What follows belongs to an exercise in optimizing a design on an open flow for small area; a production flow would make more cautious choices. At most, simulation tests tie the RTL to the original design; equivalence was not proved. The series may have gaps, and a smaller design here may also do less where the tests do not look. The RTL of runs 6 and 7 was laid out without a check of its function.

$ cat flow/config.mk
export PLATFORM = sky130hd
export DESIGN_NAME = top
export DESIGN_NICKNAME = top
export VERILOG_FILES = /design/flow/design.v
export SDC_FILE = /design/flow/constraint.sdc
export NUM_CORES = 4
export LEC_CHECK = 0
export CAP_MARGIN = 20
export CORE_MARGIN = 2
export CORE_UTILIZATION = 40
export SLEW_MARGIN = 20
$ cat flow/constraint.sdc
create_clock -name core_clock -period 10.0 [get_ports {clk}]
set_input_delay 2.0000 -clock core_clock [delete_from_list [all_inputs] [get_ports {clk}]]
set_output_delay 2.0000 -clock core_clock [all_outputs]
set_load 0.01 [all_outputs]
$ cat flow/run.sh
#!/bin/bash
# synth_recipe.tcl (not shown) runs the flow's synth.tcl, then flattens the netlist and writes it again
# the make line also repeats each setting of config.mk as NAME=value (left out here)
make -C /OpenROAD-flow-scripts/flow DESIGN_CONFIG=/design/flow/config.mk WORK_HOME=/design/flow/orfs CLKGATE_MAP_FILE= SYNTH_SCRIPT=/design/flow/synth_recipe.tcl finish
$ cat flow/design.v
module clk_div_4 (
  input     wire clk,
  input     wire rst,
  output    wire clk_div_4,    
  output    wire rise_ce,      
  output    wire fall_ce       
);
  reg [1:0] div;
  always @(posedge clk) begin
    if (rst)
      div <= 2'd0;
    else
      div <= div + 2'd1;
  end
  assign clk_div_4 = div[1];
  assign rise_ce   = (div == 2'd1);
  assign fall_ce   = (div == 2'd3);
endmodule
module word_clk #(
  parameter DIVCLK = 256
) (
  input         clk,
  input         rst,
  input         mclk_rise,
  output reg    word_clk,
  output wire   word_rise
);
  localparam bit_width = $clog2(DIVCLK);
  reg [bit_width :0] word_count;
  assign word_rise = mclk_rise && (word_count == DIVCLK/2-1);
  always @(posedge clk) begin
    if (rst) begin
      word_count <= 0;
      word_clk   <= 1'b0;
    end else if (mclk_rise) begin
      word_count <= word_count + 16'b1;
      if (word_count == DIVCLK-1) begin
        word_count <= 16'b0;
        word_clk <= 1'b0;
      end else if (word_count == DIVCLK/2-1) begin
        word_clk <= 1'b1;
      end
    end
  end
endmodule
module data_adc (
  input     wire     clk,
  input     wire     mclk_rise,
  input     wire     data_in_i,
  input     wire     data_in_u,
  output    reg      mdat_i,
  output    reg      mdat_u
);
  always @(posedge clk) begin
    if (mclk_rise) begin
      mdat_i <= data_in_i;
      mdat_u <= data_in_u;
    end
  end
endmodule
module filter_sinc3 #(
  parameter WIDTH = 16,
  parameter REG_BIT_WIDTH = 37      
) (
  input                       clk,
  input                       rst,
  input                       mclk_fall,              
  input                       mdata1,                 
  input                       word_rise,              
  output reg [WIDTH - 1: 0]   DATA                    
);
   reg [REG_BIT_WIDTH - 1:0] ip_data1;
   reg [REG_BIT_WIDTH - 1:0] acc1;
   reg [REG_BIT_WIDTH - 1:0] acc2;
   reg [REG_BIT_WIDTH - 1:0] acc3;
   reg [REG_BIT_WIDTH - 1:0] acc3_d2;
   reg [REG_BIT_WIDTH - 1:0] diff1;
   reg [REG_BIT_WIDTH - 1:0] diff2;
   reg [REG_BIT_WIDTH - 1:0] diff3;
   reg [REG_BIT_WIDTH - 1:0] diff1_d;
   reg [REG_BIT_WIDTH - 1:0] diff2_d;
  always @(*) begin
    if (mdata1 == 0) begin
      ip_data1 = 37'd0;
    end else begin
      ip_data1 = 37'd1;
    end
  end
  always @(posedge clk) begin
    if (rst) begin
      acc1 <= 0;
      acc2 <= 0;
      acc3 <= 0;
    end else if (mclk_fall) begin
      acc1 <= acc1 + ip_data1;
      acc2 <= acc2 + acc1;
      acc3 <= acc3 + acc2;
    end
  end
  always @(posedge clk) begin
    if (rst) begin
      diff1   <= 0;
      diff2   <= 0;
      diff3   <= 0;
      acc3_d2 <= 0;
      diff1_d <= 0;
      diff2_d <= 0;
    end else if (word_rise) begin
      diff1   <= acc3 - acc3_d2;
      diff2   <= diff1 - diff1_d;
      diff3   <= diff2 - diff2_d;
      acc3_d2 <= acc3;
      diff1_d <= diff1;
      diff2_d <= diff2;
    end
  end
  always @(posedge clk) begin
    if (rst)
      DATA <= 0;
    else if (word_rise)
      DATA <= (diff3[24:8] == 17'h10000) ? 16'hFFFF : diff3[23:8];   
  end
endmodule
module uart_tx #(
  parameter DATA_BITS = 8,
  parameter STOP_BITS = 1,
  parameter FIRST_BIT = "lsb",
  parameter PARITY_TYPE = "none",
  parameter BAUDRATE = 115200,
  parameter CLK_FREQ = 75_000_000
) (
  input wire clk,
  input wire rst,
  output reg tx,
  output reg busy,
  input wire tx_valid,
  input wire [DATA_BITS - 1 : 0] tx_data
);
parameter IDLE_S       = 2'b01;
parameter TRANSMIT_S   = 2'b10;
localparam FULLBAUD = CLK_FREQ / BAUDRATE;
localparam SR_LEN = DATA_BITS +
                   ((PARITY_TYPE != "none") ? 1 : 0) +
                   STOP_BITS;
reg [2:0] state;
reg [SR_LEN-1:0] tx_shiftreg;
reg [31:0] clk_counter;
reg [31:0] baud_counter;
function [DATA_BITS - 1 : 0] reverse_slv;
  input [DATA_BITS - 1: 0] data;
  integer i;
  begin
    reverse_slv = 0;
    for (i = 0; i < DATA_BITS; i = i + 1)
      reverse_slv[i] = data[DATA_BITS - 1 - i];
  end
endfunction
always @(posedge clk) begin
  if (rst) begin
    state <= IDLE_S;
    tx <= 1'b1;
    busy <= 1'b0;
    clk_counter <= 0;
    baud_counter <= 0;
  end else begin
    case (state)
        IDLE_S: begin
          busy <= 1'b0;
          if (tx_valid == 1'b1) begin
            state <= TRANSMIT_S;
            tx <= 1'b0;
          if (FIRST_BIT == "msb") begin
            tx_shiftreg[SR_LEN-1 -: DATA_BITS] <= tx_data;
          end else begin  
            tx_shiftreg[SR_LEN-1 -: DATA_BITS] <= reverse_slv(tx_data);
          end
            tx_shiftreg[STOP_BITS-1:0] <= {STOP_BITS{1'b1}};
          end
          end
        TRANSMIT_S: begin
          clk_counter <= clk_counter + 1;
          busy <= 1'b1;
              if (clk_counter == FULLBAUD-1) begin
                tx <= tx_shiftreg[SR_LEN-1];
                tx_shiftreg <= {tx_shiftreg[SR_LEN-2:0], 1'b1};
                baud_counter <= baud_counter + 1;
                clk_counter <= 0;
              end
              if (baud_counter == SR_LEN && clk_counter == FULLBAUD-1) begin
                state <= IDLE_S;
                tx <= 1'b1;
                clk_counter <= 0;
                baud_counter <= 0;
              end
            end
            default: begin
                state <= IDLE_S;
                tx <= 1'b1;
                tx_shiftreg <= {SR_LEN{1'b1}};
                clk_counter <= 0;
                baud_counter <= 0;
            end
        endcase
    end
end
endmodule
module top #(
  parameter WIDTH = 16
  ) (
    input                 clk,               
    input                 rst,               
    input                 data_in_i,         
    input                 data_in_u,         
    output                mclkin,            
    output                word_clk,          
    output [WIDTH - 1 :0] data_i,            
    output [WIDTH - 1 :0] data_u,            
    output                data_tx            
);
  wire      mdat_i;
  wire      mdat_u;
  wire      mclk_rise;
  wire      mclk_fall;
  wire      word_rise;
  wire  [WIDTH - 1 :0]  FILTERED_DATA_I;
  wire  [WIDTH - 1 :0]  FILTERED_DATA_U;
  clk_div_4 gen_mclkin (
    .clk(clk),
    .rst(rst),
    .clk_div_4(mclkin),
    .rise_ce(mclk_rise),
    .fall_ce(mclk_fall)
  );
  word_clk gen_word_clk (
    .clk(clk),
    .rst(rst),
    .mclk_rise(mclk_rise),
    .word_clk(word_clk),
    .word_rise(word_rise)
  );
  data_adc SIGMA_DELTA_DATA (
    .clk(clk),
    .mclk_rise(mclk_rise),
    .data_in_i(data_in_i),
    .data_in_u(data_in_u),
    .mdat_i(mdat_i),
    .mdat_u(mdat_u)
  );
  filter_sinc3 data_filter_I (
    .clk(clk),
    .rst(rst),
    .mclk_fall(mclk_fall),
    .mdata1(mdat_i),
    .word_rise(word_rise),
    .DATA(FILTERED_DATA_I)
  );
  filter_sinc3 data_filter_U (
    .clk(clk),
    .rst(rst),
    .mclk_fall(mclk_fall),
    .mdata1(mdat_u),
    .word_rise(word_rise),
    .DATA(FILTERED_DATA_U)
  );
  assign data_i = FILTERED_DATA_I;
  assign data_u = FILTERED_DATA_U;
  uart_tx #(
    .DATA_BITS(8),
    .STOP_BITS(1),
    .FIRST_BIT("msb"),
    .BAUDRATE(115200),
    .CLK_FREQ(18_750_000)
  ) send_data (
    .clk(clk),
    .rst(rst),
    .tx(data_tx),
    .busy(),
    .tx_valid(word_clk),
    .tx_data(FILTERED_DATA_I[7:0])
  );
endmodule
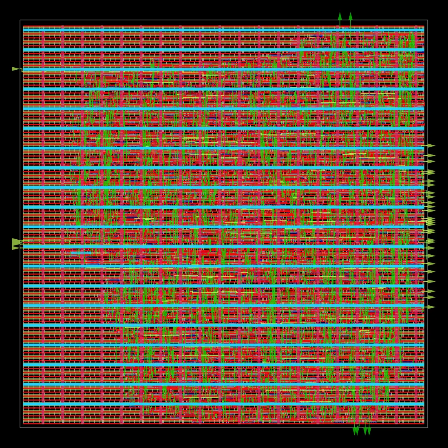
Run 1: final layout
fin cells: 4,837
# IOs: 39

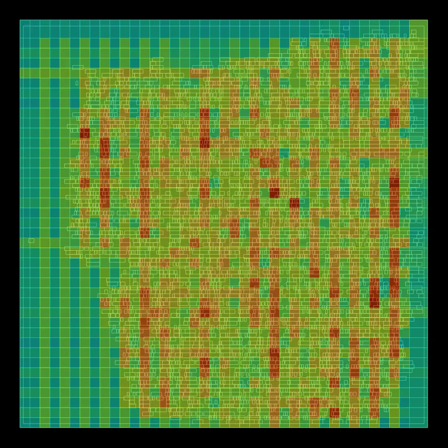
Run 1: track usage over the die
busiest metal layer after global routing: met2
met2 usage: 25.2%

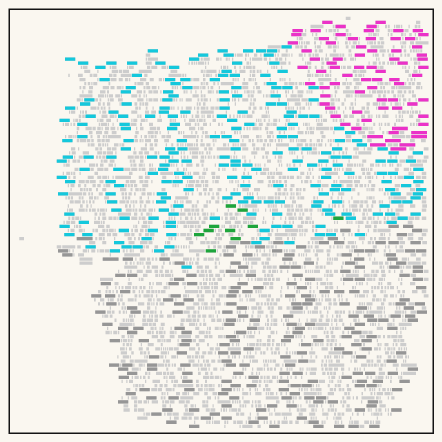
Run 1: flops by top-level scope
(1.5 px per um)
gen_word_clk -> green  # sequential cells 10, where centre
send_data -> magenta  # sequential cells 75, where upper right
data_filter_I -> cyan  # sequential cells 233

==> run 1: per-stage QoR <==
step                area (um^2)  utilization, %
detailed placement        32100            42.2
global route              34200            44.9
floorplan                 30800               -
CTS                       34100            44.9
finish                    34200            44.9
global placement          32100            42.2
==> run 1: per-layer routing <==
layer | wire [um] | vias up | part of all wire [%]
met2 | 26800 | 218 | 43
met4 | 859 | 2 | 1.4
met1 | 33000 | 10882 | 53
met5 | 11 | - | 0.018
met3 | 2080 | 72 | 3.3
li1 | - | 13106 | -
==> run 1: final timing paths <==
kind | slack [ns] | to | from
hold reg to reg | 0.45 | data_filter_I.diff2_d[4] | data_filter_I.diff2_d[4]
setup reg to reg | 5.85 | data_filter_U.diff2[18] | gen_mclkin.div[1]
hold / removal | 0.45 | data_filter_I.diff2_d[4] | data_filter_I.diff2_d[4]
setup / recovery | 5.85 | data_filter_U.diff2[18] | gen_mclkin.div[1]
==> run 1: kinds of logic (layout without fill, tap and decap cells) <==
family,count (synthesis),in the layout
buf+inv,355,365
xor+xnor,286,286
simple gates,1309,1309
flops,555,555
fa+ha+maj,259,259
mux,76,76
compound gates,957,957
==> run 1: cells in the mapped netlist, types with 13 or more instances <==
cell / instances
o21bai_1: 24
clkbuf_1: 145
nand3_1: 77
nor4_1: 18
a31oi_1: 22
dfxtp_1: 545
a21o_1: 121
xnor2_1: 137
nand4_1: 43
xor2_1: 149
nand2b_1: 33
and3_1: 43
nor2_1: 323
a21oi_1: 438
o221a_2: 32
ha_1: 251
o21ai_0: 153
a211oi_1: 40
nor3_1: 29
mux2i_1: 74
nor2b_1: 34
o21a_1: 23
nand2_1: 626
or3_1: 29
inv_1: 198
and4_1: 13
==> run 1: critical path, cell delays in order (launching register included) <==
cell and delay, ns:
dfxtp_1 0.39, inv_1 0.07, ha_1 0.37, nand4_1 0.34
or4_4 0.72, buf_4 0.86, buf_4 0.77, nor2_1 0.11
a21oi_1 0.14, nor2_1 0.05
==> run 1: area by class of cell <==
cell class	count	area share, %
clock buffers	85	5.05
flip-flops and latches	555	32.8
clock inverters	25	0.919
repair buffers	56	1.58
multi-input cells	2887	53.7
well taps	1030	3.77
inverters	199	2.19
==> impl_metrics.csv, run 1 <==
group,metric,value,unit
run_status,status,"no timing/DRC/antenna violations",
sta,fin_ws,5.85,ns
final_layout,seqCellArea,0.0112,mm^2
hold_path,min_path_cells,2,
cts,path_clk_slew,0.06,ns
placement,port_buffers,38,
placement,place_ws,5.45,ns
global_routing,grt_use_met1,22.0,%
final_layout,diodes,0,
sta,timing.fmax,0.241,GHz
yosys,synth_cells,3797,
final_layout,multi_input_area,0.0183,mm^2
cts,postCtsHoldBufs,0,
yosys,synthXorXnorAreaFrac,8.12,%
sta,whs,0.448,ns
yosys,synthArstFlopShare,0,%
sta,worst_pin_slew,1.04,ns
global_routing,grt_pass1_vias,22267,
final_layout,final_cell_mix,"625 x nand2_1, 545 x dfxtp_1, 438 x a21oi_1",
sta,slew_violations,0,
setup_path,path_max_fanout,89,
sta,finalSetupViolCount,0,
drt,drc,0,
cts,clock-sinks,555,
yosys,synth_compound_area_share,19.2,%
final_layout,final_common_cell,"nand2_1",
cts,ctsHtreeMaxLevel,2,
setup_path,cp_data_required_time,10.48,ns
global_routing,grt_use_total,15.6,%
floorplanning,dieArea,0.0793,mm^2
yosys,synth.cell_area,0.0308,mm^2
sta,timing_hold_violations_final,0,
floorplanning,start_util,40.5,%
yosys,synth_area_leaders,"dfxtp_1 35%, ha_1 10%, nand2_1 7.6%",
sta,rsz0062_at_grt,"false",
sta,min_period,4.15,ns
yosys,syn_avg_cell_area,8.12,um^2
global_routing,grtUsageMet3,2.63,%
drt,wirelength,62.7,mm
cts,insertion_delay,0.63,ns
cts,cts_resized,0,
floorplanning,core_area,0.0761,mm^2
sta,fin_crit_sh,41.5,%
global_routing,overflow,0,
final_layout,top_regs,"send_data.baud_counter x32, send_data.clk_counter x32",
drt,ant_nets,0,
final_layout,area_growth,10.8,%
yosys,yosysTopAreaCell,"dfxtp_1",
placement,place_inst,4726,
yosys,synth_enable_flop_cells,10,
yosys,synth.mux.area_fraction,2.48,%
cts,cts_root_buf,"clkbuf_16",
sta,maxSlewHeadroom,30.8,%
yosys,yosysWarnings,5,
drt,via_per_inst,5.02,
setup_path,critPathArrivalTime,4.63,ns
placement,place.gp.congestion,0.848,
final_layout,layout.nets,4022,
floorplanning,dieHeight,282,um
drt,wl_per_cell,13.0,um
hold_path,holdCritPathClass,"reg2reg",
global_routing,grt_pass1_wl,107,mm
yosys,yosys.area_share.adder,10.7,%
yosys,ys_seq_elements,555,
cts,post_cts_buffers,0,
sta,fin_skew,0.0243,ns
placement,place_hpwl,42.4,mm
floorplanning,die_w,282,um
drt,first_pass_iters,5,
job,cap_violations,0,
drt,vias,24280,
global_routing,antenna_found_initial,1,
yosys,seq_area_frac_synth,36.4,%
setup_path,worstSetupEndpointType,"flip-flop",
drt,drt_iter0_drc,1163,
yosys,synth_top_family_by_area,"compound AO/OA/AOI/OAI gates",
yosys,synthSimpleGateAreaFrac,18.8,%
cts,cts-buffers-inserted,60,
setup_path,r2r_cells,9,
global_routing,grt_max_degree,208,
yosys,yosysTopAreaCellShare,35.4,%
cts,clockBufferDepth,3,
floorplanning,rows,101,
sta,totalNegativeSetupSlack,0,ns
cts,cts_tree,"built",
setup_path,critical_path_class,"reg2reg",
yosys,synth_cell_type_count,80,
final_layout,nFillCells,7540,
setup_path,worst_setup_path_start_kind,"flip-flop",
final_layout,drive_gt1_share,4.81,%
yosys,ys.flop_type,"dfxtp_1",
Run 1, nets reached from selected ports:
(3 px per um)
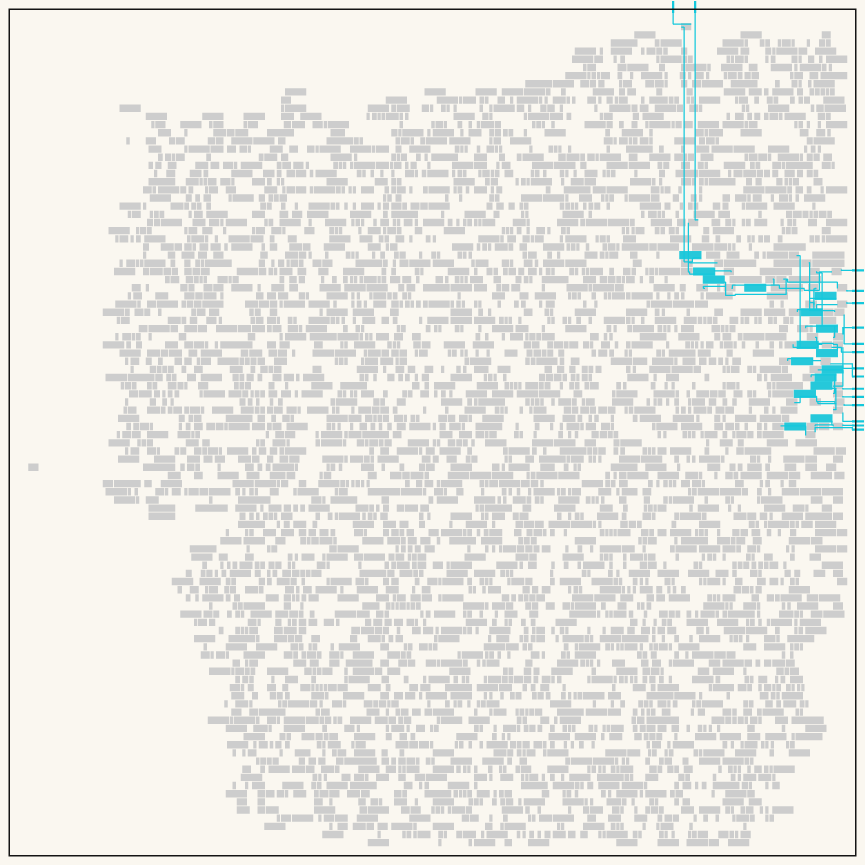

## Run 2: what changed since run 1
==> flow/design.v (replaced) <==
module clk_div_4 (
  input  wire       clk,
  input  wire       rst,
  output reg  [9:0] c
);
  always @(posedge clk) begin
    if (rst)
      c <= 10'd2;
    else
      c <= c + 10'd1;
  end
endmodule
module word_clk (
  input  wire        clk,
  input  wire        rst,
  input  wire        step,      
  input  wire [7:0]  p,         
  output reg  [15:0] w0,
  output wire [15:0] w1,
  output wire [15:0] w2
);
  always @(posedge clk) begin
    if (rst)
      w0 <= 16'd8515;                        
    else if (step)
      w0 <= (p == 8'd255) ? 16'd1 : w0 + {8'd0, p} + 16'd2;
  end
  assign w2 = w0 + 16'd32384 - {p, 8'd0};
  assign w1 = 16'd33152 + {p, 8'd0} - {w0[14:0], 1'b0};
endmodule
module data_adc (
  input     wire     clk,
  input     wire     mclk_rise,
  input     wire     data_in_i,
  input     wire     data_in_u,
  output    reg      mdat_i,
  output    reg      mdat_u
);
  always @(posedge clk) begin
    if (mclk_rise) begin
      mdat_i <= data_in_i;
      mdat_u <= data_in_u;
    end
  end
endmodule
module filter_sinc3 (
  input             clk,
  input             rst,
  input             acc_en,                 
  input             mdata1,                 
  input             word_rise,              
  input      [15:0] w0,
  input      [15:0] w1,
  input      [15:0] w2,
  output reg [15:0] DATA                    
);
  reg [21:0] a_new;
  reg [23:0] a_mid;
  reg [24:0] a_old;
  reg [15:0] q0, q1, q2;
  wire add = acc_en & mdata1;
  always @(posedge clk) begin
    if (rst) begin
      a_new <= 0;
      a_mid <= 0;
      a_old <= 0;
    end else if (word_rise) begin
      a_new <= 0;
      a_mid <= {2'b0, a_new};
      a_old <= {1'b0, a_mid};
    end else if (add) begin
      a_new <= a_new + w0;
      a_mid <= a_mid + w1;
      a_old <= a_old + w2;
    end
  end
  always @(posedge clk) begin
    if (rst) begin
      q0   <= 0;
      q1   <= 0;
      q2   <= 0;
      DATA <= 0;
    end else if (word_rise) begin
      DATA <= q0;
      q0   <= q1;
      q1   <= q2;
      q2   <= a_old[24] ? 16'hFFFF : a_old[23:8];
    end
  end
endmodule
module uart_tx (
  input  wire       clk,
  input  wire       rst,
  output wire       tx,
  input  wire       tx_valid,
  input  wire [7:0] tx_data
);
  reg [9:0] sr;
  reg [7:0] cnt;
  wire idle    = (sr == 10'd0);
  wire bit_end = (cnt == 8'd161);
  always @(posedge clk) begin
    if (rst) begin
      sr  <= 10'd0;
      cnt <= 8'd0;
    end else if (idle) begin
      if (tx_valid)
        sr <= {1'b0, tx_data, 1'b1};
    end else if (bit_end) begin
      sr  <= {sr[8:0], 1'b0};
      cnt <= 8'd0;
    end else begin
      cnt <= cnt + 8'd1;
    end
  end
  assign tx = idle | sr[9];
endmodule
module top #(
  parameter WIDTH = 16
  ) (
    input                 clk,               
    input                 rst,               
    input                 data_in_i,         
    input                 data_in_u,         
    output                mclkin,            
    output                word_clk,          
    output [WIDTH - 1 :0] data_i,            
    output [WIDTH - 1 :0] data_u,            
    output                data_tx            
);
  wire [9:0]  c;
  wire        mdat_i, mdat_u;
  wire [15:0] w0, w1, w2;
  clk_div_4 gen_timing (.clk(clk), .rst(rst), .c(c));
  assign mclkin   = ~c[1];
  assign word_clk = c[9];
  wire mclk_rise = (c[1:0] == 2'd3);           
  wire acc_en    = (c[1:0] == 2'd0);           
  wire w_step    = (c[1:0] == 2'd1);           
  wire word_rise = (c == 10'd511);             
  wire [7:0] p   = {~c[9], c[8:2]};            
  word_clk gen_weights (
    .clk(clk), .rst(rst), .step(w_step), .p(p), .w0(w0), .w1(w1), .w2(w2)
  );
  data_adc SIGMA_DELTA_DATA (
    .clk(clk),
    .mclk_rise(mclk_rise),
    .data_in_i(data_in_i),
    .data_in_u(data_in_u),
    .mdat_i(mdat_i),
    .mdat_u(mdat_u)
  );
  filter_sinc3 data_filter_I (
    .clk(clk), .rst(rst), .acc_en(acc_en), .mdata1(mdat_i), .word_rise(word_rise),
    .w0(w0), .w1(w1), .w2(w2), .DATA(data_i)
  );
  filter_sinc3 data_filter_U (
    .clk(clk), .rst(rst), .acc_en(acc_en), .mdata1(mdat_u), .word_rise(word_rise),
    .w0(w0), .w1(w1), .w2(w2), .DATA(data_u)
  );
  uart_tx send_data (
    .clk(clk),
    .rst(rst),
    .tx(data_tx),
    .tx_valid(word_clk),
    .tx_data(data_i[7:0])
  );
endmodule
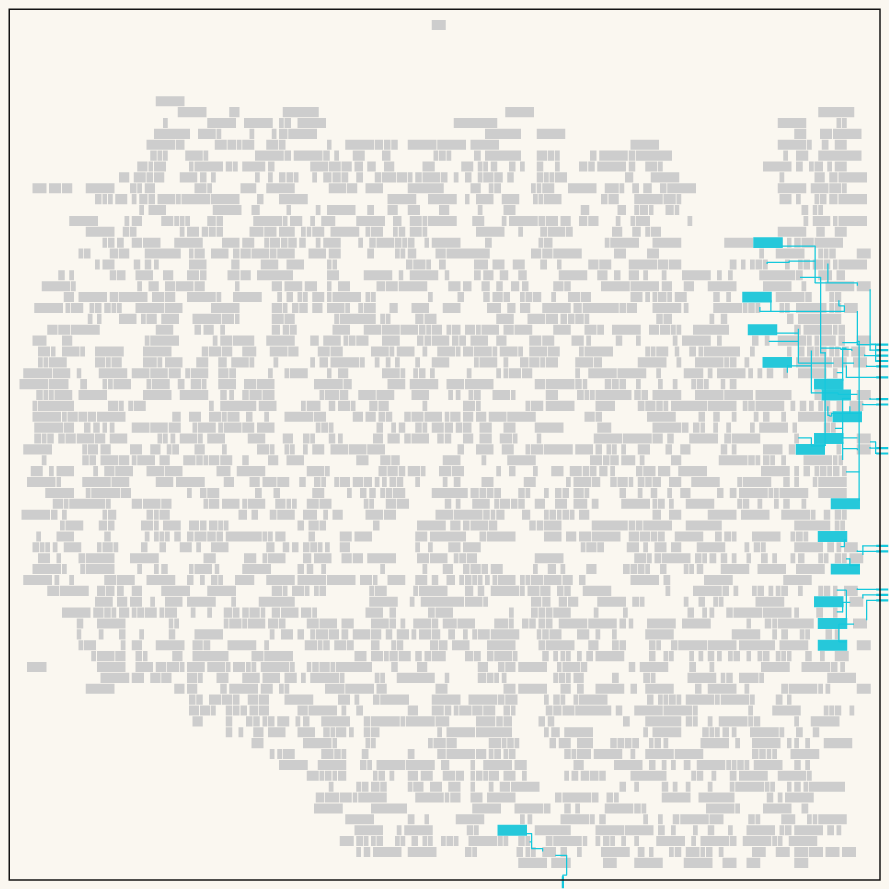
Run 2: nets reached from selected ports
(4 px per um)
data_i -> cyan  # direction output, edge 15 right, 1 bottom, end cells 16, buffers 16, wire 443 um

==> run 2 against run 1 <==
Against the previous run:
- count of clock-buffer cells in the layout shrank 30
- register-to-register slack got worse by 0.89 ns
- worst setup slack got worse by 0.89 ns
- highest routed layer is now met4
- clock skew decreased by 0.0059 ns
- utilization up 0.061 points
- final cell count shrank 40%
- still clean on timing, DRC and antenna
- sequential share of layout area fell by 1.6 points
- die area down 40%
==> impl_metrics.csv, run 2 <==
group,metric,value,unit
yosys,synth_enable_flop_cells,2,
yosys,seq_area_frac_synth,34.9,%
placement,place_hpwl,32.3,mm
drt,drc,0,
yosys,synth_cells,2309,
cts,clock-sinks,316,
yosys,synth_area_leaders,"dfxtp_1 35%, ha_1 11%, nand2_1 7.7%",
sta,maxSlewHeadroom,16.1,%
setup_path,worst_setup_path_start_kind,"flip-flop",
yosys,synth_commonest_cells,"373 x nand2_1, 314 x dfxtp_1, 254 x nor2_1",
setup_path,r2r_slack,4.96,ns
placement,place.gp.congestion,0.902,
global_routing,grt_pass1_vias,15091,
setup_path,worstSetupEndpointType,"flip-flop",
floorplanning,die_w,217,um
setup_path,slowest_stage,"o31ai_1",
setup_path,critPathCapture,"data_filter_U.a_old[18]",
cts,post_cts_buffers,0,
global_routing,grt_max_degree,235,
final_layout,final_cell_mix,"371 x nand2_1, 314 x dfxtp_1, 253 x nor2_1",
sta,fin_crit_sh,50.4,%
final_layout,area_growth,11.6,%
yosys,synth.cell_area,0.0182,mm^2
sta,worst_pin_slew,1.26,ns
setup_path,crit_buf_inv,1,
setup_path,cp_data_required_time,10.47,ns
setup_path,critPathLaunch,"gen_weights.w0[1]",
hold_path,holdCritPathClass,"reg2reg",
run_status,status,"no timing/DRC/antenna violations",
sta,fin_skew,0.0184,ns
final_layout,layout.nets,2450,
cts,cts_tree,"built",
global_routing,overflow,0,
setup_path,worst_r2r_endpoint,"data_filter_U.a_old[18]",
sta,min_period,5.04,ns
final_layout,nFillCells,4531,
setup_path,path_delay_family,"compound AO/OA/AOI/OAI gates",
cts,cts_resized,0,
drt,wl_met2,21.7,mm
setup_path,critical_path_class,"reg2reg",
cts,path_clk_slew,0.06,ns
hold_path,hold_path_end,"data_filter_I.q0[14]",
cts,cts-buffers-inserted,38,
drt,highest_layer,"met4",
placement,place_inst,2841,
setup_path,path_cells,"inv_1 > ha_1 > o21bai_1 > a21oi_1 > o21bai_1 > a21o_1 > a21oi_1 > o21ai_0 > a21oi_1 > xnor2_1 > ha_1 > a21oi_1 > o21ai_0 > a221o_1 > o31ai_1 > nor3_1 > xnor2_1 > a211oi_1",
final_layout,final_cells,2910,
cts,ctsHtreeMaxLevel,2,
drt,dr_wl_met3,1.88,mm
sta,rsz0062_at_grt,"false",
floorplanning,dieHeight,217,um
sta,totalNegativeSetupSlack,0,ns
yosys,ys.flop_type,"dfxtp_1",
floorplanning,start_util,40.3,%
cts,insertion_delay,0.56,ns
drt,first_pass_iters,5,
drt,wl_per_cell,16.4,um
yosys,ys_seq_elements,316,
floorplanning,io_pins,39,
drt,vias,15971,
setup_path,critPathArrivalTime,5.51,ns
global_routing,antenna_found_initial,0,
sta,timing.fmax,0.198,GHz
hold_path,min_path_cells,2,
sta,finalSetupViolCount,0,
yosys,yosysWarnings,5,
floorplanning,core_area,0.0452,mm^2
drt,wirelength,47.8,mm
final_layout,drive_gt1_share,4.50,%
final_layout,top_regs,"data_filter_I.a_old x25, data_filter_U.a_old x25",
setup_path,crit_path_max_incr_delay,0.63,ns
job,cap_violations,0,
setup_path,r2r-start,"gen_weights.w0[1]",
hold_path,min_from,"data_filter_I.q1[14]",
placement,port_buffers,38,
yosys,synth_cell_type_count,77,
yosys,yosysTopAreaCellShare,34.5,%
setup_path,r2r_cells,18,
final_layout,diodes,0,
sta,timing_hold_violations_final,0,
sta,slew_violations,0,
setup_path,crit_top_cell,"a21oi_1",
setup_path,path_max_fanout,9,
setup_path,path_depth,18,
drt,ant_nets,0,
yosys,synthArstFlopShare,0,%
yosys,syn_avg_cell_area,7.88,um^2
floorplanning,rows,78,
yosys,yosysTopAreaCell,"dfxtp_1",
global_routing,grt_pass1_wl,78.2,mm
drt,drt_iter0_drc,1183,
floorplanning,dieArea,0.0472,mm^2
yosys,yosysMostFrequentCell,"nand2_1",
drt,via_per_inst,5.49,
final_layout,final_common_cell,"nand2_1",
cts,cts_root_buf,"clkbuf_16",
cts,postCtsHoldBufs,0,
drt,wl_met1,22.8,mm
cts,clockBufferDepth,3,
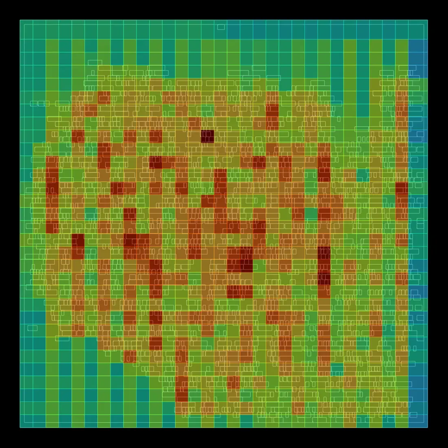
Run 2: track usage over the die
met3 Usage GRT: 2.68%
Post-Route Utilization: 45.0%
GR Layer Usage met1: 26.9%
Total GRT Usage: 20.2%
met2 usage: 33.2%

-- run 2: changes by cell type after synthesis, moves of 77 or more --
| cell | before | now |
|---|---|---|
| ha_1 | 251 | 158 |
| dfxtp_1 | 545 | 314 |
| inv_1 | 198 | 76 |
| nor3_1 | 29 | 106 |
| o21ai_0 | 153 | 72 |
| xor2_1 | 149 | 40 |
| a21o_1 | 121 | 43 |
| a21oi_1 | 438 | 243 |
| nand2_1 | 626 | 373 |
-- run 2: kinds of logic (layout without fill, tap and decap cells) --
family	Yosys count	in the layout	synth area share [%]
and+or+nand+nor	915	915	22.1
AOI/OAI and AO/OA	580	580	20.4
DFF	316	316	34.9
buffers and inverters	193	194	4.12
adders and majority gates	165	165	11.6
xor gates and xnor gates	131	131	6.31
muxes	9	9	0.495
-- run 2: through the flow --
step           worst slack (ns)  area (um^2)  hold WS [ns]
2_1_floorplan              5.94        18200         0.432
3_3_place_gp               5.11        19000         0.437
3_5_place_dp               5.11        19000         0.443
4_1_cts                    5.02        20300         0.449
5_1_grt                    4.57        20300         0.466
6_report                   4.96        20300         0.447
-- run 2: worst register-to-register path, delay by kind of cell, from the launching register on --
kind	cells	cell delay (ns)
compound gates	12	2.83
xor+xnor	2	0.38
fa+ha+maj	2	0.76
buf+inv	1	0.30
flops	1	0.53
simple gates	1	0.15
-- run 2: layer usage --
metal	up-vias	global-route usage, %
met4	0	7.67
met3	83	2.68
met1	7492	26.9
met2	327	33.2
met5	-	0
li1	8069	-
-- run 2: layout make-up --
type | instances | area [um^2] | area share, %
inverters | 77 | 289 | 1.42
multi-input cells | 1800 | 11100 | 54.8
clock buffers | 55 | 1150 | 5.65
clock inverters | 14 | 174 | 0.856
repair buffers | 48 | 484 | 2.38
well taps | 600 | 751 | 3.70
flip-flops and latches | 316 | 6350 | 31.2
Run 2, final layout:
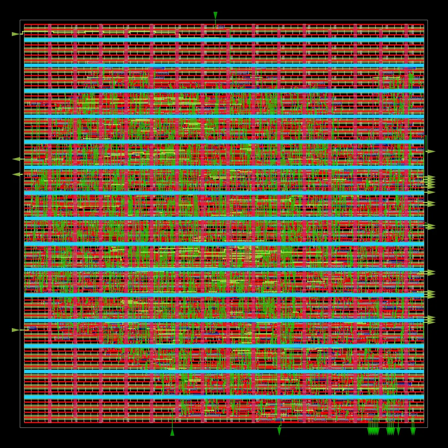

==> run 3: a larger rewrite; changed files in full <==
==> flow/design.v <==
module clk_div_4 (
  input  wire       clk,
  input  wire       rst,
  output reg  [9:0] c
);
  always @(posedge clk) begin
    if (rst)
      c <= 10'd2;
    else
      c <= c + 10'd1;
  end
endmodule
module word_clk (
  input  wire        clk,
  input  wire        rst,
  input  wire        step,      
  input  wire [7:0]  p,         
  input  wire [1:0]  ph,        
  output wire [6:0]  d0,
  output wire [6:0]  d1,
  output wire [6:0]  d2
);
  reg  [15:0] w0;
  wire [15:0] w1, w2;
  always @(posedge clk) begin
    if (rst)
      w0 <= 16'd8385;                        
    else if (step)
      w0 <= (p == 8'd255) ? 16'd1 : w0 + {8'd0, p} + 16'd2;
  end
  assign w2 = w0 + 16'd32384 - {p, 8'd0};
  assign w1 = 16'd33152 + {p, 8'd0} - {w0[14:0], 1'b0};
  function [6:0] digit(input [15:0] w, input [1:0] k);
    case (k)
      2'd0:    digit = w[6:0];
      2'd1:    digit = w[13:7];
      2'd2:    digit = {5'd0, w[15:14]};
      default: digit = 7'd0;
    endcase
  endfunction
  assign d0 = digit(w0, ph);
  assign d1 = digit(w1, ph);
  assign d2 = digit(w2, ph);
endmodule
module data_adc (
  input     wire     clk,
  input     wire     mclk_rise,
  input     wire     data_in_i,
  input     wire     data_in_u,
  output    reg      mdat_i,
  output    reg      mdat_u
);
  always @(posedge clk) begin
    if (mclk_rise) begin
      mdat_i <= data_in_i;
      mdat_u <= data_in_u;
    end
  end
endmodule
module filter_sinc3 (
  input             clk,
  input             rst,
  input             fresh,                  
  input             pass,                   
  input             first,                  
  input             mdata1,                 
  input             word_rise,              
  input             valid,                  
  input      [6:0]  d0,
  input      [6:0]  d1,
  input      [6:0]  d2,
  output reg [15:0] DATA                    
);
  reg [6:0] n0, n1, n2, n3;                 
  reg [6:0] m0, m1, m2, m3;                 
  reg [6:0] o0, o1, o2, o3;                 
  reg       cn, cm, co;                     
  reg [47:0] q;
  wire [6:0] n_in = (fresh | pass) ? 7'd0 : n0;
  wire [6:0] m_in = fresh ? 7'd0 : pass ? n0 : m0;
  wire [6:0] o_in = fresh ? 7'd0 : pass ? m0 : o0;
  wire [7:0] n_sum = n_in + (mdata1 ? d0 : 7'd0) + (cn & ~first);
  wire [7:0] m_sum = m_in + (mdata1 ? d1 : 7'd0) + (cm & ~first);
  wire [7:0] o_sum = o_in + (mdata1 ? d2 : 7'd0) + (co & ~first);
  always @(posedge clk) begin
    n0 <= n1; n1 <= n2; n2 <= n3; n3 <= n_sum[6:0]; cn <= n_sum[7];
    m0 <= m1; m1 <= m2; m2 <= m3; m3 <= m_sum[6:0]; cm <= m_sum[7];
    o0 <= o1; o1 <= o2; o2 <= o3; o3 <= o_sum[6:0]; co <= o_sum[7];
  end
  wire [15:0] word = o0[3] ? 16'hFFFF : {o0[2:0], o3, o2[6:1]};
  always @(posedge clk) begin
    q[47:16] <= {q[0], q[47:17]};
    q[15:0]  <= word_rise ? word : q[16:1];
  end
  always @(posedge clk) begin
    if (rst)
      DATA <= 0;
    else if (word_rise)
      DATA <= valid ? q[16:1] : 16'd0;
  end
endmodule
module uart_tx (
  input  wire       clk,
  input  wire       rst,
  output wire       tx,
  input  wire       tx_valid,
  input  wire [7:0] tx_data
);
  reg [9:0] sr;
  reg [7:0] cnt;
  wire idle    = (sr == 10'd0);
  wire bit_end = (cnt == 8'd161);
  always @(posedge clk) begin
    if (rst) begin
      sr  <= 10'd0;
      cnt <= 8'd0;
    end else if (idle) begin
      if (tx_valid)
        sr <= {1'b0, tx_data, 1'b1};
    end else if (bit_end) begin
      sr  <= {sr[8:0], 1'b0};
      cnt <= 8'd0;
    end else begin
      cnt <= cnt + 8'd1;
    end
  end
  assign tx = idle | sr[9];
endmodule
module top #(
  parameter WIDTH = 16
  ) (
    input                 clk,               
    input                 rst,               
    input                 data_in_i,         
    input                 data_in_u,         
    output                mclkin,            
    output                word_clk,          
    output [WIDTH - 1 :0] data_i,            
    output [WIDTH - 1 :0] data_u,            
    output                data_tx            
);
  wire [9:0]  c;
  wire        mdat_i, mdat_u;
  wire [6:0]  d0, d1, d2;
  reg         fresh;
  reg  [1:0]  words;
  clk_div_4 gen_timing (.clk(clk), .rst(rst), .c(c));
  assign mclkin   = ~c[1];
  assign word_clk = c[9];
  wire mclk_rise = (c[1:0] == 2'd3);           
  wire first     = (c[1:0] == 2'd0);           
  wire word_rise = (c == 10'd511);             
  wire pass      = (c[9:2] == 8'd128);         
  wire [7:0] p   = {~c[9], c[8:2]};            
  wire valid     = (words == 2'd3);
  always @(posedge clk) begin
    if (rst)
      fresh <= 1'b1;
    else if (c[2:0] == 3'd7)
      fresh <= 1'b0;
  end
  always @(posedge clk) begin
    if (rst)
      words <= 2'd0;
    else if (word_rise && !valid)
      words <= words + 2'd1;
  end
  word_clk gen_weights (
    .clk(clk), .rst(rst), .step(mclk_rise), .p(p), .ph(c[1:0]),
    .d0(d0), .d1(d1), .d2(d2)
  );
  data_adc SIGMA_DELTA_DATA (
    .clk(clk),
    .mclk_rise(mclk_rise),
    .data_in_i(data_in_i),
    .data_in_u(data_in_u),
    .mdat_i(mdat_i),
    .mdat_u(mdat_u)
  );
  filter_sinc3 data_filter_I (
    .clk(clk), .rst(rst), .fresh(fresh), .pass(pass), .first(first), .mdata1(mdat_i),
    .word_rise(word_rise), .valid(valid), .d0(d0), .d1(d1), .d2(d2), .DATA(data_i)
  );
  filter_sinc3 data_filter_U (
    .clk(clk), .rst(rst), .fresh(fresh), .pass(pass), .first(first), .mdata1(mdat_u),
    .word_rise(word_rise), .valid(valid), .d0(d0), .d1(d1), .d2(d2), .DATA(data_u)
  );
  uart_tx send_data (
    .clk(clk),
    .rst(rst),
    .tx(data_tx),
    .tx_valid(word_clk),
    .tx_data(data_i[7:0])
  );
endmodule
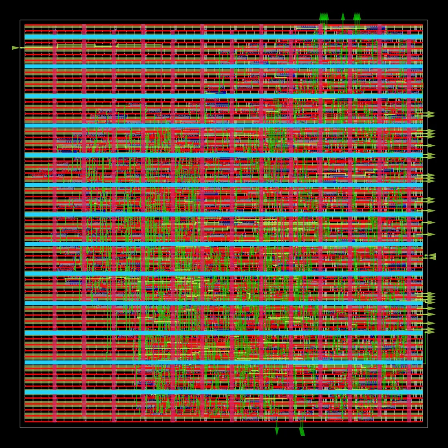
Run 3: final layout
Die H: 187 um
Die W: 187 um
Routed Wire Length: 28.7 mm
final instance area: 0.0156 mm^2
fin cells: 1,851

==> run 3 against run 2 <==
Against the previous run:
- maximum frequency is 19% higher
- synthesized cell count is 42% lower
- sequential share of layout area is 14 points higher
- synthesized area is 26% lower
- critical path type is now reg2out
- critical endpoint is now data_tx
- global-route usage is 3.5 points lower
- still clean
- largest cell class is now flip-flops and latches
==> impl_metrics.csv, run 3 <==
group,metric,value,unit
run_status,status,"no timing/DRC/antenna violations",
sta,totalNegativeSetupSlack,0,ns
cts,postCtsHoldBufs,0,
cts,path_clk_slew,0.06,ns
final_layout,layout.nets,1492,
yosys,synth.cell_area,0.0134,mm^2
setup_path,critPathArrivalTime,2.24,ns
sta,min_period,4.24,ns
floorplanning,start_util,40.3,%
yosys,seq_area_frac_synth,52.5,%
final_layout,top_regs,"data_filter_I.q x48, data_filter_U.q x48",
yosys,ys.flop_type,"dfxtp_1",
yosys,ys_seq_elements,351,
final_layout,diodes,0,
yosys,synth_enable_flop_cells,2,
setup_path,critical_path_class,"reg2out",
setup_path,path_cells,"nor4_2 > nand4_4 > or2b_2 > clkdlybuf4s50_1",
cts,cts_tree,"built",
setup_path,cp_data_required_time,8.00,ns
job,cap_violations,0,
drt,wl_per_cell,15.5,um
floorplanning,rows,67,
global_routing,antenna_found_initial,0,
global_routing,overflow,0,
cts,cts_resized,0,
cts,cts-buffers-inserted,38,
floorplanning,io_pins,39,
yosys,yosysWarnings,6,
yosys,synth_area_leaders,"dfxtp_1 52%, ha_1 9.4%, nor2_1 4.8%",
sta,slew_violations,0,
cts,clockBufferDepth,3,
yosys,synthArstFlopShare,0,%
drt,drt_iter0_drc,429,
yosys,yosysMostFrequentCell,"dfxtp_1",
yosys,synth_cells,1336,
sta,timing_hold_violations_final,0,
drt,first_pass_iters,4,
yosys,synth_commonest_cells,"349 x dfxtp_1, 171 x nor2_1, 101 x ha_1",
placement,place_hpwl,20.2,mm
drt,vias,9160,
yosys,synth_cell_type_count,70,
cts,cts_root_buf,"clkbuf_16",
setup_path,path_max_fanout,9,
setup_path,slowest_stage,"clkdlybuf4s50_1",
final_layout,drive_gt1_share,6.91,%
drt,via_per_inst,4.95,
placement,place.gp.congestion,0.859,
cts,clock-sinks,351,
global_routing,grt_max_degree,36,
setup_path,crit_path_max_incr_delay,0.53,ns
hold_path,holdCritPathClass,"reg2reg",
sta,timing.fmax,0.236,GHz
cts,post_cts_buffers,0,
drt,ant_nets,0,
final_layout,final_cell_mix,"349 x dfxtp_1, 170 x nor2_1, 101 x ha_1",
placement,port_buffers,38,
yosys,syn_avg_cell_area,10.0,um^2
drt,drc,0,
final_layout,nFillCells,3149,
sta,rsz0062_at_grt,"false",
global_routing,grt_pass1_vias,9077,
floorplanning,core_area,0.0333,mm^2
sta,worst_pin_slew,0.960,ns
sta,fin_crit_sh,42.4,%
setup_path,worst_setup_path_start_kind,"flip-flop",
sta,fin_skew,0.0186,ns
sta,maxSlewHeadroom,36.0,%
yosys,yosysTopAreaCellShare,52.0,%
final_layout,area_growth,16.1,%
final_layout,final_common_cell,"dfxtp_1",
global_routing,grt_use_total,16.7,%
global_routing,grt_pass1_wl,47.3,mm
yosys,yosysTopAreaCell,"dfxtp_1",
cts,ctsHtreeMaxLevel,2,
sta,finalSetupViolCount,0,
sta,whs,0.308,ns
floorplanning,dieArea,0.0350,mm^2
setup_path,worstSetupEndpointType,"output port",
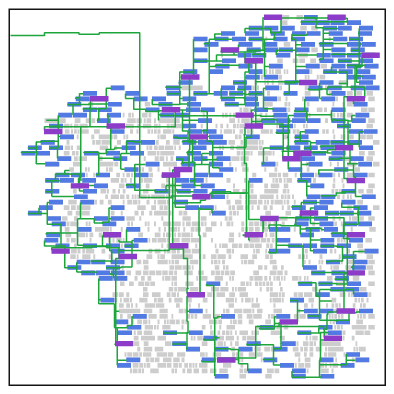
Run 3: clock distribution
(2 px per um)
cells driving clock nets -> purple  # count 38
clock wires -> green  # length 4,120 um
flip-flops -> blue  # count 351
flops lie = spread over the die
routed clock nets = 39
clock latency (worst-skew pair): 0.53 ns

[run 3: changes by cell type in the layout (fill, tap and decap cells not counted), moves of 29 or more]
cell      change
nand3_1      -30
xnor2_1      -37
a22o_1       +29
nor3_1       -64
a21oi_1     -154
a311oi_1     -33
nand2_1     -285
a211oi_1     -51
o21ai_0      -41
ha_1         -57
nor2_1       -83
dfxtp_1      +35
[run 3: logic make-up after synthesis]
group	count (synthesis)	synth area share, %
AOI/OAI and AO/OA	240	11.9
xor gates and xnor gates	72	4.70
adders and majority gates	114	11.4
buffers and inverters	122	3.71
DFF	351	52.5
muxes	11	0.913
and+or+nand+nor	426	14.9
[run 3: area by class of cell]
class                   instances  area (um^2)  share of cell area [%]
flip-flops and latches        351         7050                    45.2
multi-input cells             863         5890                    37.8
clock buffers                  48         1040                    6.66
well taps                     448          561                    3.60
repair buffers                 47          448                    2.87
clock inverters                21          333                    2.14
inverters                      73          274                    1.76
[run 3: metrics by stage]
step                worst slack [ns]  utilization, %  std cells  area, um^2
finish                          5.76            46.8       1851       15600
global route                    5.54            46.8       1851       15600
CTS                             5.71            46.8       1851       15600
detailed placement              5.95            42.7       1782       14200
global placement                5.97            42.7       1782       14200
floorplan                       6.47               -       1336       13400
[run 3: final timing paths]
kind / start / endpoint / slack (ns) / depth (start not counted)
min reg2reg: data_filter_I.q[39] / data_filter_I.q[38] / 0.31 / 0
max reg2reg: gen_weights.w0[11] / data_filter_U.o3[6] / 5.93 / 19
min: data_filter_I.q[39] / data_filter_I.q[38] / 0.31 / 0
max: send_data.sr[9] / data_tx / 5.76 / 4
[run 3: metal layers]
metal / GRT usage, % / vias up / wire length (um)
met4: 6.53 / 0 / 912
met5: 0 / - / 0
li1: - / 4613 / -
met2: 26.4 / 186 / 12500
met1: 22.8 / 4294 / 14000
met3: 2.83 / 67 / 1270
[run 3: worst max-delay path, delay by kind of cell, from the launching register on]
kind,cells,cell delay (ns)
flip-flops,1,0.33
AND/OR/NAND/NOR,3,0.87
buffers and inverters,1,0.53
Run 3, flops by top-level scope:
(2 px per um)
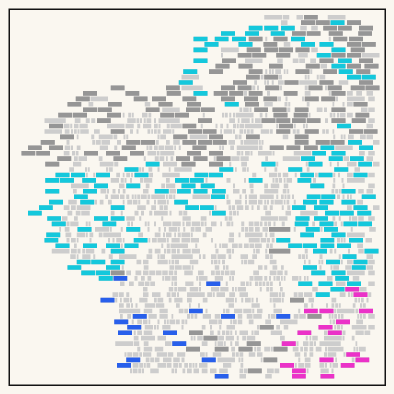

==> run 4: a larger rewrite; changed files in full <==
==> flow/design.v <==
module clk_div_4 (
  input  wire       clk,
  input  wire       rst,
  output reg  [9:0] c
);
  wire [9:0] c_inc;
  inc #(.W(10)) c_step (.a(c), .ci(1'b1), .s(c_inc), .co());
  always @(posedge clk) begin
    if (rst)
      c <= 10'd2;
    else
      c <= c_inc;
  end
endmodule
module inc #(
  parameter W = 8
) (
  input  wire [W-1:0] a,
  input  wire         ci,
  output wire [W-1:0] s,
  output wire         co
);
  wire [W:0] cy;
  assign cy[0] = ci;
  genvar i;
  generate
    for (i = 0; i < W; i = i + 1) begin : bit_
      assign s[i]    = a[i] ^ cy[i];
      assign cy[i+1] = a[i] & cy[i];
    end
  endgenerate
  assign co = cy[W];
endmodule
module rca #(
  parameter W = 4
) (
  input  wire [W-1:0] a,
  input  wire [W-1:0] b,
  input  wire         ci,
  output wire [W-1:0] s,
  output wire         co
);
  wire [W:0] cy;
  assign cy[0] = ci;
  genvar i;
  generate
    for (i = 0; i < W; i = i + 1) begin : bit_
      assign s[i]    = a[i] ^ b[i] ^ cy[i];
      assign cy[i+1] = (a[i] & b[i]) | (cy[i] & (a[i] ^ b[i]));
    end
  endgenerate
  assign co = cy[W];
endmodule
module word_clk (
  input  wire        clk,
  input  wire        fresh,     
  input  wire        wrap,      
  input  wire [1:0]  ph,
  input  wire [7:0]  p,         
  output wire [3:0]  w0d,       
  output wire [3:0]  w1d,
  output wire [3:0]  w2d
);
  reg  [3:0] r0, r1, r2, r3;    
  reg  [3:0] s0, s1, s2, s3;    
  reg        ca, cb, cc;
  wire       ph0 = (ph == 2'd0);
  wire [8:0] dl;
  assign dl[0] = p[0];
  inc #(.W(7)) dl_inc (.a(p[7:1]), .ci(1'b1), .s(dl[7:1]), .co(dl[8]));
  reg [3:0] da, db, ka, kb, kw;
  always @(*) begin
    case (ph)
      2'd0: begin da = dl[3:0];        db = dl[3:0];    ka = 4'h2; kb = 4'h3; kw = 4'h1; end
      2'd1: begin da = dl[7:4];        db = dl[7:4];    ka = 4'h4; kb = 4'hC; kw = 4'h8; end
      2'd2: begin da = {3'd0, dl[8]};  db = {4{~dl[8]}}; ka = 4'h1; kb = 4'hE; kw = 4'hE; end
      default: begin da = 4'd0;        db = {4{~dl[8]}}; ka = 4'h2; kb = 4'h1; kw = 4'h7; end
    endcase
  end
  wire [3:0] a_h = fresh ? ka : r0;
  wire [3:0] b_h = fresh ? kb : s0;
  wire [3:0] a_s, b_s;
  wire       a_c, b_c, c_c;
  rca #(.W(4)) a_add (.a(a_h), .b(da), .ci(ca & ~ph0), .s(a_s), .co(a_c));
  rca #(.W(4)) b_add (.a(b_h), .b(db), .ci(cb & ~ph0), .s(b_s), .co(b_c));
  rca #(.W(4)) c_add (.a(~a_h), .b(~b_h), .ci(cc | ph0), .s(w1d), .co(c_c));
  always @(posedge clk) begin
    r0 <= r1; r1 <= r2; r2 <= r3; r3 <= wrap ? 4'd0 : a_s; ca <= a_c;
    s0 <= s1; s1 <= s2; s2 <= s3; s3 <= wrap ? kw : b_s;   cb <= b_c;
    cc <= c_c;
  end
  assign w0d = a_h;
  assign w2d = b_h;
endmodule
module data_adc (
  input     wire     clk,
  input     wire     mclk_rise,
  input     wire     data_in_i,
  input     wire     data_in_u,
  output    reg      mdat_i,
  output    reg      mdat_u
);
  always @(posedge clk) begin
    if (mclk_rise) begin
      mdat_i <= data_in_i;
      mdat_u <= data_in_u;
    end
  end
endmodule
module acc_ring (
  input  wire       clk,
  input  wire       ph0,
  input  wire [3:0] lo_in,      
  input  wire [1:0] hi_in,      
  input  wire       hi_c0,      
  input  wire [3:0] wd,         
  input  wire       ci0,        
  output reg  [3:0] l0, l1, l2, l3,
  output reg  [1:0] h0, h1, h2, h3,
  output reg        cl
);
  reg        ch;
  wire [3:0] ls;
  wire [1:0] hs;
  wire       lc, hc;
  rca #(.W(4)) lo_add (.a(lo_in), .b(wd), .ci(ph0 ? ci0 : cl), .s(ls), .co(lc));
  inc #(.W(2)) hi_add (.a(hi_in), .ci(ph0 ? hi_c0 : ch), .s(hs), .co(hc));
  always @(posedge clk) begin
    l0 <= l1; l1 <= l2; l2 <= l3; l3 <= ls; cl <= lc;
    h0 <= h1; h1 <= h2; h2 <= h3; h3 <= hs; ch <= hc;
  end
endmodule
module filter_sinc3 (
  input             clk,
  input             rst,
  input             fresh,
  input             pass,
  input             ph0,                    
  input             mdata1,                 
  input             word_rise,              
  input             valid,                  
  input      [3:0]  w0d,                    
  input      [3:0]  w1d,
  input      [3:0]  w2d,
  output reg [15:0] DATA                    
);
  wire [3:0] nl0, nl1, nl2, nl3, ml0, ml1, ml2, ml3, ol0, ol1, ol2, ol3;
  wire [1:0] nh0, nh1, nh2, nh3, mh0, mh1, mh2, mh3, oh0, oh1, oh2, oh3;
  wire       ncl, mcl, ocl;
  reg [47:0] q;
  wire x  = mdata1;
  wire zn = fresh | pass;
  acc_ring a_new (
    .clk(clk), .ph0(ph0),
    .lo_in(zn ? 4'd0 : nl0), .hi_in(zn ? 2'd0 : nh0), .hi_c0(~zn & ncl),
    .wd(x ? w0d : 4'd0), .ci0(x),
    .l0(nl0), .l1(nl1), .l2(nl2), .l3(nl3), .h0(nh0), .h1(nh1), .h2(nh2), .h3(nh3), .cl(ncl)
  );
  acc_ring a_mid (
    .clk(clk), .ph0(ph0),
    .lo_in(fresh ? 4'd0 : pass ? nl0 : ml0), .hi_in(fresh ? 2'd0 : pass ? nh0 : mh0),
    .hi_c0(~fresh & (pass ? ncl : mcl)),
    .wd(x ? w1d : 4'd0), .ci0(1'b0),
    .l0(ml0), .l1(ml1), .l2(ml2), .l3(ml3), .h0(mh0), .h1(mh1), .h2(mh2), .h3(mh3), .cl(mcl)
  );
  acc_ring a_old (
    .clk(clk), .ph0(ph0),
    .lo_in(fresh ? 4'd0 : pass ? ml0 : ol0), .hi_in(fresh ? 2'd0 : pass ? mh0 : oh0),
    .hi_c0(~fresh & (pass ? mcl : ocl)),
    .wd(x ? w2d : 4'd0), .ci0(1'b0),
    .l0(ol0), .l1(ol1), .l2(ol2), .l3(ol3), .h0(oh0), .h1(oh1), .h2(oh2), .h3(oh3), .cl(ocl)
  );
  wire [23:8] d3   = {oh0, oh3, oh2, oh1, ol0, ol3};
  wire        zero = ~|{ol0, ol1, ol2, ol3, oh0, oh1, oh2, oh3};
  wire        full = zero & mh0[1];           
  wire [15:0] word = d3 | {16{full}};
  always @(posedge clk) begin
    q[47:16] <= {q[0], q[47:17]};
    q[15:0]  <= word_rise ? word : q[16:1];
  end
  always @(posedge clk) begin
    if (rst)
      DATA <= 0;
    else if (word_rise)
      DATA <= valid ? q[16:1] : 16'd0;
  end
endmodule
module uart_tx (
  input  wire       clk,
  input  wire       rst,
  output wire       tx,
  input  wire       tx_valid,
  input  wire [7:0] tx_data
);
  reg  [9:0] sr;
  reg  [7:0] cnt;
  wire [7:0] cnt_inc;
  wire idle    = (sr == 10'd0);
  wire bit_end = (cnt == 8'd161);
  inc #(.W(8)) cnt_step (.a(cnt), .ci(1'b1), .s(cnt_inc), .co());
  always @(posedge clk) begin
    if (rst) begin
      sr  <= 10'd0;
      cnt <= 8'd0;
    end else if (idle) begin
      if (tx_valid)
        sr <= {1'b0, tx_data, 1'b1};
    end else if (bit_end) begin
      sr  <= {sr[8:0], 1'b0};
      cnt <= 8'd0;
    end else begin
      cnt <= cnt_inc;
    end
  end
  assign tx = idle | sr[9];
endmodule
module top #(
  parameter WIDTH = 16
  ) (
    input                 clk,               
    input                 rst,               
    input                 data_in_i,         
    input                 data_in_u,         
    output                mclkin,            
    output                word_clk,          
    output [WIDTH - 1 :0] data_i,            
    output [WIDTH - 1 :0] data_u,            
    output                data_tx            
);
  wire [9:0]  c;
  wire        mdat_i, mdat_u;
  wire [3:0]  w0d, w1d, w2d;
  reg         fresh;
  reg  [1:0]  words;
  clk_div_4 gen_timing (.clk(clk), .rst(rst), .c(c));
  assign mclkin   = ~c[1];
  assign word_clk = c[9];
  wire [1:0] ph  = c[1:0];
  wire mclk_rise = (ph == 2'd3);               
  wire ph0       = (ph == 2'd0);
  wire word_rise = (c == 10'd511);             
  wire [7:0] p   = {~c[9], c[8:2]};            
  wire pass      = (p == 8'd0);                
  wire wrap      = (p == 8'd255);              
  wire valid     = (words == 2'd3);
  always @(posedge clk) begin
    if (rst)
      fresh <= 1'b1;
    else if (c[2:0] == 3'd7)
      fresh <= 1'b0;
  end
  always @(posedge clk) begin
    if (rst)
      words <= 2'd0;
    else if (word_rise && !valid)
      words <= words + 2'd1;
  end
  word_clk gen_weights (
    .clk(clk), .fresh(fresh), .wrap(wrap), .ph(ph), .p(p),
    .w0d(w0d), .w1d(w1d), .w2d(w2d)
  );
  data_adc SIGMA_DELTA_DATA (
    .clk(clk),
    .mclk_rise(mclk_rise),
    .data_in_i(data_in_i),
    .data_in_u(data_in_u),
    .mdat_i(mdat_i),
    .mdat_u(mdat_u)
  );
  filter_sinc3 data_filter_I (
    .clk(clk), .rst(rst), .fresh(fresh), .pass(pass), .ph0(ph0), .mdata1(mdat_i),
    .word_rise(word_rise), .valid(valid), .w0d(w0d), .w1d(w1d), .w2d(w2d), .DATA(data_i)
  );
  filter_sinc3 data_filter_U (
    .clk(clk), .rst(rst), .fresh(fresh), .pass(pass), .ph0(ph0), .mdata1(mdat_u),
    .word_rise(word_rise), .valid(valid), .w0d(w0d), .w1d(w1d), .w2d(w2d), .DATA(data_u)
  );
  uart_tx send_data (
    .clk(clk),
    .rst(rst),
    .tx(data_tx),
    .tx_valid(word_clk),
    .tx_data(data_i[7:0])
  );
endmodule
==> flow/config.mk <==
export PLATFORM = sky130hd
export DESIGN_NAME = top
export DESIGN_NICKNAME = top
export VERILOG_FILES = /design/flow/design.v
export SDC_FILE = /design/flow/constraint.sdc
export NUM_CORES = 4
export LEC_CHECK = 0
export CAP_MARGIN = 20
export CORE_MARGIN = 2
export CORE_UTILIZATION = 40
export CTS_BUF_LIST = sky130_fd_sc_hd__clkbuf_4
export SLEW_MARGIN = 20
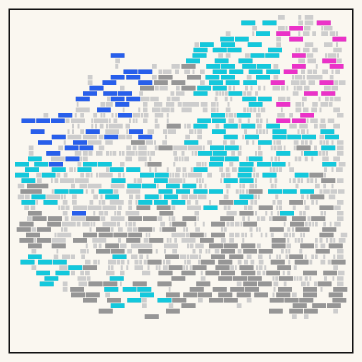
Run 4: flops by top-level scope
(2 px per um)
send_data -> magenta  # sequential cells 18, where upper right
data_filter_I -> cyan  # sequential cells 142, where spread over the die
gen_weights -> blue  # sequential cells 35
not coloured = 157

==> run 4 against run 3 <==
Against the previous run:
- still clean
- synthesized cell count down 26%
- worst hold slack worse by 0.026 ns
- routed wire length down 31%
==> impl_metrics.csv, run 4 <==
group,metric,value,unit
hold_path,min_from,"data_filter_I.q[40]",
yosys,seq_area_frac_synth,63.4,%
setup_path,cp_data_required_time,8.00,ns
job,cap_violations,0,
yosys,synth_cell_type_count,39,
sta,slew_violations,0,
final_layout,drive_gt1_share,15.1,%
placement,place_hpwl,12.6,mm
drt,drt_iter0_drc,460,
setup_path,worstSetupEndpointType,"output port",
setup_path,path_max_fanout,11,
cts,ctsHtreeMaxLevel,3,
yosys,yosysWarnings,7,
cts,cts_tree,"built",
yosys,synth_enable_flop_cells,2,
cts,post_cts_buffers,0,
yosys,synthArstFlopShare,0,%
final_layout,seqCellArea,0.00707,mm^2
drt,drc,0,
placement,place.gp.congestion,0.788,
setup_path,worst_setup_path_start_kind,"flip-flop",
sta,finalSetupViolCount,0,
yosys,ys.flop_type,"dfxtp_1",
setup_path,r2r_cells,10,
cts,path_clk_slew,0.07,ns
final_layout,multi_input_area,0.00372,mm^2
placement,port_buffers,38,
final_layout,final_cell_mix,"350 x dfxtp_1, 124 x clkbuf_4, 97 x nor2_1",
global_routing,overflow,0,
drt,first_pass_iters,5,
final_layout,top_regs,"data_filter_I.q x48, data_filter_U.q x48",
global_routing,grt_pass1_wl,33.3,mm
run_status,status,"no timing/DRC/antenna violations",
drt,ant_nets,0,
floorplanning,die_w,171,um
yosys,synth_area_leaders,"dfxtp_1 63%, fa_1 6.5%, ha_1 4.2%",
floorplanning,start_util,40.4,%
sta,worst_pin_slew,0.928,ns
global_routing,grt_max_degree,68,
floorplanning,core_area,0.0276,mm^2
setup_path,r2r-start,"fresh",
floorplanning,dieArea,0.0292,mm^2
setup_path,critical_path_class,"reg2out",
yosys,yosysTopAreaCell,"dfxtp_1",
cts,clock-sinks,352,
hold_path,min_path_cells,0,
yosys,yosysTopAreaCellShare,62.8,%
placement,place_inst,1358,
cts,postCtsHoldBufs,0,
drt,wl_per_cell,13.0,um
drt,via_per_inst,4.49,
sta,fin_ws,4.92,ns
yosys,synth.cell_area,0.0112,mm^2
final_layout,nFillCells,2656,
sta,fin_crit_sh,50.8,%
final_layout,final_cells,1514,
sta,maxSlewHeadroom,37.6,%
setup_path,critPathLaunch,"send_data.sr[3]",
sta,rsz0062_at_grt,"false",
hold_path,holdCritPathClass,"reg2reg",
floorplanning,rows,61,
cts,cts_resized,0,
sta,timing.fmax,0.197,GHz
yosys,ys_seq_elements,352,
yosys,synth_commonest_cells,"350 x dfxtp_1, 97 x nor2_1, 94 x nand2_1",
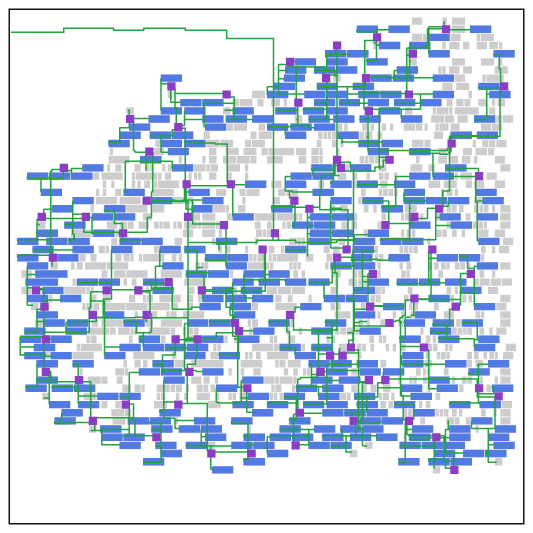
Run 4: clock distribution
(3 px per um)
flip-flops -> blue  # count 352
clock wires -> green  # length 4,230 um
cells driving clock nets -> purple  # count 86
flops lie = spread over the die
routed clock nets = 87
clock latency (worst-skew pair): 0.70 ns
Final Skew: 0.0703 ns

-- run 4: cell type report --
cell class	count	share of cell area (%)
clock buffer	124	7.19
antenna	1	0.0193
inverter	43	1.25
tap	378	3.65
timing repair buffer	44	3.27
sequential	352	54.6
multi-input combinational	541	28.8
clock inverter	31	1.29
-- run 4: layer usage --
metal,vias up,global-route usage (%),wire [um]
li1,3452,-,-
met1,3167,19.6,9840
met2,148,20.7,8400
met3,36,3.98,1100
met4,0,6.67,378
met5,-,0,0
-- run 4: critical path: stages (launching register included) --
cell and delay [ns]:
dfxtp_1 0.33, nor4_2 0.82, nand3_2 0.50, nand2b_1 0.18, clkdlybuf4s50_1 0.54
-- run 4: through the flow --
stage | hold slack [ns] | util (%) | cell area, um^2
2_1_floorplan | 0.310 | - | 11200
3_3_place_gp | 0.310 | 42.9 | 11800
3_5_place_dp | 0.312 | 42.9 | 11800
4_1_cts | 0.266 | 46.8 | 12900
5_1_grt | 0.285 | 46.9 | 12900
6_report | 0.282 | 46.9 | 12900
-- run 4: cells by family (layout without fill, tap and decap cells) --
group | Yosys count | after routing | share of synthesized area (%)
DFF | 352 | 352 | 63.4
and+or+nand+nor | 317 | 317 | 13.5
AOI/OAI and AO/OA | 119 | 119 | 6.06
buffers and inverters | 92 | 242 | 3.32
adders and majority gates | 73 | 73 | 10.6
muxes | 29 | 29 | 2.85
xor gates and xnor gates | 3 | 3 | 0.236
other | 0 | 1 | 0
-- run 4: worst paths after layout --
kind                                    end  slack [ns]
hold reg to reg         data_filter_I.q[39]        0.28
hold / removal          data_filter_I.q[39]        0.28
setup reg to reg  data_filter_I.a_mid.l3[3]        5.85
setup / recovery                    data_tx        4.92
Run 4, nets reached from selected ports:
(4 px per um)
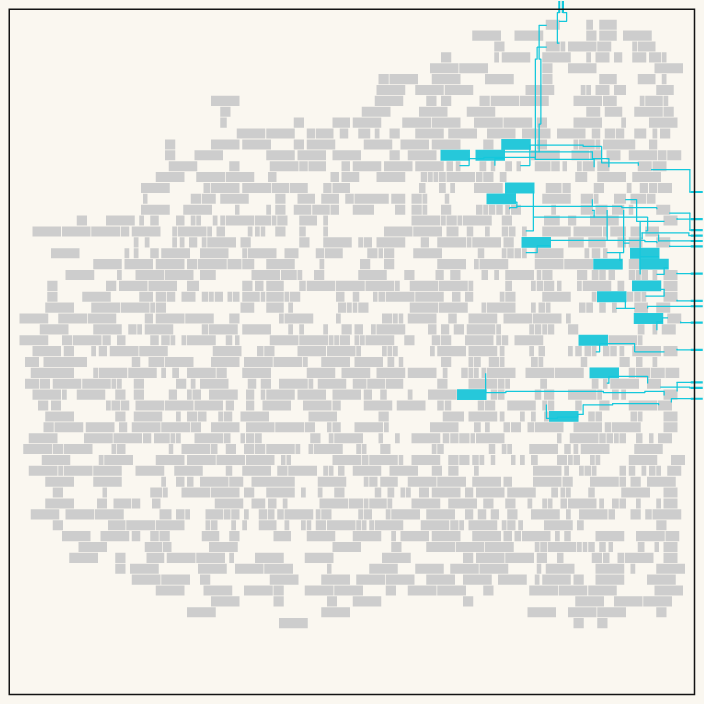

## Run 5: what changed since run 4
--- a/flow/config.mk
+++ b/flow/config.mk
@@ -9,4 +9,3 @@
 export CORE_MARGIN = 2
 export CORE_UTILIZATION = 40
-export CTS_BUF_LIST = sky130_fd_sc_hd__clkbuf_4
 export SLEW_MARGIN = 20
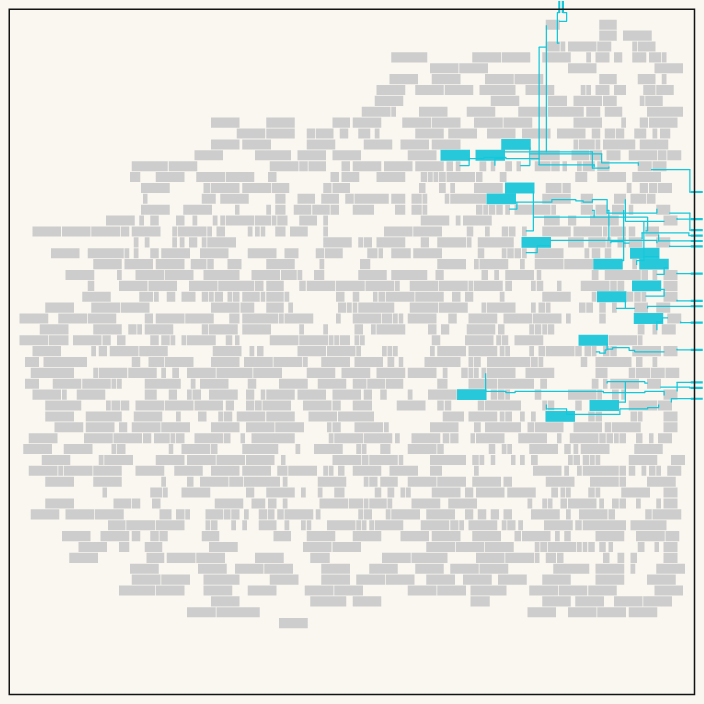
Run 5: nets reached from selected ports
(4 px per um)
data_i -> cyan  # direction output, edge 14 right, 2 top, end cells 16, buffers 16, wire 625 um
PortBufs: 38

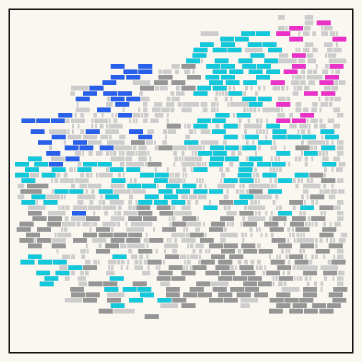
Run 5: flops by top-level scope
(2 px per um)
send_data -> magenta  # sequential cells 18, where upper right
data_filter_I -> cyan  # sequential cells 142
gen_weights -> blue  # sequential cells 35

==> run 5 against run 4 <==
Against the previous run:
- still clean
- critical path type unchanged
- via count fell by 4.2%
- register-to-register slack lost 0.04 ns
- utilization rose by 0.50 points
- global-route usage down 0.46 points
- largest cell class unchanged
- flip-flop and latch count unchanged
==> impl_metrics.csv, run 5 <==
group,metric,value,unit
run_status,status,"no timing/DRC/antenna violations",
cts,insertion_delay,0.51,ns
final_layout,final_cells,1420,
yosys,ys.flop_type,"dfxtp_1",
sta,worst_pin_slew,0.926,ns
sta,fin_ws,5.12,ns
hold_path,min_path_cells,0,
sta,slew_violations,0,
setup_path,r2r_cells,10,
floorplanning,rows,61,
placement,place.gp.congestion,0.788,
final_layout,fin_util,47.4,%
setup_path,worst_r2r_endpoint,"data_filter_I.a_mid.l3[3]",
yosys,synth_cells,985,
global_routing,grt_use_total,13.8,%
yosys,syn_avg_cell_area,11.3,um^2
cts,cts-buffers-inserted,35,
sta,timing_hold_violations_final,0,
setup_path,critical_path_class,"reg2out",
floorplanning,dieArea,0.0292,mm^2
global_routing,grt_pass1_vias,6394,
yosys,ys_seq_elements,352,
drt,first_pass_iters,5,
global_routing,antenna_found_initial,0,
drt,wirelength,19.2,mm
placement,place_ws,5.65,ns
job,cap_violations,0,
final_layout,drive_gt1_share,9.31,%
sta,maxSlewHeadroom,37.8,%
cts,clock-sinks,352,
yosys,synth_commonest_cells,"350 x dfxtp_1, 97 x nor2_1, 94 x nand2_1",
sta,fin_skew,0.0207,ns
cts,cts_resized,0,
yosys,synth_cell_type_count,39,
cts,post_cts_buffers,0,
setup_path,r2r-start,"fresh",
floorplanning,io_pins,39,
placement,place_hpwl,12.6,mm
setup_path,critPathLaunch,"send_data.sr[3]",
yosys,synthArstFlopShare,0,%
cts,postCtsHoldBufs,0,
final_layout,top_regs,"data_filter_I.q x48, data_filter_U.q x48",
global_routing,grt_pass1_wl,32.4,mm
cts,cts_root_buf,"clkbuf_16",
sta,min_period,4.88,ns
cts,ctsHtreeMaxLevel,2,
setup_path,critPathCapture,"data_tx",
sta,fin_crit_sh,48.8,%
sta,totalNegativeSetupSlack,0,ns
global_routing,overflow,0,
setup_path,cp_data_required_time,8.00,ns
drt,ant_nets,0,
yosys,yosysTopAreaCell,"dfxtp_1",
floorplanning,die_w,171,um
setup_path,critPathArrivalTime,2.88,ns
yosys,synth.cell_area,0.0112,mm^2
placement,place_inst,1358,
drt,wl_per_cell,13.5,um
yosys,seq_area_frac_synth,63.4,%
yosys,yosysTopAreaCellShare,62.8,%
[run 5: cell counts after synthesis]
Identical to the previous run, type by type.
[run 5: worst min-delay path by stage]
stage | start | to
3_5_place_dp | data_filter_I.q[24] | data_filter_I.q[23]
6_report | data_filter_I.a_mid.l3[1] | data_filter_I.a_mid.l2[1]
3_3_place_gp | data_filter_U.a_new.l1[3] | data_filter_U.a_new.l0[3]
4_1_cts | data_filter_I.a_mid.l3[1] | data_filter_I.a_mid.l2[1]
5_1_grt | data_filter_I.a_new.l3[1] | data_filter_I.a_new.l2[1]
2_1_floorplan | data_filter_I.a_mid.h1[0] | data_filter_I.a_mid.h0[0]
[run 5: routing by layer]
layer	vias to the layer above	share of wire, %	GRT usage [%]
li1	3291	-	-
met1	3066	51	20.1
met2	127	42	20.4
met3	34	5.6	3.31
met4	0	1.7	3.91
met5	-	0	0
[run 5: area by class of cell]
| cell class | instances | area [um^2] |
|---|---|---|
| inverter | 43 | 161 |
| sequential | 352 | 7070 |
| multi-input combinational | 541 | 3720 |
| fill | 2579 | 14500 |
| clock buffer | 46 | 1020 |
| tap | 378 | 473 |
| timing repair buffer | 44 | 423 |
| clock inverter | 16 | 218 |
[run 5: critical path, stage by stage, from the launching register on]
cell,delay [ns]
dfxtp_1,0.33
nor4_2,0.81
nand3_2,0.50
nand2b_1,0.18
clkdlybuf4s50_1,0.54
[run 5: cells by family (layout without fill, tap and decap cells)]
family / Yosys count / after routing / share of synthesized area [%]
flip-flops: 352 / 352 / 63.4
multiplexers: 29 / 29 / 2.85
XOR/XNOR: 3 / 3 / 0.236
adder cells (fa/ha/maj): 73 / 73 / 10.6
AND/OR/NAND/NOR: 317 / 317 / 13.5
buffers and inverters: 92 / 149 / 3.32
AO/OA/AOI/OAI: 119 / 119 / 6.06
Run 5, final layout:
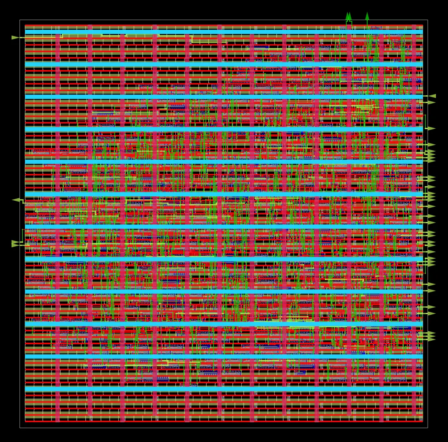

## Run 6: what changed since run 5
--- a/flow/design.v
+++ b/flow/design.v
@@ -58,4 +58,5 @@
   input  wire [1:0]  ph,
   input  wire [7:0]  p,         
+  input  wire [7:0]  e,         
   output wire [3:0]  w0d,       
   output wire [3:0]  w1d,
@@ -63,5 +64,4 @@
 );
   reg  [3:0] r0, r1, r2, r3;    
-  reg  [3:0] s0, s1, s2, s3;    
   reg        ca, cb, cc;
   wire       ph0 = (ph == 2'd0);
@@ -69,27 +69,25 @@
   assign dl[0] = p[0];
   inc #(.W(7)) dl_inc (.a(p[7:1]), .ci(1'b1), .s(dl[7:1]), .co(dl[8]));
-  reg [3:0] da, db, ka, kb, kw;
+  reg [3:0] da, ka, ke;
   always @(*) begin
     case (ph)
-      2'd0: begin da = dl[3:0];        db = dl[3:0];    ka = 4'h2; kb = 4'h3; kw = 4'h1; end
-      2'd1: begin da = dl[7:4];        db = dl[7:4];    ka = 4'h4; kb = 4'hC; kw = 4'h8; end
-      2'd2: begin da = {3'd0, dl[8]};  db = {4{~dl[8]}}; ka = 4'h1; kb = 4'hE; kw = 4'hE; end
-      default: begin da = 4'd0;        db = {4{~dl[8]}}; ka = 4'h2; kb = 4'h1; kw = 4'h7; end
+      2'd0:    begin da = dl[3:0];       ka = 4'h2; ke = 4'h1;   end
+      2'd1:    begin da = dl[7:4];       ka = 4'h4; ke = 4'h8;   end
+      2'd2:    begin da = {3'd0, dl[8]}; ka = 4'h1; ke = e[3:0]; end
+      default: begin da = 4'd0;          ka = 4'h2; ke = e[7:4]; end
     endcase
   end
   wire [3:0] a_h = fresh ? ka : r0;
-  wire [3:0] b_h = fresh ? kb : s0;
-  wire [3:0] a_s, b_s;
+  wire [3:0] a_s;
   wire       a_c, b_c, c_c;
   rca #(.W(4)) a_add (.a(a_h), .b(da), .ci(ca & ~ph0), .s(a_s), .co(a_c));
-  rca #(.W(4)) b_add (.a(b_h), .b(db), .ci(cb & ~ph0), .s(b_s), .co(b_c));
-  rca #(.W(4)) c_add (.a(~a_h), .b(~b_h), .ci(cc | ph0), .s(w1d), .co(c_c));
+  rca #(.W(4)) b_add (.a(a_h), .b(ke), .ci(cb & ~ph0), .s(w2d), .co(b_c));
+  rca #(.W(4)) c_add (.a(~a_h), .b(~w2d), .ci(cc | ph0), .s(w1d), .co(c_c));
   always @(posedge clk) begin
     r0 <= r1; r1 <= r2; r2 <= r3; r3 <= wrap ? 4'd0 : a_s; ca <= a_c;
-    s0 <= s1; s1 <= s2; s2 <= s3; s3 <= wrap ? kw : b_s;   cb <= b_c;
+    cb <= b_c;
     cc <= c_c;
   end
   assign w0d = a_h;
-  assign w2d = b_h;
 endmodule
 module data_adc (
@@ -244,4 +242,8 @@
   wire wrap      = (p == 8'd255);              
   wire valid     = (words == 2'd3);
+  wire [7:0] e;                                
+  wire [7:0] c_hi_inc;
+  inc #(.W(8)) e_inc (.a(c[9:2]), .ci(1'b1), .s(c_hi_inc), .co());
+  assign e = ~c_hi_inc;
   always @(posedge clk) begin
     if (rst)
@@ -257,5 +259,5 @@
   end
   word_clk gen_weights (
-    .clk(clk), .fresh(fresh), .wrap(wrap), .ph(ph), .p(p),
+    .clk(clk), .fresh(fresh), .wrap(wrap), .ph(ph), .p(p), .e(e),
     .w0d(w0d), .w1d(w1d), .w2d(w2d)
   );
--- a/flow/config.mk
+++ b/flow/config.mk
@@ -9,3 +9,6 @@
 export CORE_MARGIN = 2
 export CORE_UTILIZATION = 40
+export CTS_BUF_LIST = sky130_fd_sc_hd__clkbuf_4
+export CTS_CLUSTER_DIAMETER = 40
+export CTS_CLUSTER_SIZE = 10
 export SLEW_MARGIN = 20
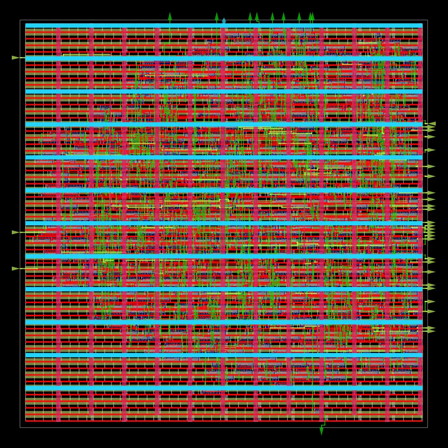
Run 6: final layout
Post-Route Utilization: 44.6%
Die H: 168 um
Die W: 168 um

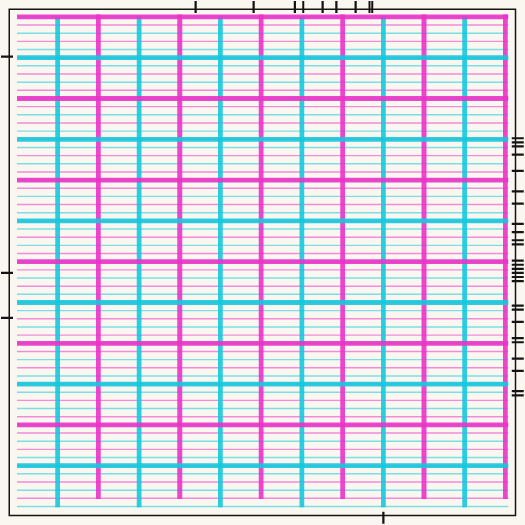
Run 6: supply network
(3 px per um) Pins as bars on the die edge.
VSS -> cyan
VDD -> magenta
rows = 60
met4 straps = 12
signal pins = 39
met5 straps = 12
Core Area: 0.0267 mm^2

==> run 6 against run 5 <==
Against the previous run:
- still clean on timing, DRC and antenna
- die area decreased by 3.2%
- flip-flop and latch count down 16
- global-route usage down 0.45 points
- worst hold slack worse by 0.0065 ns
- maximum frequency fell by 7.2%
- synthesized cell count down 7.4%
- sequential share of layout area is 2.6 points higher
- non-clock buffer count stayed put
- utilization down 2.8 points
- highest routed layer unchanged
==> impl_metrics.csv, run 6 <==
group,metric,value,unit
drt,highest_layer,"met4",
cts,clock-sinks,336,
yosys,yosysTopAreaCell,"dfxtp_1",
sta,totalNegativeSetupSlack,0,ns
sta,slew_violations,0,
cts,cts-buffers-inserted,43,
yosys,synth_enable_flop_cells,2,
setup_path,worst_setup_path_start_kind,"flip-flop",
drt,vias,6168,
global_routing,grt_max_degree,68,
final_layout,area_growth,10.4,%
global_routing,grt_pass1_wl,30.7,mm
placement,port_buffers,38,
global_routing,grt_use_total,13.3,%
yosys,synth_cell_type_count,49,
sta,min_period,5.26,ns
yosys,yosysMostFrequentCell,"dfxtp_1",
yosys,synth_area_leaders,"dfxtp_1 62%, fa_1 6.7%, ha_1 5.1%",
final_layout,final_area,0.0119,mm^2
sta,whs,0.308,ns
yosys,yosysWarnings,7,
cts,insertion_delay,0.67,ns
cts,post_cts_buffers,0,
final_layout,final_cell_mix,"334 x dfxtp_1, 97 x nand2_1, 59 x inv_1",
yosys,yosysTopAreaCellShare,62.0,%
cts,cts_resized,0,
placement,place.gp.congestion,0.797,
sta,maxSlewHeadroom,39.9,%
placement,dpl_cell_area,0.0114,mm^2
drt,drt_iter0_drc,315,
yosys,syn_avg_cell_area,11.8,um^2
final_layout,drive_gt1_share,8.73,%
setup_path,critical_path_class,"reg2out",
setup_path,cp_data_required_time,8.00,ns
floorplanning,dieArea,0.0283,mm^2
drt,ant_nets,0,
global_routing,grt_pass1_vias,6098,
cts,path_clk_slew,0.09,ns
sta,worst_pin_slew,0.894,ns
cts,cts_tree,"built",
drt,wl_met2,7.95,mm
drt,first_pass_iters,6,
drt,drc,0,
cts,postCtsHoldBufs,0,
setup_path,critPathArrivalTime,3.26,ns
sta,timing_hold_violations_final,0,
hold_path,holdCritPathClass,"reg2reg",
yosys,synth_cells,912,
sta,finalSetupViolCount,0,
floorplanning,start_util,40.4,%
setup_path,worstSetupEndpointType,"output port",
sta,fin_crit_sh,52.6,%
drt,dr_wl_met3,849,um
final_layout,final_common_cell,"dfxtp_1",
floorplanning,rows,60,
final_layout,top_regs,"data_filter_I.q x48, data_filter_U.q x48",
sta,timing.fmax,0.190,GHz
yosys,seq_area_frac_synth,62.5,%
cts,cts_root_buf,"clkbuf_4",
setup_path,path_max_fanout,11,
sta,rsz0062_at_grt,"false",
sta,fin_skew,0.0378,ns
run_status,status,"no timing/DRC/antenna violations",
global_routing,overflow,0,
final_layout,layout.nets,1042,
yosys,synthArstFlopShare,0,%
floorplanning,io_pins,39,
yosys,ys_seq_elements,336,
drt,wirelength,18.3,mm
drt,wl_per_cell,13.9,um
yosys,synth_commonest_cells,"334 x dfxtp_1, 97 x nand2_1, 59 x inv_1",
drt,wl_met1,9.08,mm
drt,via_per_inst,4.69,
yosys,synth.cell_area,0.0108,mm^2
placement,place_hpwl,12.2,mm
global_routing,antenna_found_initial,1,
[run 6: logic make-up (layout without fill, tap and decap cells)]
family	count (synthesis)	in the layout	share of synthesized area [%]
xor gates and xnor gates	4	4	0.325
muxes	23	23	2.35
adders and majority gates	80	80	11.8
buffers and inverters	102	164	3.99
DFF	336	336	62.5
and+or+nand+nor	243	243	11.1
other	0	1	0
AOI/OAI and AO/OA	124	124	7.93
[run 6: final timing paths]
path	start	endpoint	slack, ns	cells after the start
setup / recovery	send_data.sr[9]	data_tx	4.74	4
hold / removal	data_filter_U.a_mid.l1[2]	data_filter_U.a_mid.l0[2]	0.31	0
setup reg to reg	gen_timing.c[0]	data_filter_I.a_mid.l3[3]	5.62	15
hold reg to reg	data_filter_U.a_mid.l1[2]	data_filter_U.a_mid.l0[2]	0.31	0
[run 6: critical path: stages (launching register included)]
cell,delay [ns]
dfxtp_1,0.34
nor4_2,0.80
nand3_1,0.68
nand2b_1,0.23
clkdlybuf4s50_1,0.56
[run 6: final cells by class]
cell class | instances | area [um^2]
fill | 2533 | 14800
sequential | 336 | 6750
multi-input combinational | 474 | 3610
tap | 341 | 427
timing repair buffer | 44 | 423
clock buffer | 47 | 353
inverter | 59 | 221
clock inverter | 14 | 126
antenna | 1 | 2.50
[run 6: metrics by stage]
stage               utilization [%]  worst slack (ns)  cells
floorplan                         -              5.87    912
global placement               42.8              5.50   1254
detailed placement             42.8              5.44   1254
CTS                            44.5              4.65   1315
global route                   44.6              4.47   1316
finish                         44.6              4.74   1316
[run 6: per-layer routing]
layer,track usage [%],vias up
met5,0,-
met4,4.80,0
met3,2.99,44
met2,20.6,124
met1,18.5,2876
li1,-,3124
Run 6, nets reached from selected ports:
(4 px per um)
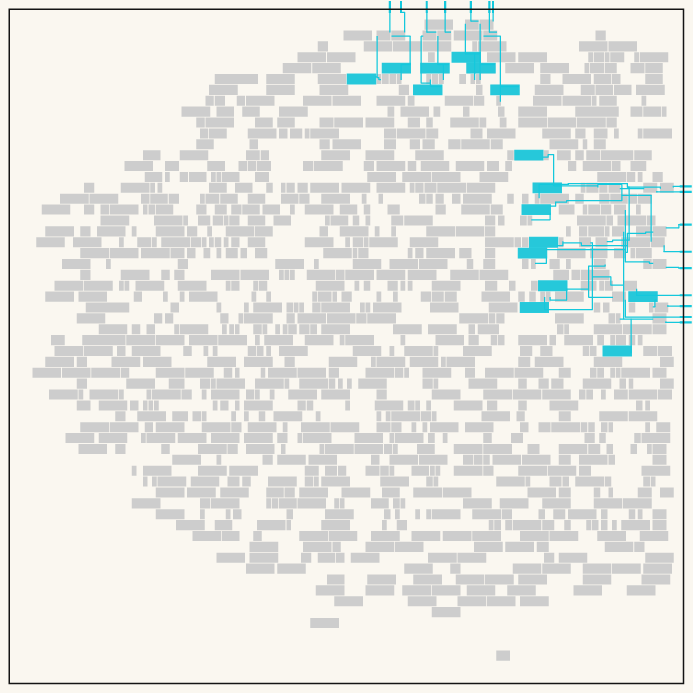

## Run 7: what changed since run 6
--- a/flow/config.mk
+++ b/flow/config.mk
@@ -9,6 +9,6 @@
 export CORE_MARGIN = 2
 export CORE_UTILIZATION = 40
-export CTS_BUF_LIST = sky130_fd_sc_hd__clkbuf_4
-export CTS_CLUSTER_DIAMETER = 40
-export CTS_CLUSTER_SIZE = 10
+export CTS_BUF_LIST = sky130_fd_sc_hd__clkbuf_8
+export CTS_CLUSTER_DIAMETER = 50
+export CTS_CLUSTER_SIZE = 14
 export SLEW_MARGIN = 20
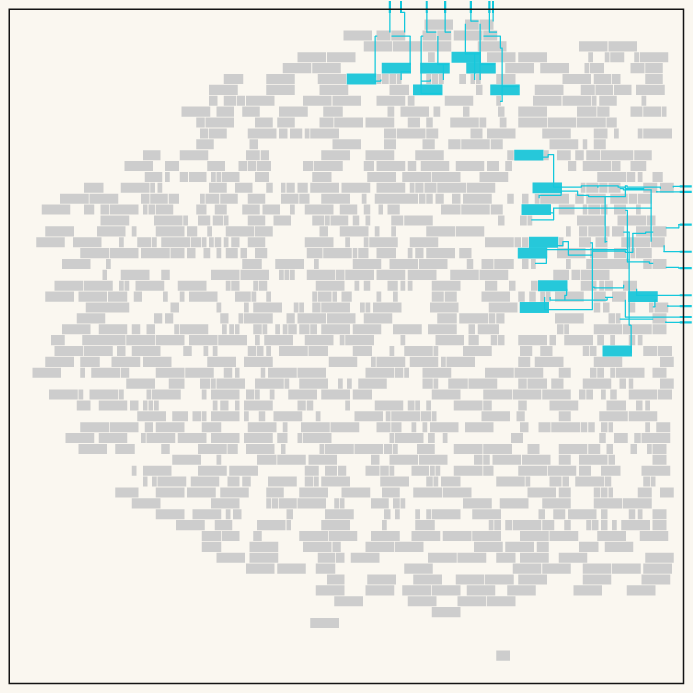
Run 7: nets reached from selected ports
(4 px per um)
data_i -> cyan  # direction output, edge 9 right, 7 top, end cells 16, buffers 16, wire 551 um

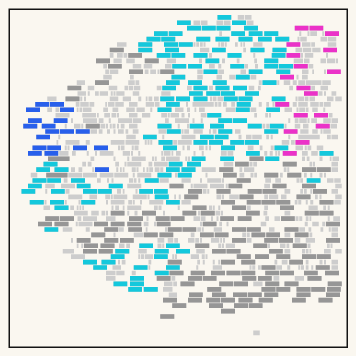
Run 7: flops by top-level scope
(2 px per um)
send_data -> magenta  # sequential cells 18, where upper right
gen_weights -> blue  # sequential cells 19
data_filter_I -> cyan  # sequential cells 142
not coloured = 157

==> run 7 against run 6 <==
Against the previous run:
- still clean on timing, DRC and antenna
- worst setup slack got worse by 0.0085 ns
- routed wire length decreased by 0.33%
- utilization increased by 0.37 points
- critical endpoint unchanged
- synthesized area unchanged
==> impl_metrics.csv, run 7 <==
group,metric,value,unit
run_status,status,"no timing/DRC/antenna violations",
sta,fin_ws,4.73,ns
final_layout,drive_gt1_share,7.31,%
final_layout,top_regs,"data_filter_I.q x48, data_filter_U.q x48",
placement,port_buffers,38,
final_layout,final_area,0.0120,mm^2
drt,drc,0,
placement,place.gp.congestion,0.797,
yosys,yosysTopAreaCellShare,62.0,%
floorplanning,rows,60,
hold_path,holdCritPathClass,"reg2reg",
final_layout,final_cells,1298,
global_routing,grt_most_used_layer,"met2",
final_layout,area_growth,11.4,%
yosys,yosysWarnings,7,
final_layout,nFillCells,2518,
cts,ctsHtreeMaxLevel,1,
drt,vias,6073,
sta,rsz0062_at_grt,"false",
yosys,synth_cell_type_count,49,
placement,dpl_cell_area,0.0114,mm^2
global_routing,grt_pass1_vias,5990,
cts,cts_resized,0,
floorplanning,core_area,0.0267,mm^2
sta,totalNegativeSetupSlack,0,ns
yosys,seq_area_frac_synth,62.5,%
sta,worst_pin_slew,0.914,ns
yosys,synth.cell_area,0.0108,mm^2
final_layout,diodes,0,
sta,min_period,5.27,ns
yosys,ys_seq_elements,336,
yosys,synth_enable_flop_cells,2,
setup_path,critical_path_class,"reg2out",
drt,via_per_inst,4.68,
sta,fin_crit_sh,52.7,%
floorplanning,die_w,168,um
cts,postCtsHoldBufs,0,
global_routing,antenna_found_initial,0,
global_routing,grt_use_total,13.1,%
sta,timing_hold_violations_final,0,
floorplanning,dieArea,0.0283,mm^2
setup_path,critPathArrivalTime,3.27,ns
yosys,yosysMostFrequentCell,"dfxtp_1",
yosys,synth_cells,912,
cts,cts_root_buf,"clkbuf_8",
sta,fin_skew,0.0150,ns
cts,clockBufferDepth,3,
placement,place_inst,1254,
job,cap_violations,0,
floorplanning,start_util,40.4,%
global_routing,overflow,0,
cts,path_clk_slew,0.09,ns
global_routing,grt_use_met1,18.4,%
drt,wirelength,18.2,mm
final_layout,final_common_cell,"dfxtp_1",
sta,slew_violations,0,
sta,maxSlewHeadroom,38.6,%
final_layout,layout.nets,1030,
cts,cts-buffers-inserted,31,
floorplanning,io_pins,39,
final_layout,final_cell_mix,"334 x dfxtp_1, 97 x nand2_1, 61 x inv_1",
yosys,ys.flop_type,"dfxtp_1",
global_routing,grt_max_degree,68,
drt,ant_nets,0,
yosys,yosysTopAreaCell,"dfxtp_1",
cts,clock-sinks,336,
global_routing,grtUsageMet3,2.56,%
sta,timing.fmax,0.190,GHz
setup_path,path_max_fanout,11,
drt,first_pass_iters,5,
sta,finalSetupViolCount,0,
yosys,synth_area_leaders,"dfxtp_1 62%, fa_1 6.7%, ha_1 5.1%",
global_routing,met2_usage,20.6,%
floorplanning,dieHeight,168,um
setup_path,worst_setup_path_start_kind,"flip-flop",
yosys,synthArstFlopShare,0,%
setup_path,cp_data_required_time,8.00,ns
placement,place_hpwl,12.2,mm
drt,drt_iter0_drc,332,
setup_path,worstSetupEndpointType,"output port",
global_routing,grt_pass1_wl,30.5,mm
yosys,synth_commonest_cells,"334 x dfxtp_1, 97 x nand2_1, 59 x inv_1",
cts,insertion_delay,0.60,ns
cts,cts_tree,"built",
placement,place_ws,5.44,ns
drt,wl_per_cell,14.0,um
yosys,syn_avg_cell_area,11.8,um^2
cts,post_cts_buffers,0,
==> run 7: path summary, 6_finish.rpt <==
kind	depth (start not counted)	start	to	slack [ns]
min	0	data_filter_U.a_new.l3[2]	data_filter_U.a_new.l2[2]	0.32
max	4	send_data.sr[3]	data_tx	4.73
max reg2reg	15	gen_timing.c[0]	data_filter_I.a_mid.l3[3]	5.63
min reg2reg	0	data_filter_U.a_new.l3[2]	data_filter_U.a_new.l2[2]	0.32
==> run 7: area by class of cell <==
class,count,area [um^2],area share [%]
Timing Repair Buffer,44,423,3.52
Sequential cell,336,6750,56.2
Clock inverter,12,141,1.18
Tap cell,341,427,3.55
Clock buffer,32,440,3.67
Multi-Input combinational cell,474,3610,30.1
Inverter,59,221,1.84
==> run 7: worst max-delay path, cell delays in order (launching register included) <==
cell and delay (ns):
dfxtp_1 0.33, nor4_2 0.81, nand3_1 0.74, nand2b_1 0.24, clkdlybuf4s50_1 0.56
==> run 7: stage by stage <==
stage	utilization (%)	hold slack (ns)
2_1_floorplan	-	0.310
3_3_place_gp	42.8	0.310
3_5_place_dp	42.8	0.312
4_1_cts	44.9	0.309
5_1_grt	44.9	0.320
6_report	44.9	0.317
==> run 7: kinds of logic (layout without fill, tap and decap cells) <==
kind of cell,count (synthesis),after routing,synth area share (%)
DFF,336,336,62.5
xor gates and xnor gates,4,4,0.325
adders and majority gates,80,80,11.8
and+or+nand+nor,243,243,11.1
AOI/OAI and AO/OA,124,124,7.93
muxes,23,23,2.35
buffers and inverters,102,147,3.99
==> run 7: layer usage <==
metal / vias up / share of wire, %
li1: 3078 / -
met1: 2878 / 50
met2: 86 / 44
met3: 31 / 4.0
met4: 0 / 2.0
met5: - / 0
Run 7, final layout:
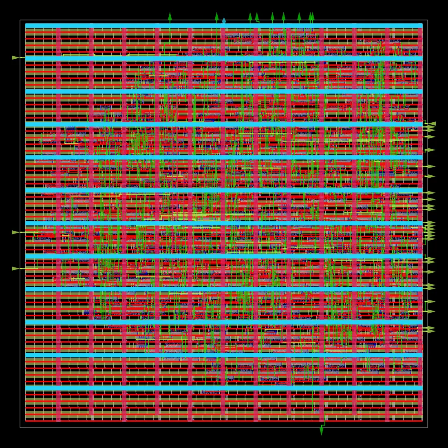

## Run 8: what changed since run 7
--- a/flow/design.v
+++ b/flow/design.v
@@ -193,8 +193,7 @@
   reg  [9:0] sr;
   reg  [7:0] cnt;
-  wire [7:0] cnt_inc;
+  wire [7:0] cnt_inc = {cnt[6:0], ~(cnt[7] ^ cnt[5] ^ cnt[4] ^ cnt[3])};
   wire idle    = (sr == 10'd0);
-  wire bit_end = (cnt == 8'd161);
-  inc #(.W(8)) cnt_step (.a(cnt), .ci(1'b1), .s(cnt_inc), .co());
+  wire bit_end = (cnt == 8'hB7);
   always @(posedge clk) begin
     if (rst) begin
--- a/flow/config.mk
+++ b/flow/config.mk
@@ -9,6 +9,6 @@
 export CORE_MARGIN = 2
 export CORE_UTILIZATION = 40
-export CTS_BUF_LIST = sky130_fd_sc_hd__clkbuf_8
-export CTS_CLUSTER_DIAMETER = 50
-export CTS_CLUSTER_SIZE = 14
+export CTS_BUF_LIST = sky130_fd_sc_hd__clkbuf_2
+export CTS_CLUSTER_DIAMETER = 30
+export CTS_CLUSTER_SIZE = 6
 export SLEW_MARGIN = 20
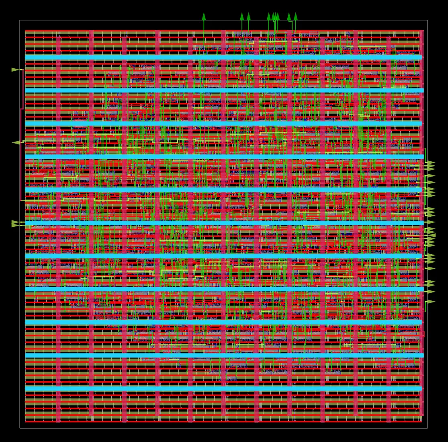
Run 8: final layout
Placement Rows: 59
Routed Wire Length: 18.8 mm

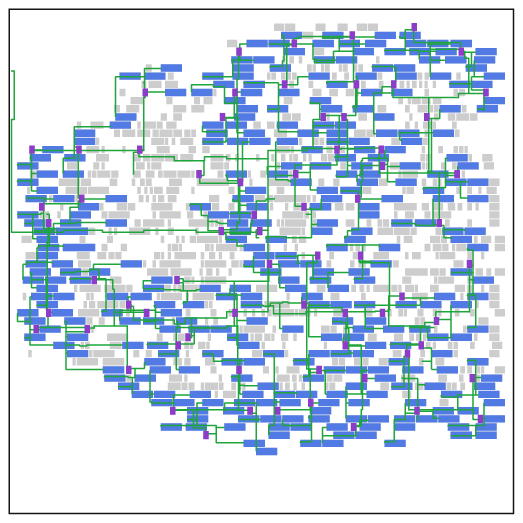
Run 8: clock distribution
(3 px per um)
cells driving clock nets -> purple  # count 69
flip-flops -> blue  # count 336
clock wires -> green  # length 3,800 um
flops lie = spread over the die
routed clock nets = 70
Final Skew: 0.0680 ns
clock latency (worst-skew pair): 0.82 ns

==> run 8 against run 7 <==
Against the previous run:
- final cell count grew 3.7%
- critical path type unchanged
- worst setup slack improved by 0.51 ns
- highest routed layer unchanged
- global-route usage up 0.99 points
- still clean on timing, DRC and antenna
- flip-flop and latch count is the same
==> impl_metrics.csv, run 8 <==
group,metric,value,unit
run_status,status,"no timing/DRC/antenna violations",
setup_path,worstSetupEndpointType,"output port",
final_layout,final_cell_mix,"334 x dfxtp_1, 107 x nand2_1, 83 x clkbuf_2",
final_layout,top_regs,"data_filter_I.q x48, data_filter_U.q x48",
placement,place.gp.congestion,0.801,
yosys,ys_seq_elements,336,
placement,place_hpwl,12.5,mm
sta,timing_hold_violations_final,0,
setup_path,slowest_stage,"nor4_4",
sta,maxSlewHeadroom,46.7,%
cts,path_clk_slew,0.11,ns
yosys,synthArstFlopShare,0,%
setup_path,path_depth,4,
setup_path,path_max_fanout,10,
cts,cts_root_buf,"clkbuf_2",
floorplanning,dieHeight,168,um
sta,totalNegativeSetupSlack,0,ns
sta,finalSetupViolCount,0,
setup_path,worst_r2r_endpoint,"data_filter_U.a_mid.l3[3]",
final_layout,final_cells,1346,
setup_path,critPathCapture,"data_tx",
placement,place_inst,1253,
yosys,ys.flop_type,"dfxtp_1",
yosys,synth_cell_type_count,44,
setup_path,path_delay_family,"simple AND/OR/NAND/NOR gates",
setup_path,r2r_slack,5.61,ns
yosys,yosysTopAreaCellShare,62.5,%
global_routing,grt_use_total,14.1,%
global_routing,overflow,0,
placement,place_ws,5.57,ns
drt,drc,0,
placement,port_buffers,38,
global_routing,grt_pass1_vias,6517,
final_layout,drive_gt1_share,11.9,%
cts,postCtsHoldBufs,0,
yosys,syn_avg_cell_area,11.7,um^2
global_routing,grt_max_degree,72,
cts,post_cts_buffers,0,
cts,cts_resized,0,
floorplanning,start_util,41.0,%
drt,wl_per_cell,14.0,um
cts,cts-buffers-inserted,69,
job,cap_violations,0,
setup_path,cp_data_required_time,8.00,ns
hold_path,holdCritPathClass,"reg2reg",
drt,ant_nets,0,
sta,fin_crit_sh,47.5,%
final_layout,final_common_cell,"dfxtp_1",
yosys,yosysMostFrequentCell,"dfxtp_1",
sta,rsz0062_at_grt,"false",
drt,first_pass_iters,4,
setup_path,r2r-start,"gen_timing.c[0]",
drt,drt_iter0_drc,311,
sta,timing.fmax,0.210,GHz
sta,min_period,4.75,ns
yosys,synth_area_leaders,"dfxtp_1 62%, fa_1 6.7%, ha_1 4.3%",
global_routing,grt_pass1_wl,32.2,mm
yosys,synth_cells,911,
setup_path,critPathArrivalTime,2.75,ns
setup_path,path_cells,"nor4_4 > nand3_4 > or2b_1 > clkdlybuf4s50_1",
sta,worst_pin_slew,0.796,ns
setup_path,r2r_cells,14,
setup_path,crit_buf_inv,1,
yosys,synth_enable_flop_cells,2,
drt,via_per_inst,4.69,
setup_path,crit_path_max_incr_delay,0.61,ns
yosys,synth_commonest_cells,"334 x dfxtp_1, 107 x nand2_1, 59 x a21oi_1",
drt,vias,6315,
final_layout,nFillCells,2489,
yosys,seq_area_frac_synth,63.0,%
floorplanning,dieArea,0.0281,mm^2
cts,ctsHtreeMaxLevel,3,
cts,clock-sinks,336,
floorplanning,io_pins,39,
cts,cts_tree,"built",
yosys,yosysWarnings,7,
yosys,yosysTopAreaCell,"dfxtp_1",
setup_path,critical_path_class,"reg2out",
run 8: changes by cell type after synthesis, moves of 6 or more:
cell      change
a21oi_1       +8
buf_1         +6
buf_2        -13
clkbuf_1      +9
ha_1          -7
mux2_4        +8
nand2_1      +10
nor2_1        -6
run 8: stage by stage:
stage	hold WS (ns)	instance area, um^2	util [%]
after floorplan	0.310	10700	-
after global placement	0.310	11400	43.6
after detailed placement	0.312	11400	43.7
after CTS	0.292	11900	45.6
after global routing	0.275	11900	45.6
final	0.301	11900	45.6
run 8: metal layers:
layer | track usage, % | part of all wire (%) | up-vias | wire [um]
met1 | 19.4 | 50 | 2964 | 9500
met3 | 3.95 | 4.6 | 34 | 866
met4 | 5.48 | 1.7 | 0 | 327
li1 | - | - | 3196 | -
met5 | 0 | 0 | - | 0
met2 | 21.1 | 43 | 121 | 8140
run 8: cell families (layout without fill, tap and decap cells):
kind of cell	count (synthesis)	count (layout)	synth area share [%]
AOI/OAI and AO/OA	129	129	8.04
other	0	1	0
muxes	18	18	2.08
and+or+nand+nor	253	253	11.9
adders and majority gates	73	73	11.1
xor gates and xnor gates	5	5	0.409
DFF	336	336	63.0
buffers and inverters	97	196	3.48
run 8: worst min-delay path by stage:
| stage | start | endpoint | slack (ns) | cells after the start |
|---|---|---|---|---|
| floorplan | data_filter_I.a_mid.h1[0] | data_filter_I.a_mid.h0[0] | 0.31 | 0 |
| global placement | data_filter_I.a_mid.l3[0] | data_filter_I.a_mid.l2[0] | 0.31 | 0 |
| detailed placement | data_filter_I.a_mid.l2[1] | data_filter_I.a_mid.l1[1] | 0.31 | 0 |
| CTS | data_filter_I.a_new.l1[1] | data_filter_I.a_new.l0[1] | 0.29 | 0 |
| global route | data_filter_I.a_new.l1[1] | data_filter_I.a_new.l0[1] | 0.27 | 0 |
| finish | data_filter_I.a_new.l1[1] | data_filter_I.a_new.l0[1] | 0.30 | 0 |
run 8: layout make-up:
type / count / area, um^2 / area share [%]
repair buffers: 47 / 447 / 3.75
flip-flops and latches: 336 / 6750 / 56.6
clock inverters: 9 / 91.3 / 0.766
diodes: 1 / 2.50 / 0.0210
multi-input cells: 478 / 3590 / 30.1
clock buffers: 83 / 415 / 3.48
well taps: 335 / 419 / 3.52
inverters: 57 / 214 / 1.79
Run 8, flops by top-level scope:
(2 px per um)
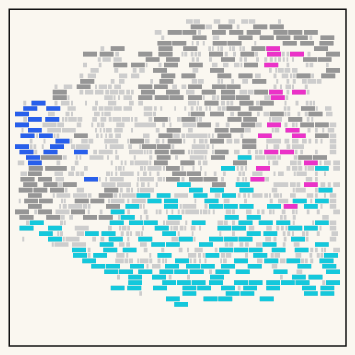

## Run 9: what changed since run 8
--- a/flow/config.mk
+++ b/flow/config.mk
@@ -9,6 +9,6 @@
 export CORE_MARGIN = 2
 export CORE_UTILIZATION = 40
-export CTS_BUF_LIST = sky130_fd_sc_hd__clkbuf_2
-export CTS_CLUSTER_DIAMETER = 30
-export CTS_CLUSTER_SIZE = 6
+export CTS_BUF_LIST = sky130_fd_sc_hd__clkbuf_4
+export CTS_CLUSTER_DIAMETER = 40
+export CTS_CLUSTER_SIZE = 10
 export SLEW_MARGIN = 20
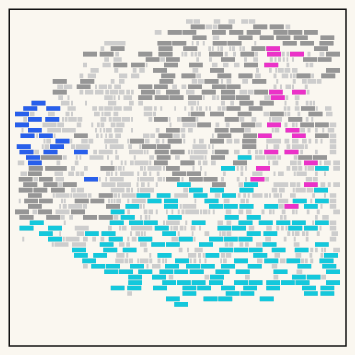
Run 9: flops by top-level scope
(2 px per um)
gen_weights -> blue  # sequential cells 19
data_filter_I -> cyan  # sequential cells 142
send_data -> magenta  # sequential cells 18
not coloured = 157

==> run 9 against run 8 <==
Against the previous run:
- still clean
- maximum frequency rose by 3.2%
- utilization shrank 0.067 points
- register-to-register slack barely moved
- clock skew fell by 0.0055 ns
- non-clock buffer count stayed put
- synthesized area did not move
- synthesized cell count unchanged
- critical path type unchanged
- largest cell class unchanged
==> impl_metrics.csv, run 9 <==
group,metric,value,unit
run_status,status,"no timing/DRC/antenna violations",
yosys,synth_area_leaders,"dfxtp_1 62%, fa_1 6.7%, ha_1 4.3%",
sta,fin_ws,5.39,ns
final_layout,drive_gt1_share,9.18,%
setup_path,path_max_fanout,10,
sta,rsz0062_at_grt,"false",
cts,post_cts_buffers,0,
yosys,synth_cell_type_count,44,
sta,finalSetupViolCount,0,
sta,fin_crit_sh,46.1,%
cts,insertion_delay,0.68,ns
yosys,synth.cell_area,0.0107,mm^2
cts,path_clk_slew,0.10,ns
cts,cts_root_buf,"clkbuf_4",
setup_path,r2r_slack,5.60,ns
drt,first_pass_iters,4,
setup_path,worst_r2r_endpoint,"data_filter_U.a_mid.l3[3]",
yosys,seq_area_frac_synth,63.0,%
yosys,ys_seq_elements,336,
setup_path,slowest_stage,"nor4_4",
drt,ant_nets,0,
job,cap_violations,0,
drt,wirelength,18.6,mm
drt,drc,0,
final_layout,top_regs,"data_filter_I.q x48, data_filter_U.q x48",
global_routing,antenna_found_initial,1,
floorplanning,io_pins,39,
sta,totalNegativeSetupSlack,0,ns
yosys,syn_avg_cell_area,11.7,um^2
yosys,ys.flop_type,"dfxtp_1",
cts,cts_resized,0,
sta,whs,0.271,ns
drt,vias,6209,
sta,timing.fmax,0.217,GHz
hold_path,hold_path_end,"data_filter_U.a_mid.l2[3]",
floorplanning,die_w,168,um
global_routing,grt_pass1_wl,31.7,mm
setup_path,crit_buf_inv,1,
setup_path,worstSetupEndpointType,"output port",
setup_path,critPathArrivalTime,2.61,ns
floorplanning,dieHeight,168,um
setup_path,path_delay_family,"simple AND/OR/NAND/NOR gates",
sta,slew_violations,0,
yosys,yosysTopAreaCell,"dfxtp_1",
cts,cts_tree,"built",
hold_path,min_path_cells,0,
placement,port_buffers,38,
sta,min_period,4.61,ns
floorplanning,dieArea,0.0281,mm^2
sta,worst_pin_slew,0.786,ns
yosys,synth_commonest_cells,"334 x dfxtp_1, 107 x nand2_1, 59 x a21oi_1",
placement,place.gp.congestion,0.801,
drt,drt_iter0_drc,297,
setup_path,crit_path_max_incr_delay,0.61,ns
global_routing,grt_pass1_vias,6293,
setup_path,worst_setup_path_start_kind,"flip-flop",
cts,ctsHtreeMaxLevel,2,
cts,clock-sinks,336,
final_layout,layout.nets,1040,
cts,cts-buffers-inserted,43,
drt,wl_per_cell,14.2,um
floorplanning,rows,59,
setup_path,cp_data_required_time,8.00,ns
sta,timing_hold_violations_final,0,
drt,via_per_inst,4.72,
hold_path,min_from,"data_filter_U.a_mid.l3[3]",
yosys,yosysTopAreaCellShare,62.5,%
global_routing,grt_use_total,13.8,%
setup_path,r2r-start,"gen_timing.c[0]",
yosys,yosysMostFrequentCell,"dfxtp_1",
sta,fin_skew,0.0625,ns
setup_path,path_cells,"nor4_4 > nand3_4 > or2b_1 > clkdlybuf4s50_1",
setup_path,critical_path_class,"reg2out",
setup_path,r2r_cells,14,
yosys,yosysWarnings,7,
floorplanning,core_area,0.0261,mm^2
final_layout,fin_util,45.6,%
yosys,synth_enable_flop_cells,2,
final_layout,final_cell_mix,"334 x dfxtp_1, 107 x nand2_1, 59 x a21oi_1",
floorplanning,start_util,41.0,%
global_routing,overflow,0,
cts,postCtsHoldBufs,0,
final_layout,area_growth,11.2,%
cts,clockBufferDepth,3,
yosys,synth_cells,911,
placement,place_hpwl,12.5,mm
hold_path,holdCritPathClass,"reg2reg",
sta,maxSlewHeadroom,47.4,%
yosys,synthArstFlopShare,0,%
global_routing,grt_max_degree,72,
final_layout,final_common_cell,"dfxtp_1",
placement,place_ws,5.57,ns
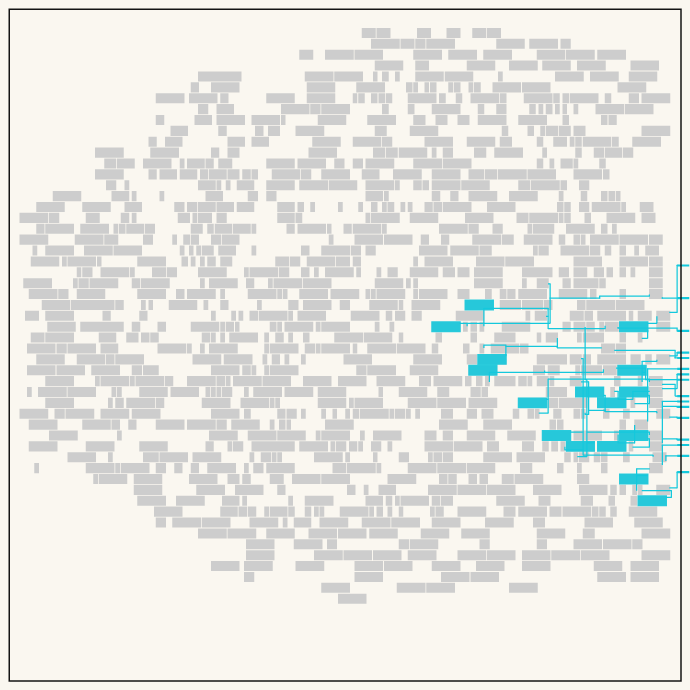
Run 9: nets reached from selected ports
(4 px per um)
data_i -> cyan  # direction output, edge right, end cells 16, buffers 16, wire 570 um

-- run 9: cell counts after synthesis --
Identical to the previous run, type by type.
-- run 9: worst max path at each step --
stage                                from                         to  slack [ns]  cells after the start
after global routing      send_data.sr[3]                    data_tx        5.24                      4
after floorplan           gen_timing.c[1]  data_filter_I.a_mid.l3[3]        5.87                     17
final                     send_data.sr[9]                    data_tx        5.39                      4
after CTS                 send_data.sr[9]                    data_tx        5.32                      4
after detailed placement  gen_timing.c[0]  data_filter_U.a_mid.l3[3]        5.57                     14
after global placement    gen_timing.c[0]  data_filter_U.a_mid.l3[3]        5.68                     15
-- run 9: cell type report --
class,instances,area [um^2]
Antenna cell,1,2.50
Clock buffer,49,368
Clock inverter,13,121
Fill cell,2465,14200
Inverter,57,214
Multi-Input combinational cell,478,3590
Sequential cell,336,6750
Tap cell,335,419
Timing Repair Buffer,47,447
-- run 9: cells by family (layout without fill, tap and decap cells) --
logic type                 Yosys count  count (layout)  share of synthesized area, %
and+or+nand+nor                    253             253                          11.9
DFF                                336             336                          63.0
muxes                               18              18                          2.08
other                                0               1                             0
AOI/OAI and AO/OA                  129             129                          8.04
adders and majority gates           73              73                          11.1
buffers and inverters               97             166                          3.48
xor gates and xnor gates             5               5                         0.409
-- run 9: per-layer routing --
metal  GRT usage [%]  share of wire [%]  vias to the layer above
li1                -                  -                     3141
met1            19.6                 51                     2931
met2            21.1                 42                      100
met3            3.14                4.4                       37
met4            4.42                2.1                        0
met5               0                  0                        -
-- run 9: stage by stage --
stage / area [um^2] / std cells
final: 11900 / 1316
after global routing: 11900 / 1316
after CTS: 11900 / 1315
after detailed placement: 11400 / 1253
after global placement: 11400 / 1252
after floorplan: 10700 / 911
Run 9, track usage over the die:
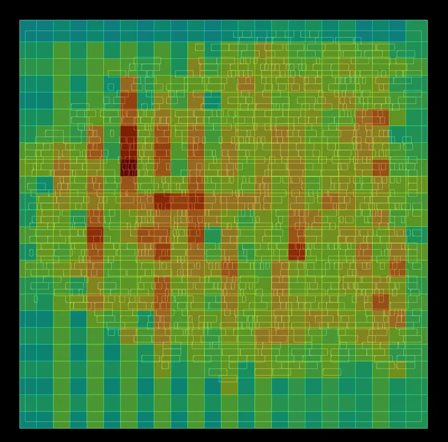

## Run 10: what changed since run 9
==> flow/flow/run.sh (new file) <==
#!/bin/bash
# Standard layout (standard.sh: standard synthesis, floorplan, power
# grid, placement, CTS, routing) with three settings changed:
#  - the clock tree is built from clkbuf_4 in clusters of at most 10 sinks,
#    without dummy loads;
#  - ports are buffered with buf_1 instead of the resizer's default choice;
#  - buffers inserted by ABC are removed before placement (repair_design
#    puts back what max slew/cap/fanout need).
# The full make output goes to run.log in the work folder; the ORFS logs
# of each step are under orfs/logs/.
set -euo pipefail
cd "$(dirname "$0")/.."
bash standard.sh \
  "CTS_ARGS=-sink_clustering_enable -repair_clock_nets -sink_clustering_size 10 -sink_clustering_max_diameter 40 -buf_list sky130_fd_sc_hd__clkbuf_4 -dont_use_dummy_load" \
  "BUFFER_PORTS_ARGS=-buffer_cell sky130_fd_sc_hd__buf_1" \
  "REMOVE_ABC_BUFFERS=1" \
  finish > run.log 2>&1
==> flow/standard.sh (new file) <==
#!/bin/bash
# synth_recipe.tcl (not shown) runs the flow's synth.tcl, then flattens the netlist and writes it again
# the make line also repeats each setting of config.mk as NAME=value (left out here)
make -C /OpenROAD-flow-scripts/flow DESIGN_CONFIG=/design/flow/config.mk WORK_HOME=/design/flow/orfs CLKGATE_MAP_FILE= SYNTH_SCRIPT=/design/flow/synth_recipe.tcl "${@:-finish}"
removed: flow/run.sh
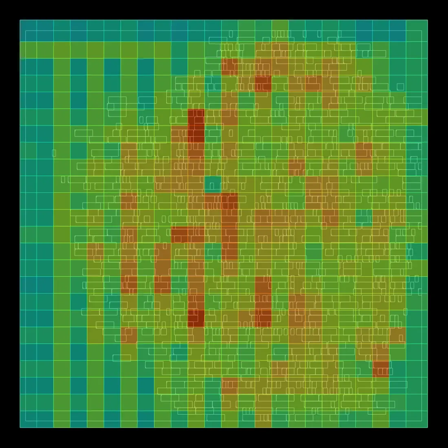
Run 10: track usage over the die
met3 Usage GRT: 3.31%
Post-Route Utilization: 44.0%
Routed WL per cell: 13.9 um
GR Layer Usage met1: 18.7%
met2 usage: 20.9%

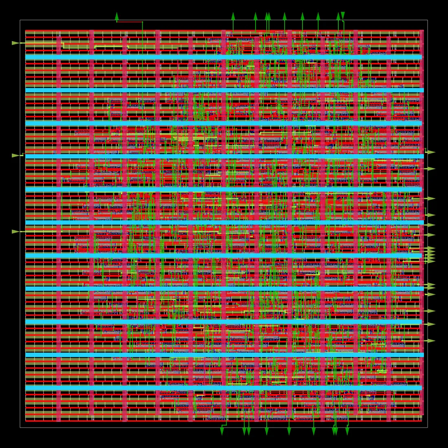
Run 10: final layout
Die W: 168 um
Die H: 168 um
Die ar.: 0.0281 mm^2

==> run 10 against run 9 <==
Against the previous run:
- cell area decreased by 3.3%
- routed wire length decreased by 3.0%
- synthesized cell count unchanged
- worst hold slack improved by 0.0099 ns
- synthesized area unchanged
- count of clock-buffer cells in the layout decreased by 4
- worst setup slack improved by 0.29 ns
- global-route usage decreased by 0.33 points
- first-iteration DRC count increased by 31%
- largest cell class unchanged
==> impl_metrics.csv, run 10 <==
group,metric,value,unit
yosys,ys.flop_type,"dfxtp_1",
global_routing,grt_pass1_vias,6218,
yosys,synth_cell_type_count,44,
yosys,seq_area_frac_synth,63.0,%
sta,min_period,4.32,ns
sta,fin_ws,5.68,ns
sta,totalNegativeSetupSlack,0,ns
setup_path,r2r_cells,15,
yosys,yosysWarnings,7,
placement,place.gp.congestion,0.767,
sta,timing.fmax,0.231,GHz
cts,cts_tree,"built",
global_routing,antenna_found_initial,2,
cts,post_cts_buffers,0,
placement,place_ws,5.64,ns
sta,finalSetupViolCount,0,
yosys,synth_cells,911,
final_layout,nFillCells,2483,
final_layout,layout.nets,1040,
sta,slew_violations,0,
drt,via_per_inst,4.71,
cts,clockBufferDepth,3,
drt,wirelength,18.1,mm
global_routing,grt_pass1_wl,31.1,mm
yosys,synth.cell_area,0.0107,mm^2
yosys,yosysTopAreaCell,"dfxtp_1",
floorplanning,io_pins,39,
global_routing,grt_max_degree,72,
yosys,synth_area_leaders,"dfxtp_1 62%, fa_1 6.7%, ha_1 4.3%",
drt,vias,6112,
final_layout,final_cell_mix,"334 x dfxtp_1, 107 x nand2_1, 59 x a21oi_1",
global_routing,overflow,0,
placement,place_inst,1251,
sta,fin_crit_sh,43.2,%
cts,ctsHtreeMaxLevel,2,
drt,first_pass_iters,5,
yosys,syn_avg_cell_area,11.7,um^2
cts,cts-buffers-inserted,45,
placement,port_buffers,38,
yosys,synthArstFlopShare,0,%
drt,drc,0,
final_layout,top_regs,"data_filter_I.q x48, data_filter_U.q x48",
job,cap_violations,0,
floorplanning,core_area,0.0261,mm^2
cts,clock-sinks,336,
placement,place_hpwl,12.0,mm
sta,timing_hold_violations_final,0,
final_layout,area_growth,7.55,%
run_status,status,"no timing/DRC/antenna violations",
sta,maxSlewHeadroom,48.8,%
yosys,synth_commonest_cells,"334 x dfxtp_1, 107 x nand2_1, 59 x a21oi_1",
sta,worst_pin_slew,0.765,ns
yosys,yosysMostFrequentCell,"dfxtp_1",
yosys,yosysTopAreaCellShare,62.5,%
final_layout,drive_gt1_share,8.01,%
yosys,ys_seq_elements,336,
drt,ant_nets,0,
-- run 10: worst paths after layout --
kind                     start                        end  slack [ns]
max reg2reg    gen_timing.c[0]  data_filter_I.a_mid.l3[3]        5.68
min reg2reg  gen_weights.r3[2]          gen_weights.r2[2]        0.28
min          gen_weights.r3[2]          gen_weights.r2[2]        0.28
max            gen_timing.c[0]  data_filter_I.a_mid.l3[3]        5.68
-- run 10: per-stage QoR --
stage               util [%]  hold WS [ns]  area, um^2
floorplan                  -         0.310       10500
global placement        42.7         0.310       11200
detailed placement      42.7         0.312       11200
CTS                     44.0         0.276       11500
global route            44.0         0.271       11500
finish                  44.0         0.281       11500
-- run 10: per-layer routing --
layer  share of wire (%)  up-vias  track usage, %
li1                    -     3118               -
met1                  50     2852            18.7
met2                  43      101            20.9
met3                 4.6       41            3.31
met4                 2.3        0            4.31
met5                   0        -               0
-- run 10: logic make-up (layout without fill, tap and decap cells) --
group	Yosys count	count (layout)	share of synthesized area, %
other cells	0	1	0
flops	336	336	63.0
compound gates	129	129	8.04
mux	18	18	2.08
buf+inv	97	147	3.48
simple gates	253	253	11.9
fa+ha+maj	73	73	11.1
xor+xnor	5	5	0.409
-- run 10: final cells by class --
class | instances | area (um^2) | share of cell area [%]
flip-flops and latches | 336 | 6750 | 58.6
multi-input cells | 478 | 3590 | 31.2
well taps | 335 | 419 | 3.64
clock buffers | 45 | 338 | 2.93
inverters | 57 | 214 | 1.86
repair buffers | 45 | 196 | 1.71
diodes | 1 | 2.50 | 0.0217
-- run 10: critical path, stage by stage (launching register included) --
cell and delay [ns]:
dfxtp_1 0.39, inv_1 0.08, ha_1 0.27, mux2i_1 0.52, inv_1 0.14, fa_1 0.46
fa_1 0.53, inv_1 0.07, fa_1 0.38, inv_1 0.07, fa_1 0.42, nor2b_1 0.17
fa_1 0.18, inv_1 0.05, fa_1 0.47, inv_1 0.04

## Gallery

Flops by top-level scope.
panel A
(2 px per um)
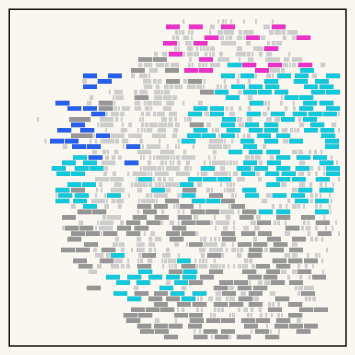
panel B
(1.5 px per um)
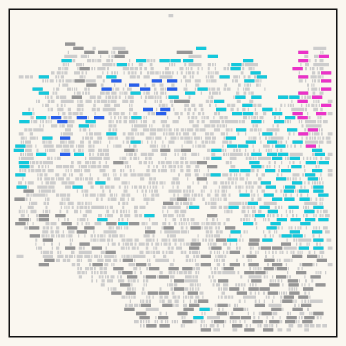
panel C
(2 px per um)
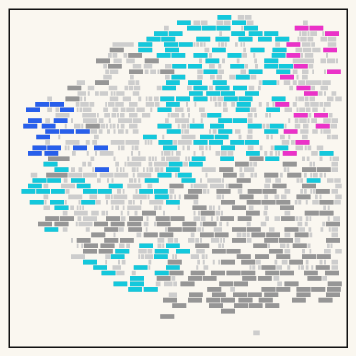
The one with the largest die is panel B.
Run 10 is panel A.
Run 2 is panel B.
Run 6 is panel C.


==> gallery <==
Supply network.
picture 1
(2 px per um) Pins as bars on the die edge.
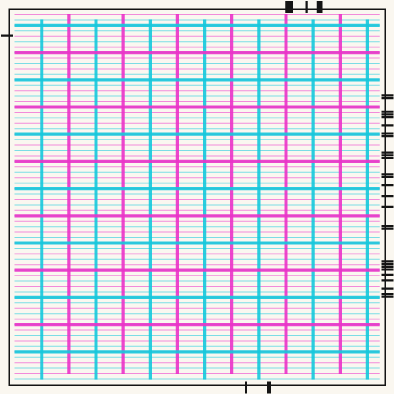
picture 2
(3 px per um) Pins as bars on the die edge.
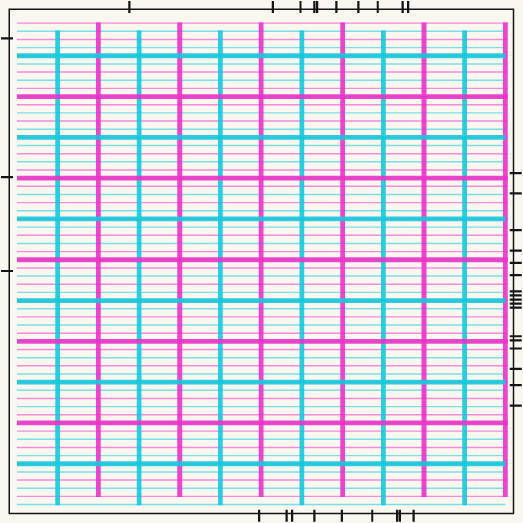
picture 3
(1.5 px per um) Pins as bars on the die edge.
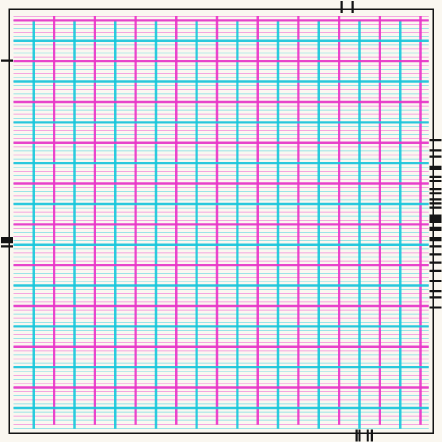
picture 4
(2 px per um) Pins as bars on the die edge.
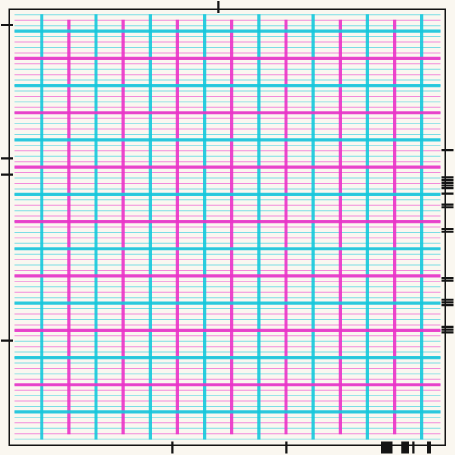
The one with the largest die is picture 3.
The one with the smallest die is picture 2.
| picture | from |
|---|---|
| picture 4 | run 2 |
| picture 2 | run 10 |
| picture 3 | run 1 |
| picture 1 | run 3 |

Key to picture 1:
VSS -> cyan
VDD -> magenta
met5 straps = 13
rows = 67
met4 straps = 13

-- port drivers added, routing unchanged --
How much do the figures lean on ideal ports? The routed layouts below were timed once more, with nothing changed but the port constraints.
Step 1 (the two cells are an assumption about what drives the block):
set clk [get_ports {clk}]
set_driving_cell -lib_cell sky130_fd_sc_hd__clkbuf_16 $clk
set_driving_cell -lib_cell sky130_fd_sc_hd__buf_2 [delete_from_list [all_inputs] $clk]
Step 2 times the ports against the registers' clock, not the clock port: input delays grow and output delays shrink by t, the midpoint of the rising clock arrivals with the driver on.
Three values: no drivers, after step 1, after step 2; two values: the first two.
run	t, ns	setup WS [ns]	hold slack, ns	latest minus earliest clock arrival (ns)	worst register clock-pin slew, ns
run 1	0.684	5.849 / 5.849 / 5.373	0.448 / 0.448 / 0.448	0.029 / 0.029	0.07 / 0.07
run 2	0.611	4.957 / 4.957 / 4.957	0.447 / 0.447 / 0.447	0.019 / 0.018	0.06 / 0.06
run 3	0.574	5.759 / 5.710 / 5.932	0.308 / 0.308 / 0.308	0.020 / 0.020	0.06 / 0.06
run 4	0.709	4.918 / 4.878 / 5.586	0.282 / 0.282 / 0.282	0.072 / 0.071	0.07 / 0.07
run 5	0.545	5.121 / 5.074 / 5.619	0.314 / 0.314 / 0.314	0.022 / 0.022	0.07 / 0.07
run 6	0.689	4.740 / 4.699 / 5.387	0.308 / 0.308 / 0.308	0.039 / 0.039	0.11 / 0.11
run 7	0.633	4.732 / 4.690 / 5.323	0.317 / 0.317 / 0.317	0.016 / 0.016	0.09 / 0.09
run 8	0.822	5.245 / 5.208 / 5.615	0.301 / 0.301 / 0.301	0.072 / 0.072	0.11 / 0.11
run 9	0.691	5.391 / 5.354 / 5.604	0.271 / 0.271 / 0.271	0.063 / 0.063	0.10 / 0.10
run 10	0.658	5.678 / 5.678 / 5.678	0.281 / 0.281 / 0.281	0.076 / 0.076	0.11 / 0.11
After both steps setup and hold are still met in every run listed. For run 1, which loses most, drivers alone change the setup slack by 0.000 ns; drivers and shift together by -0.476 ns.
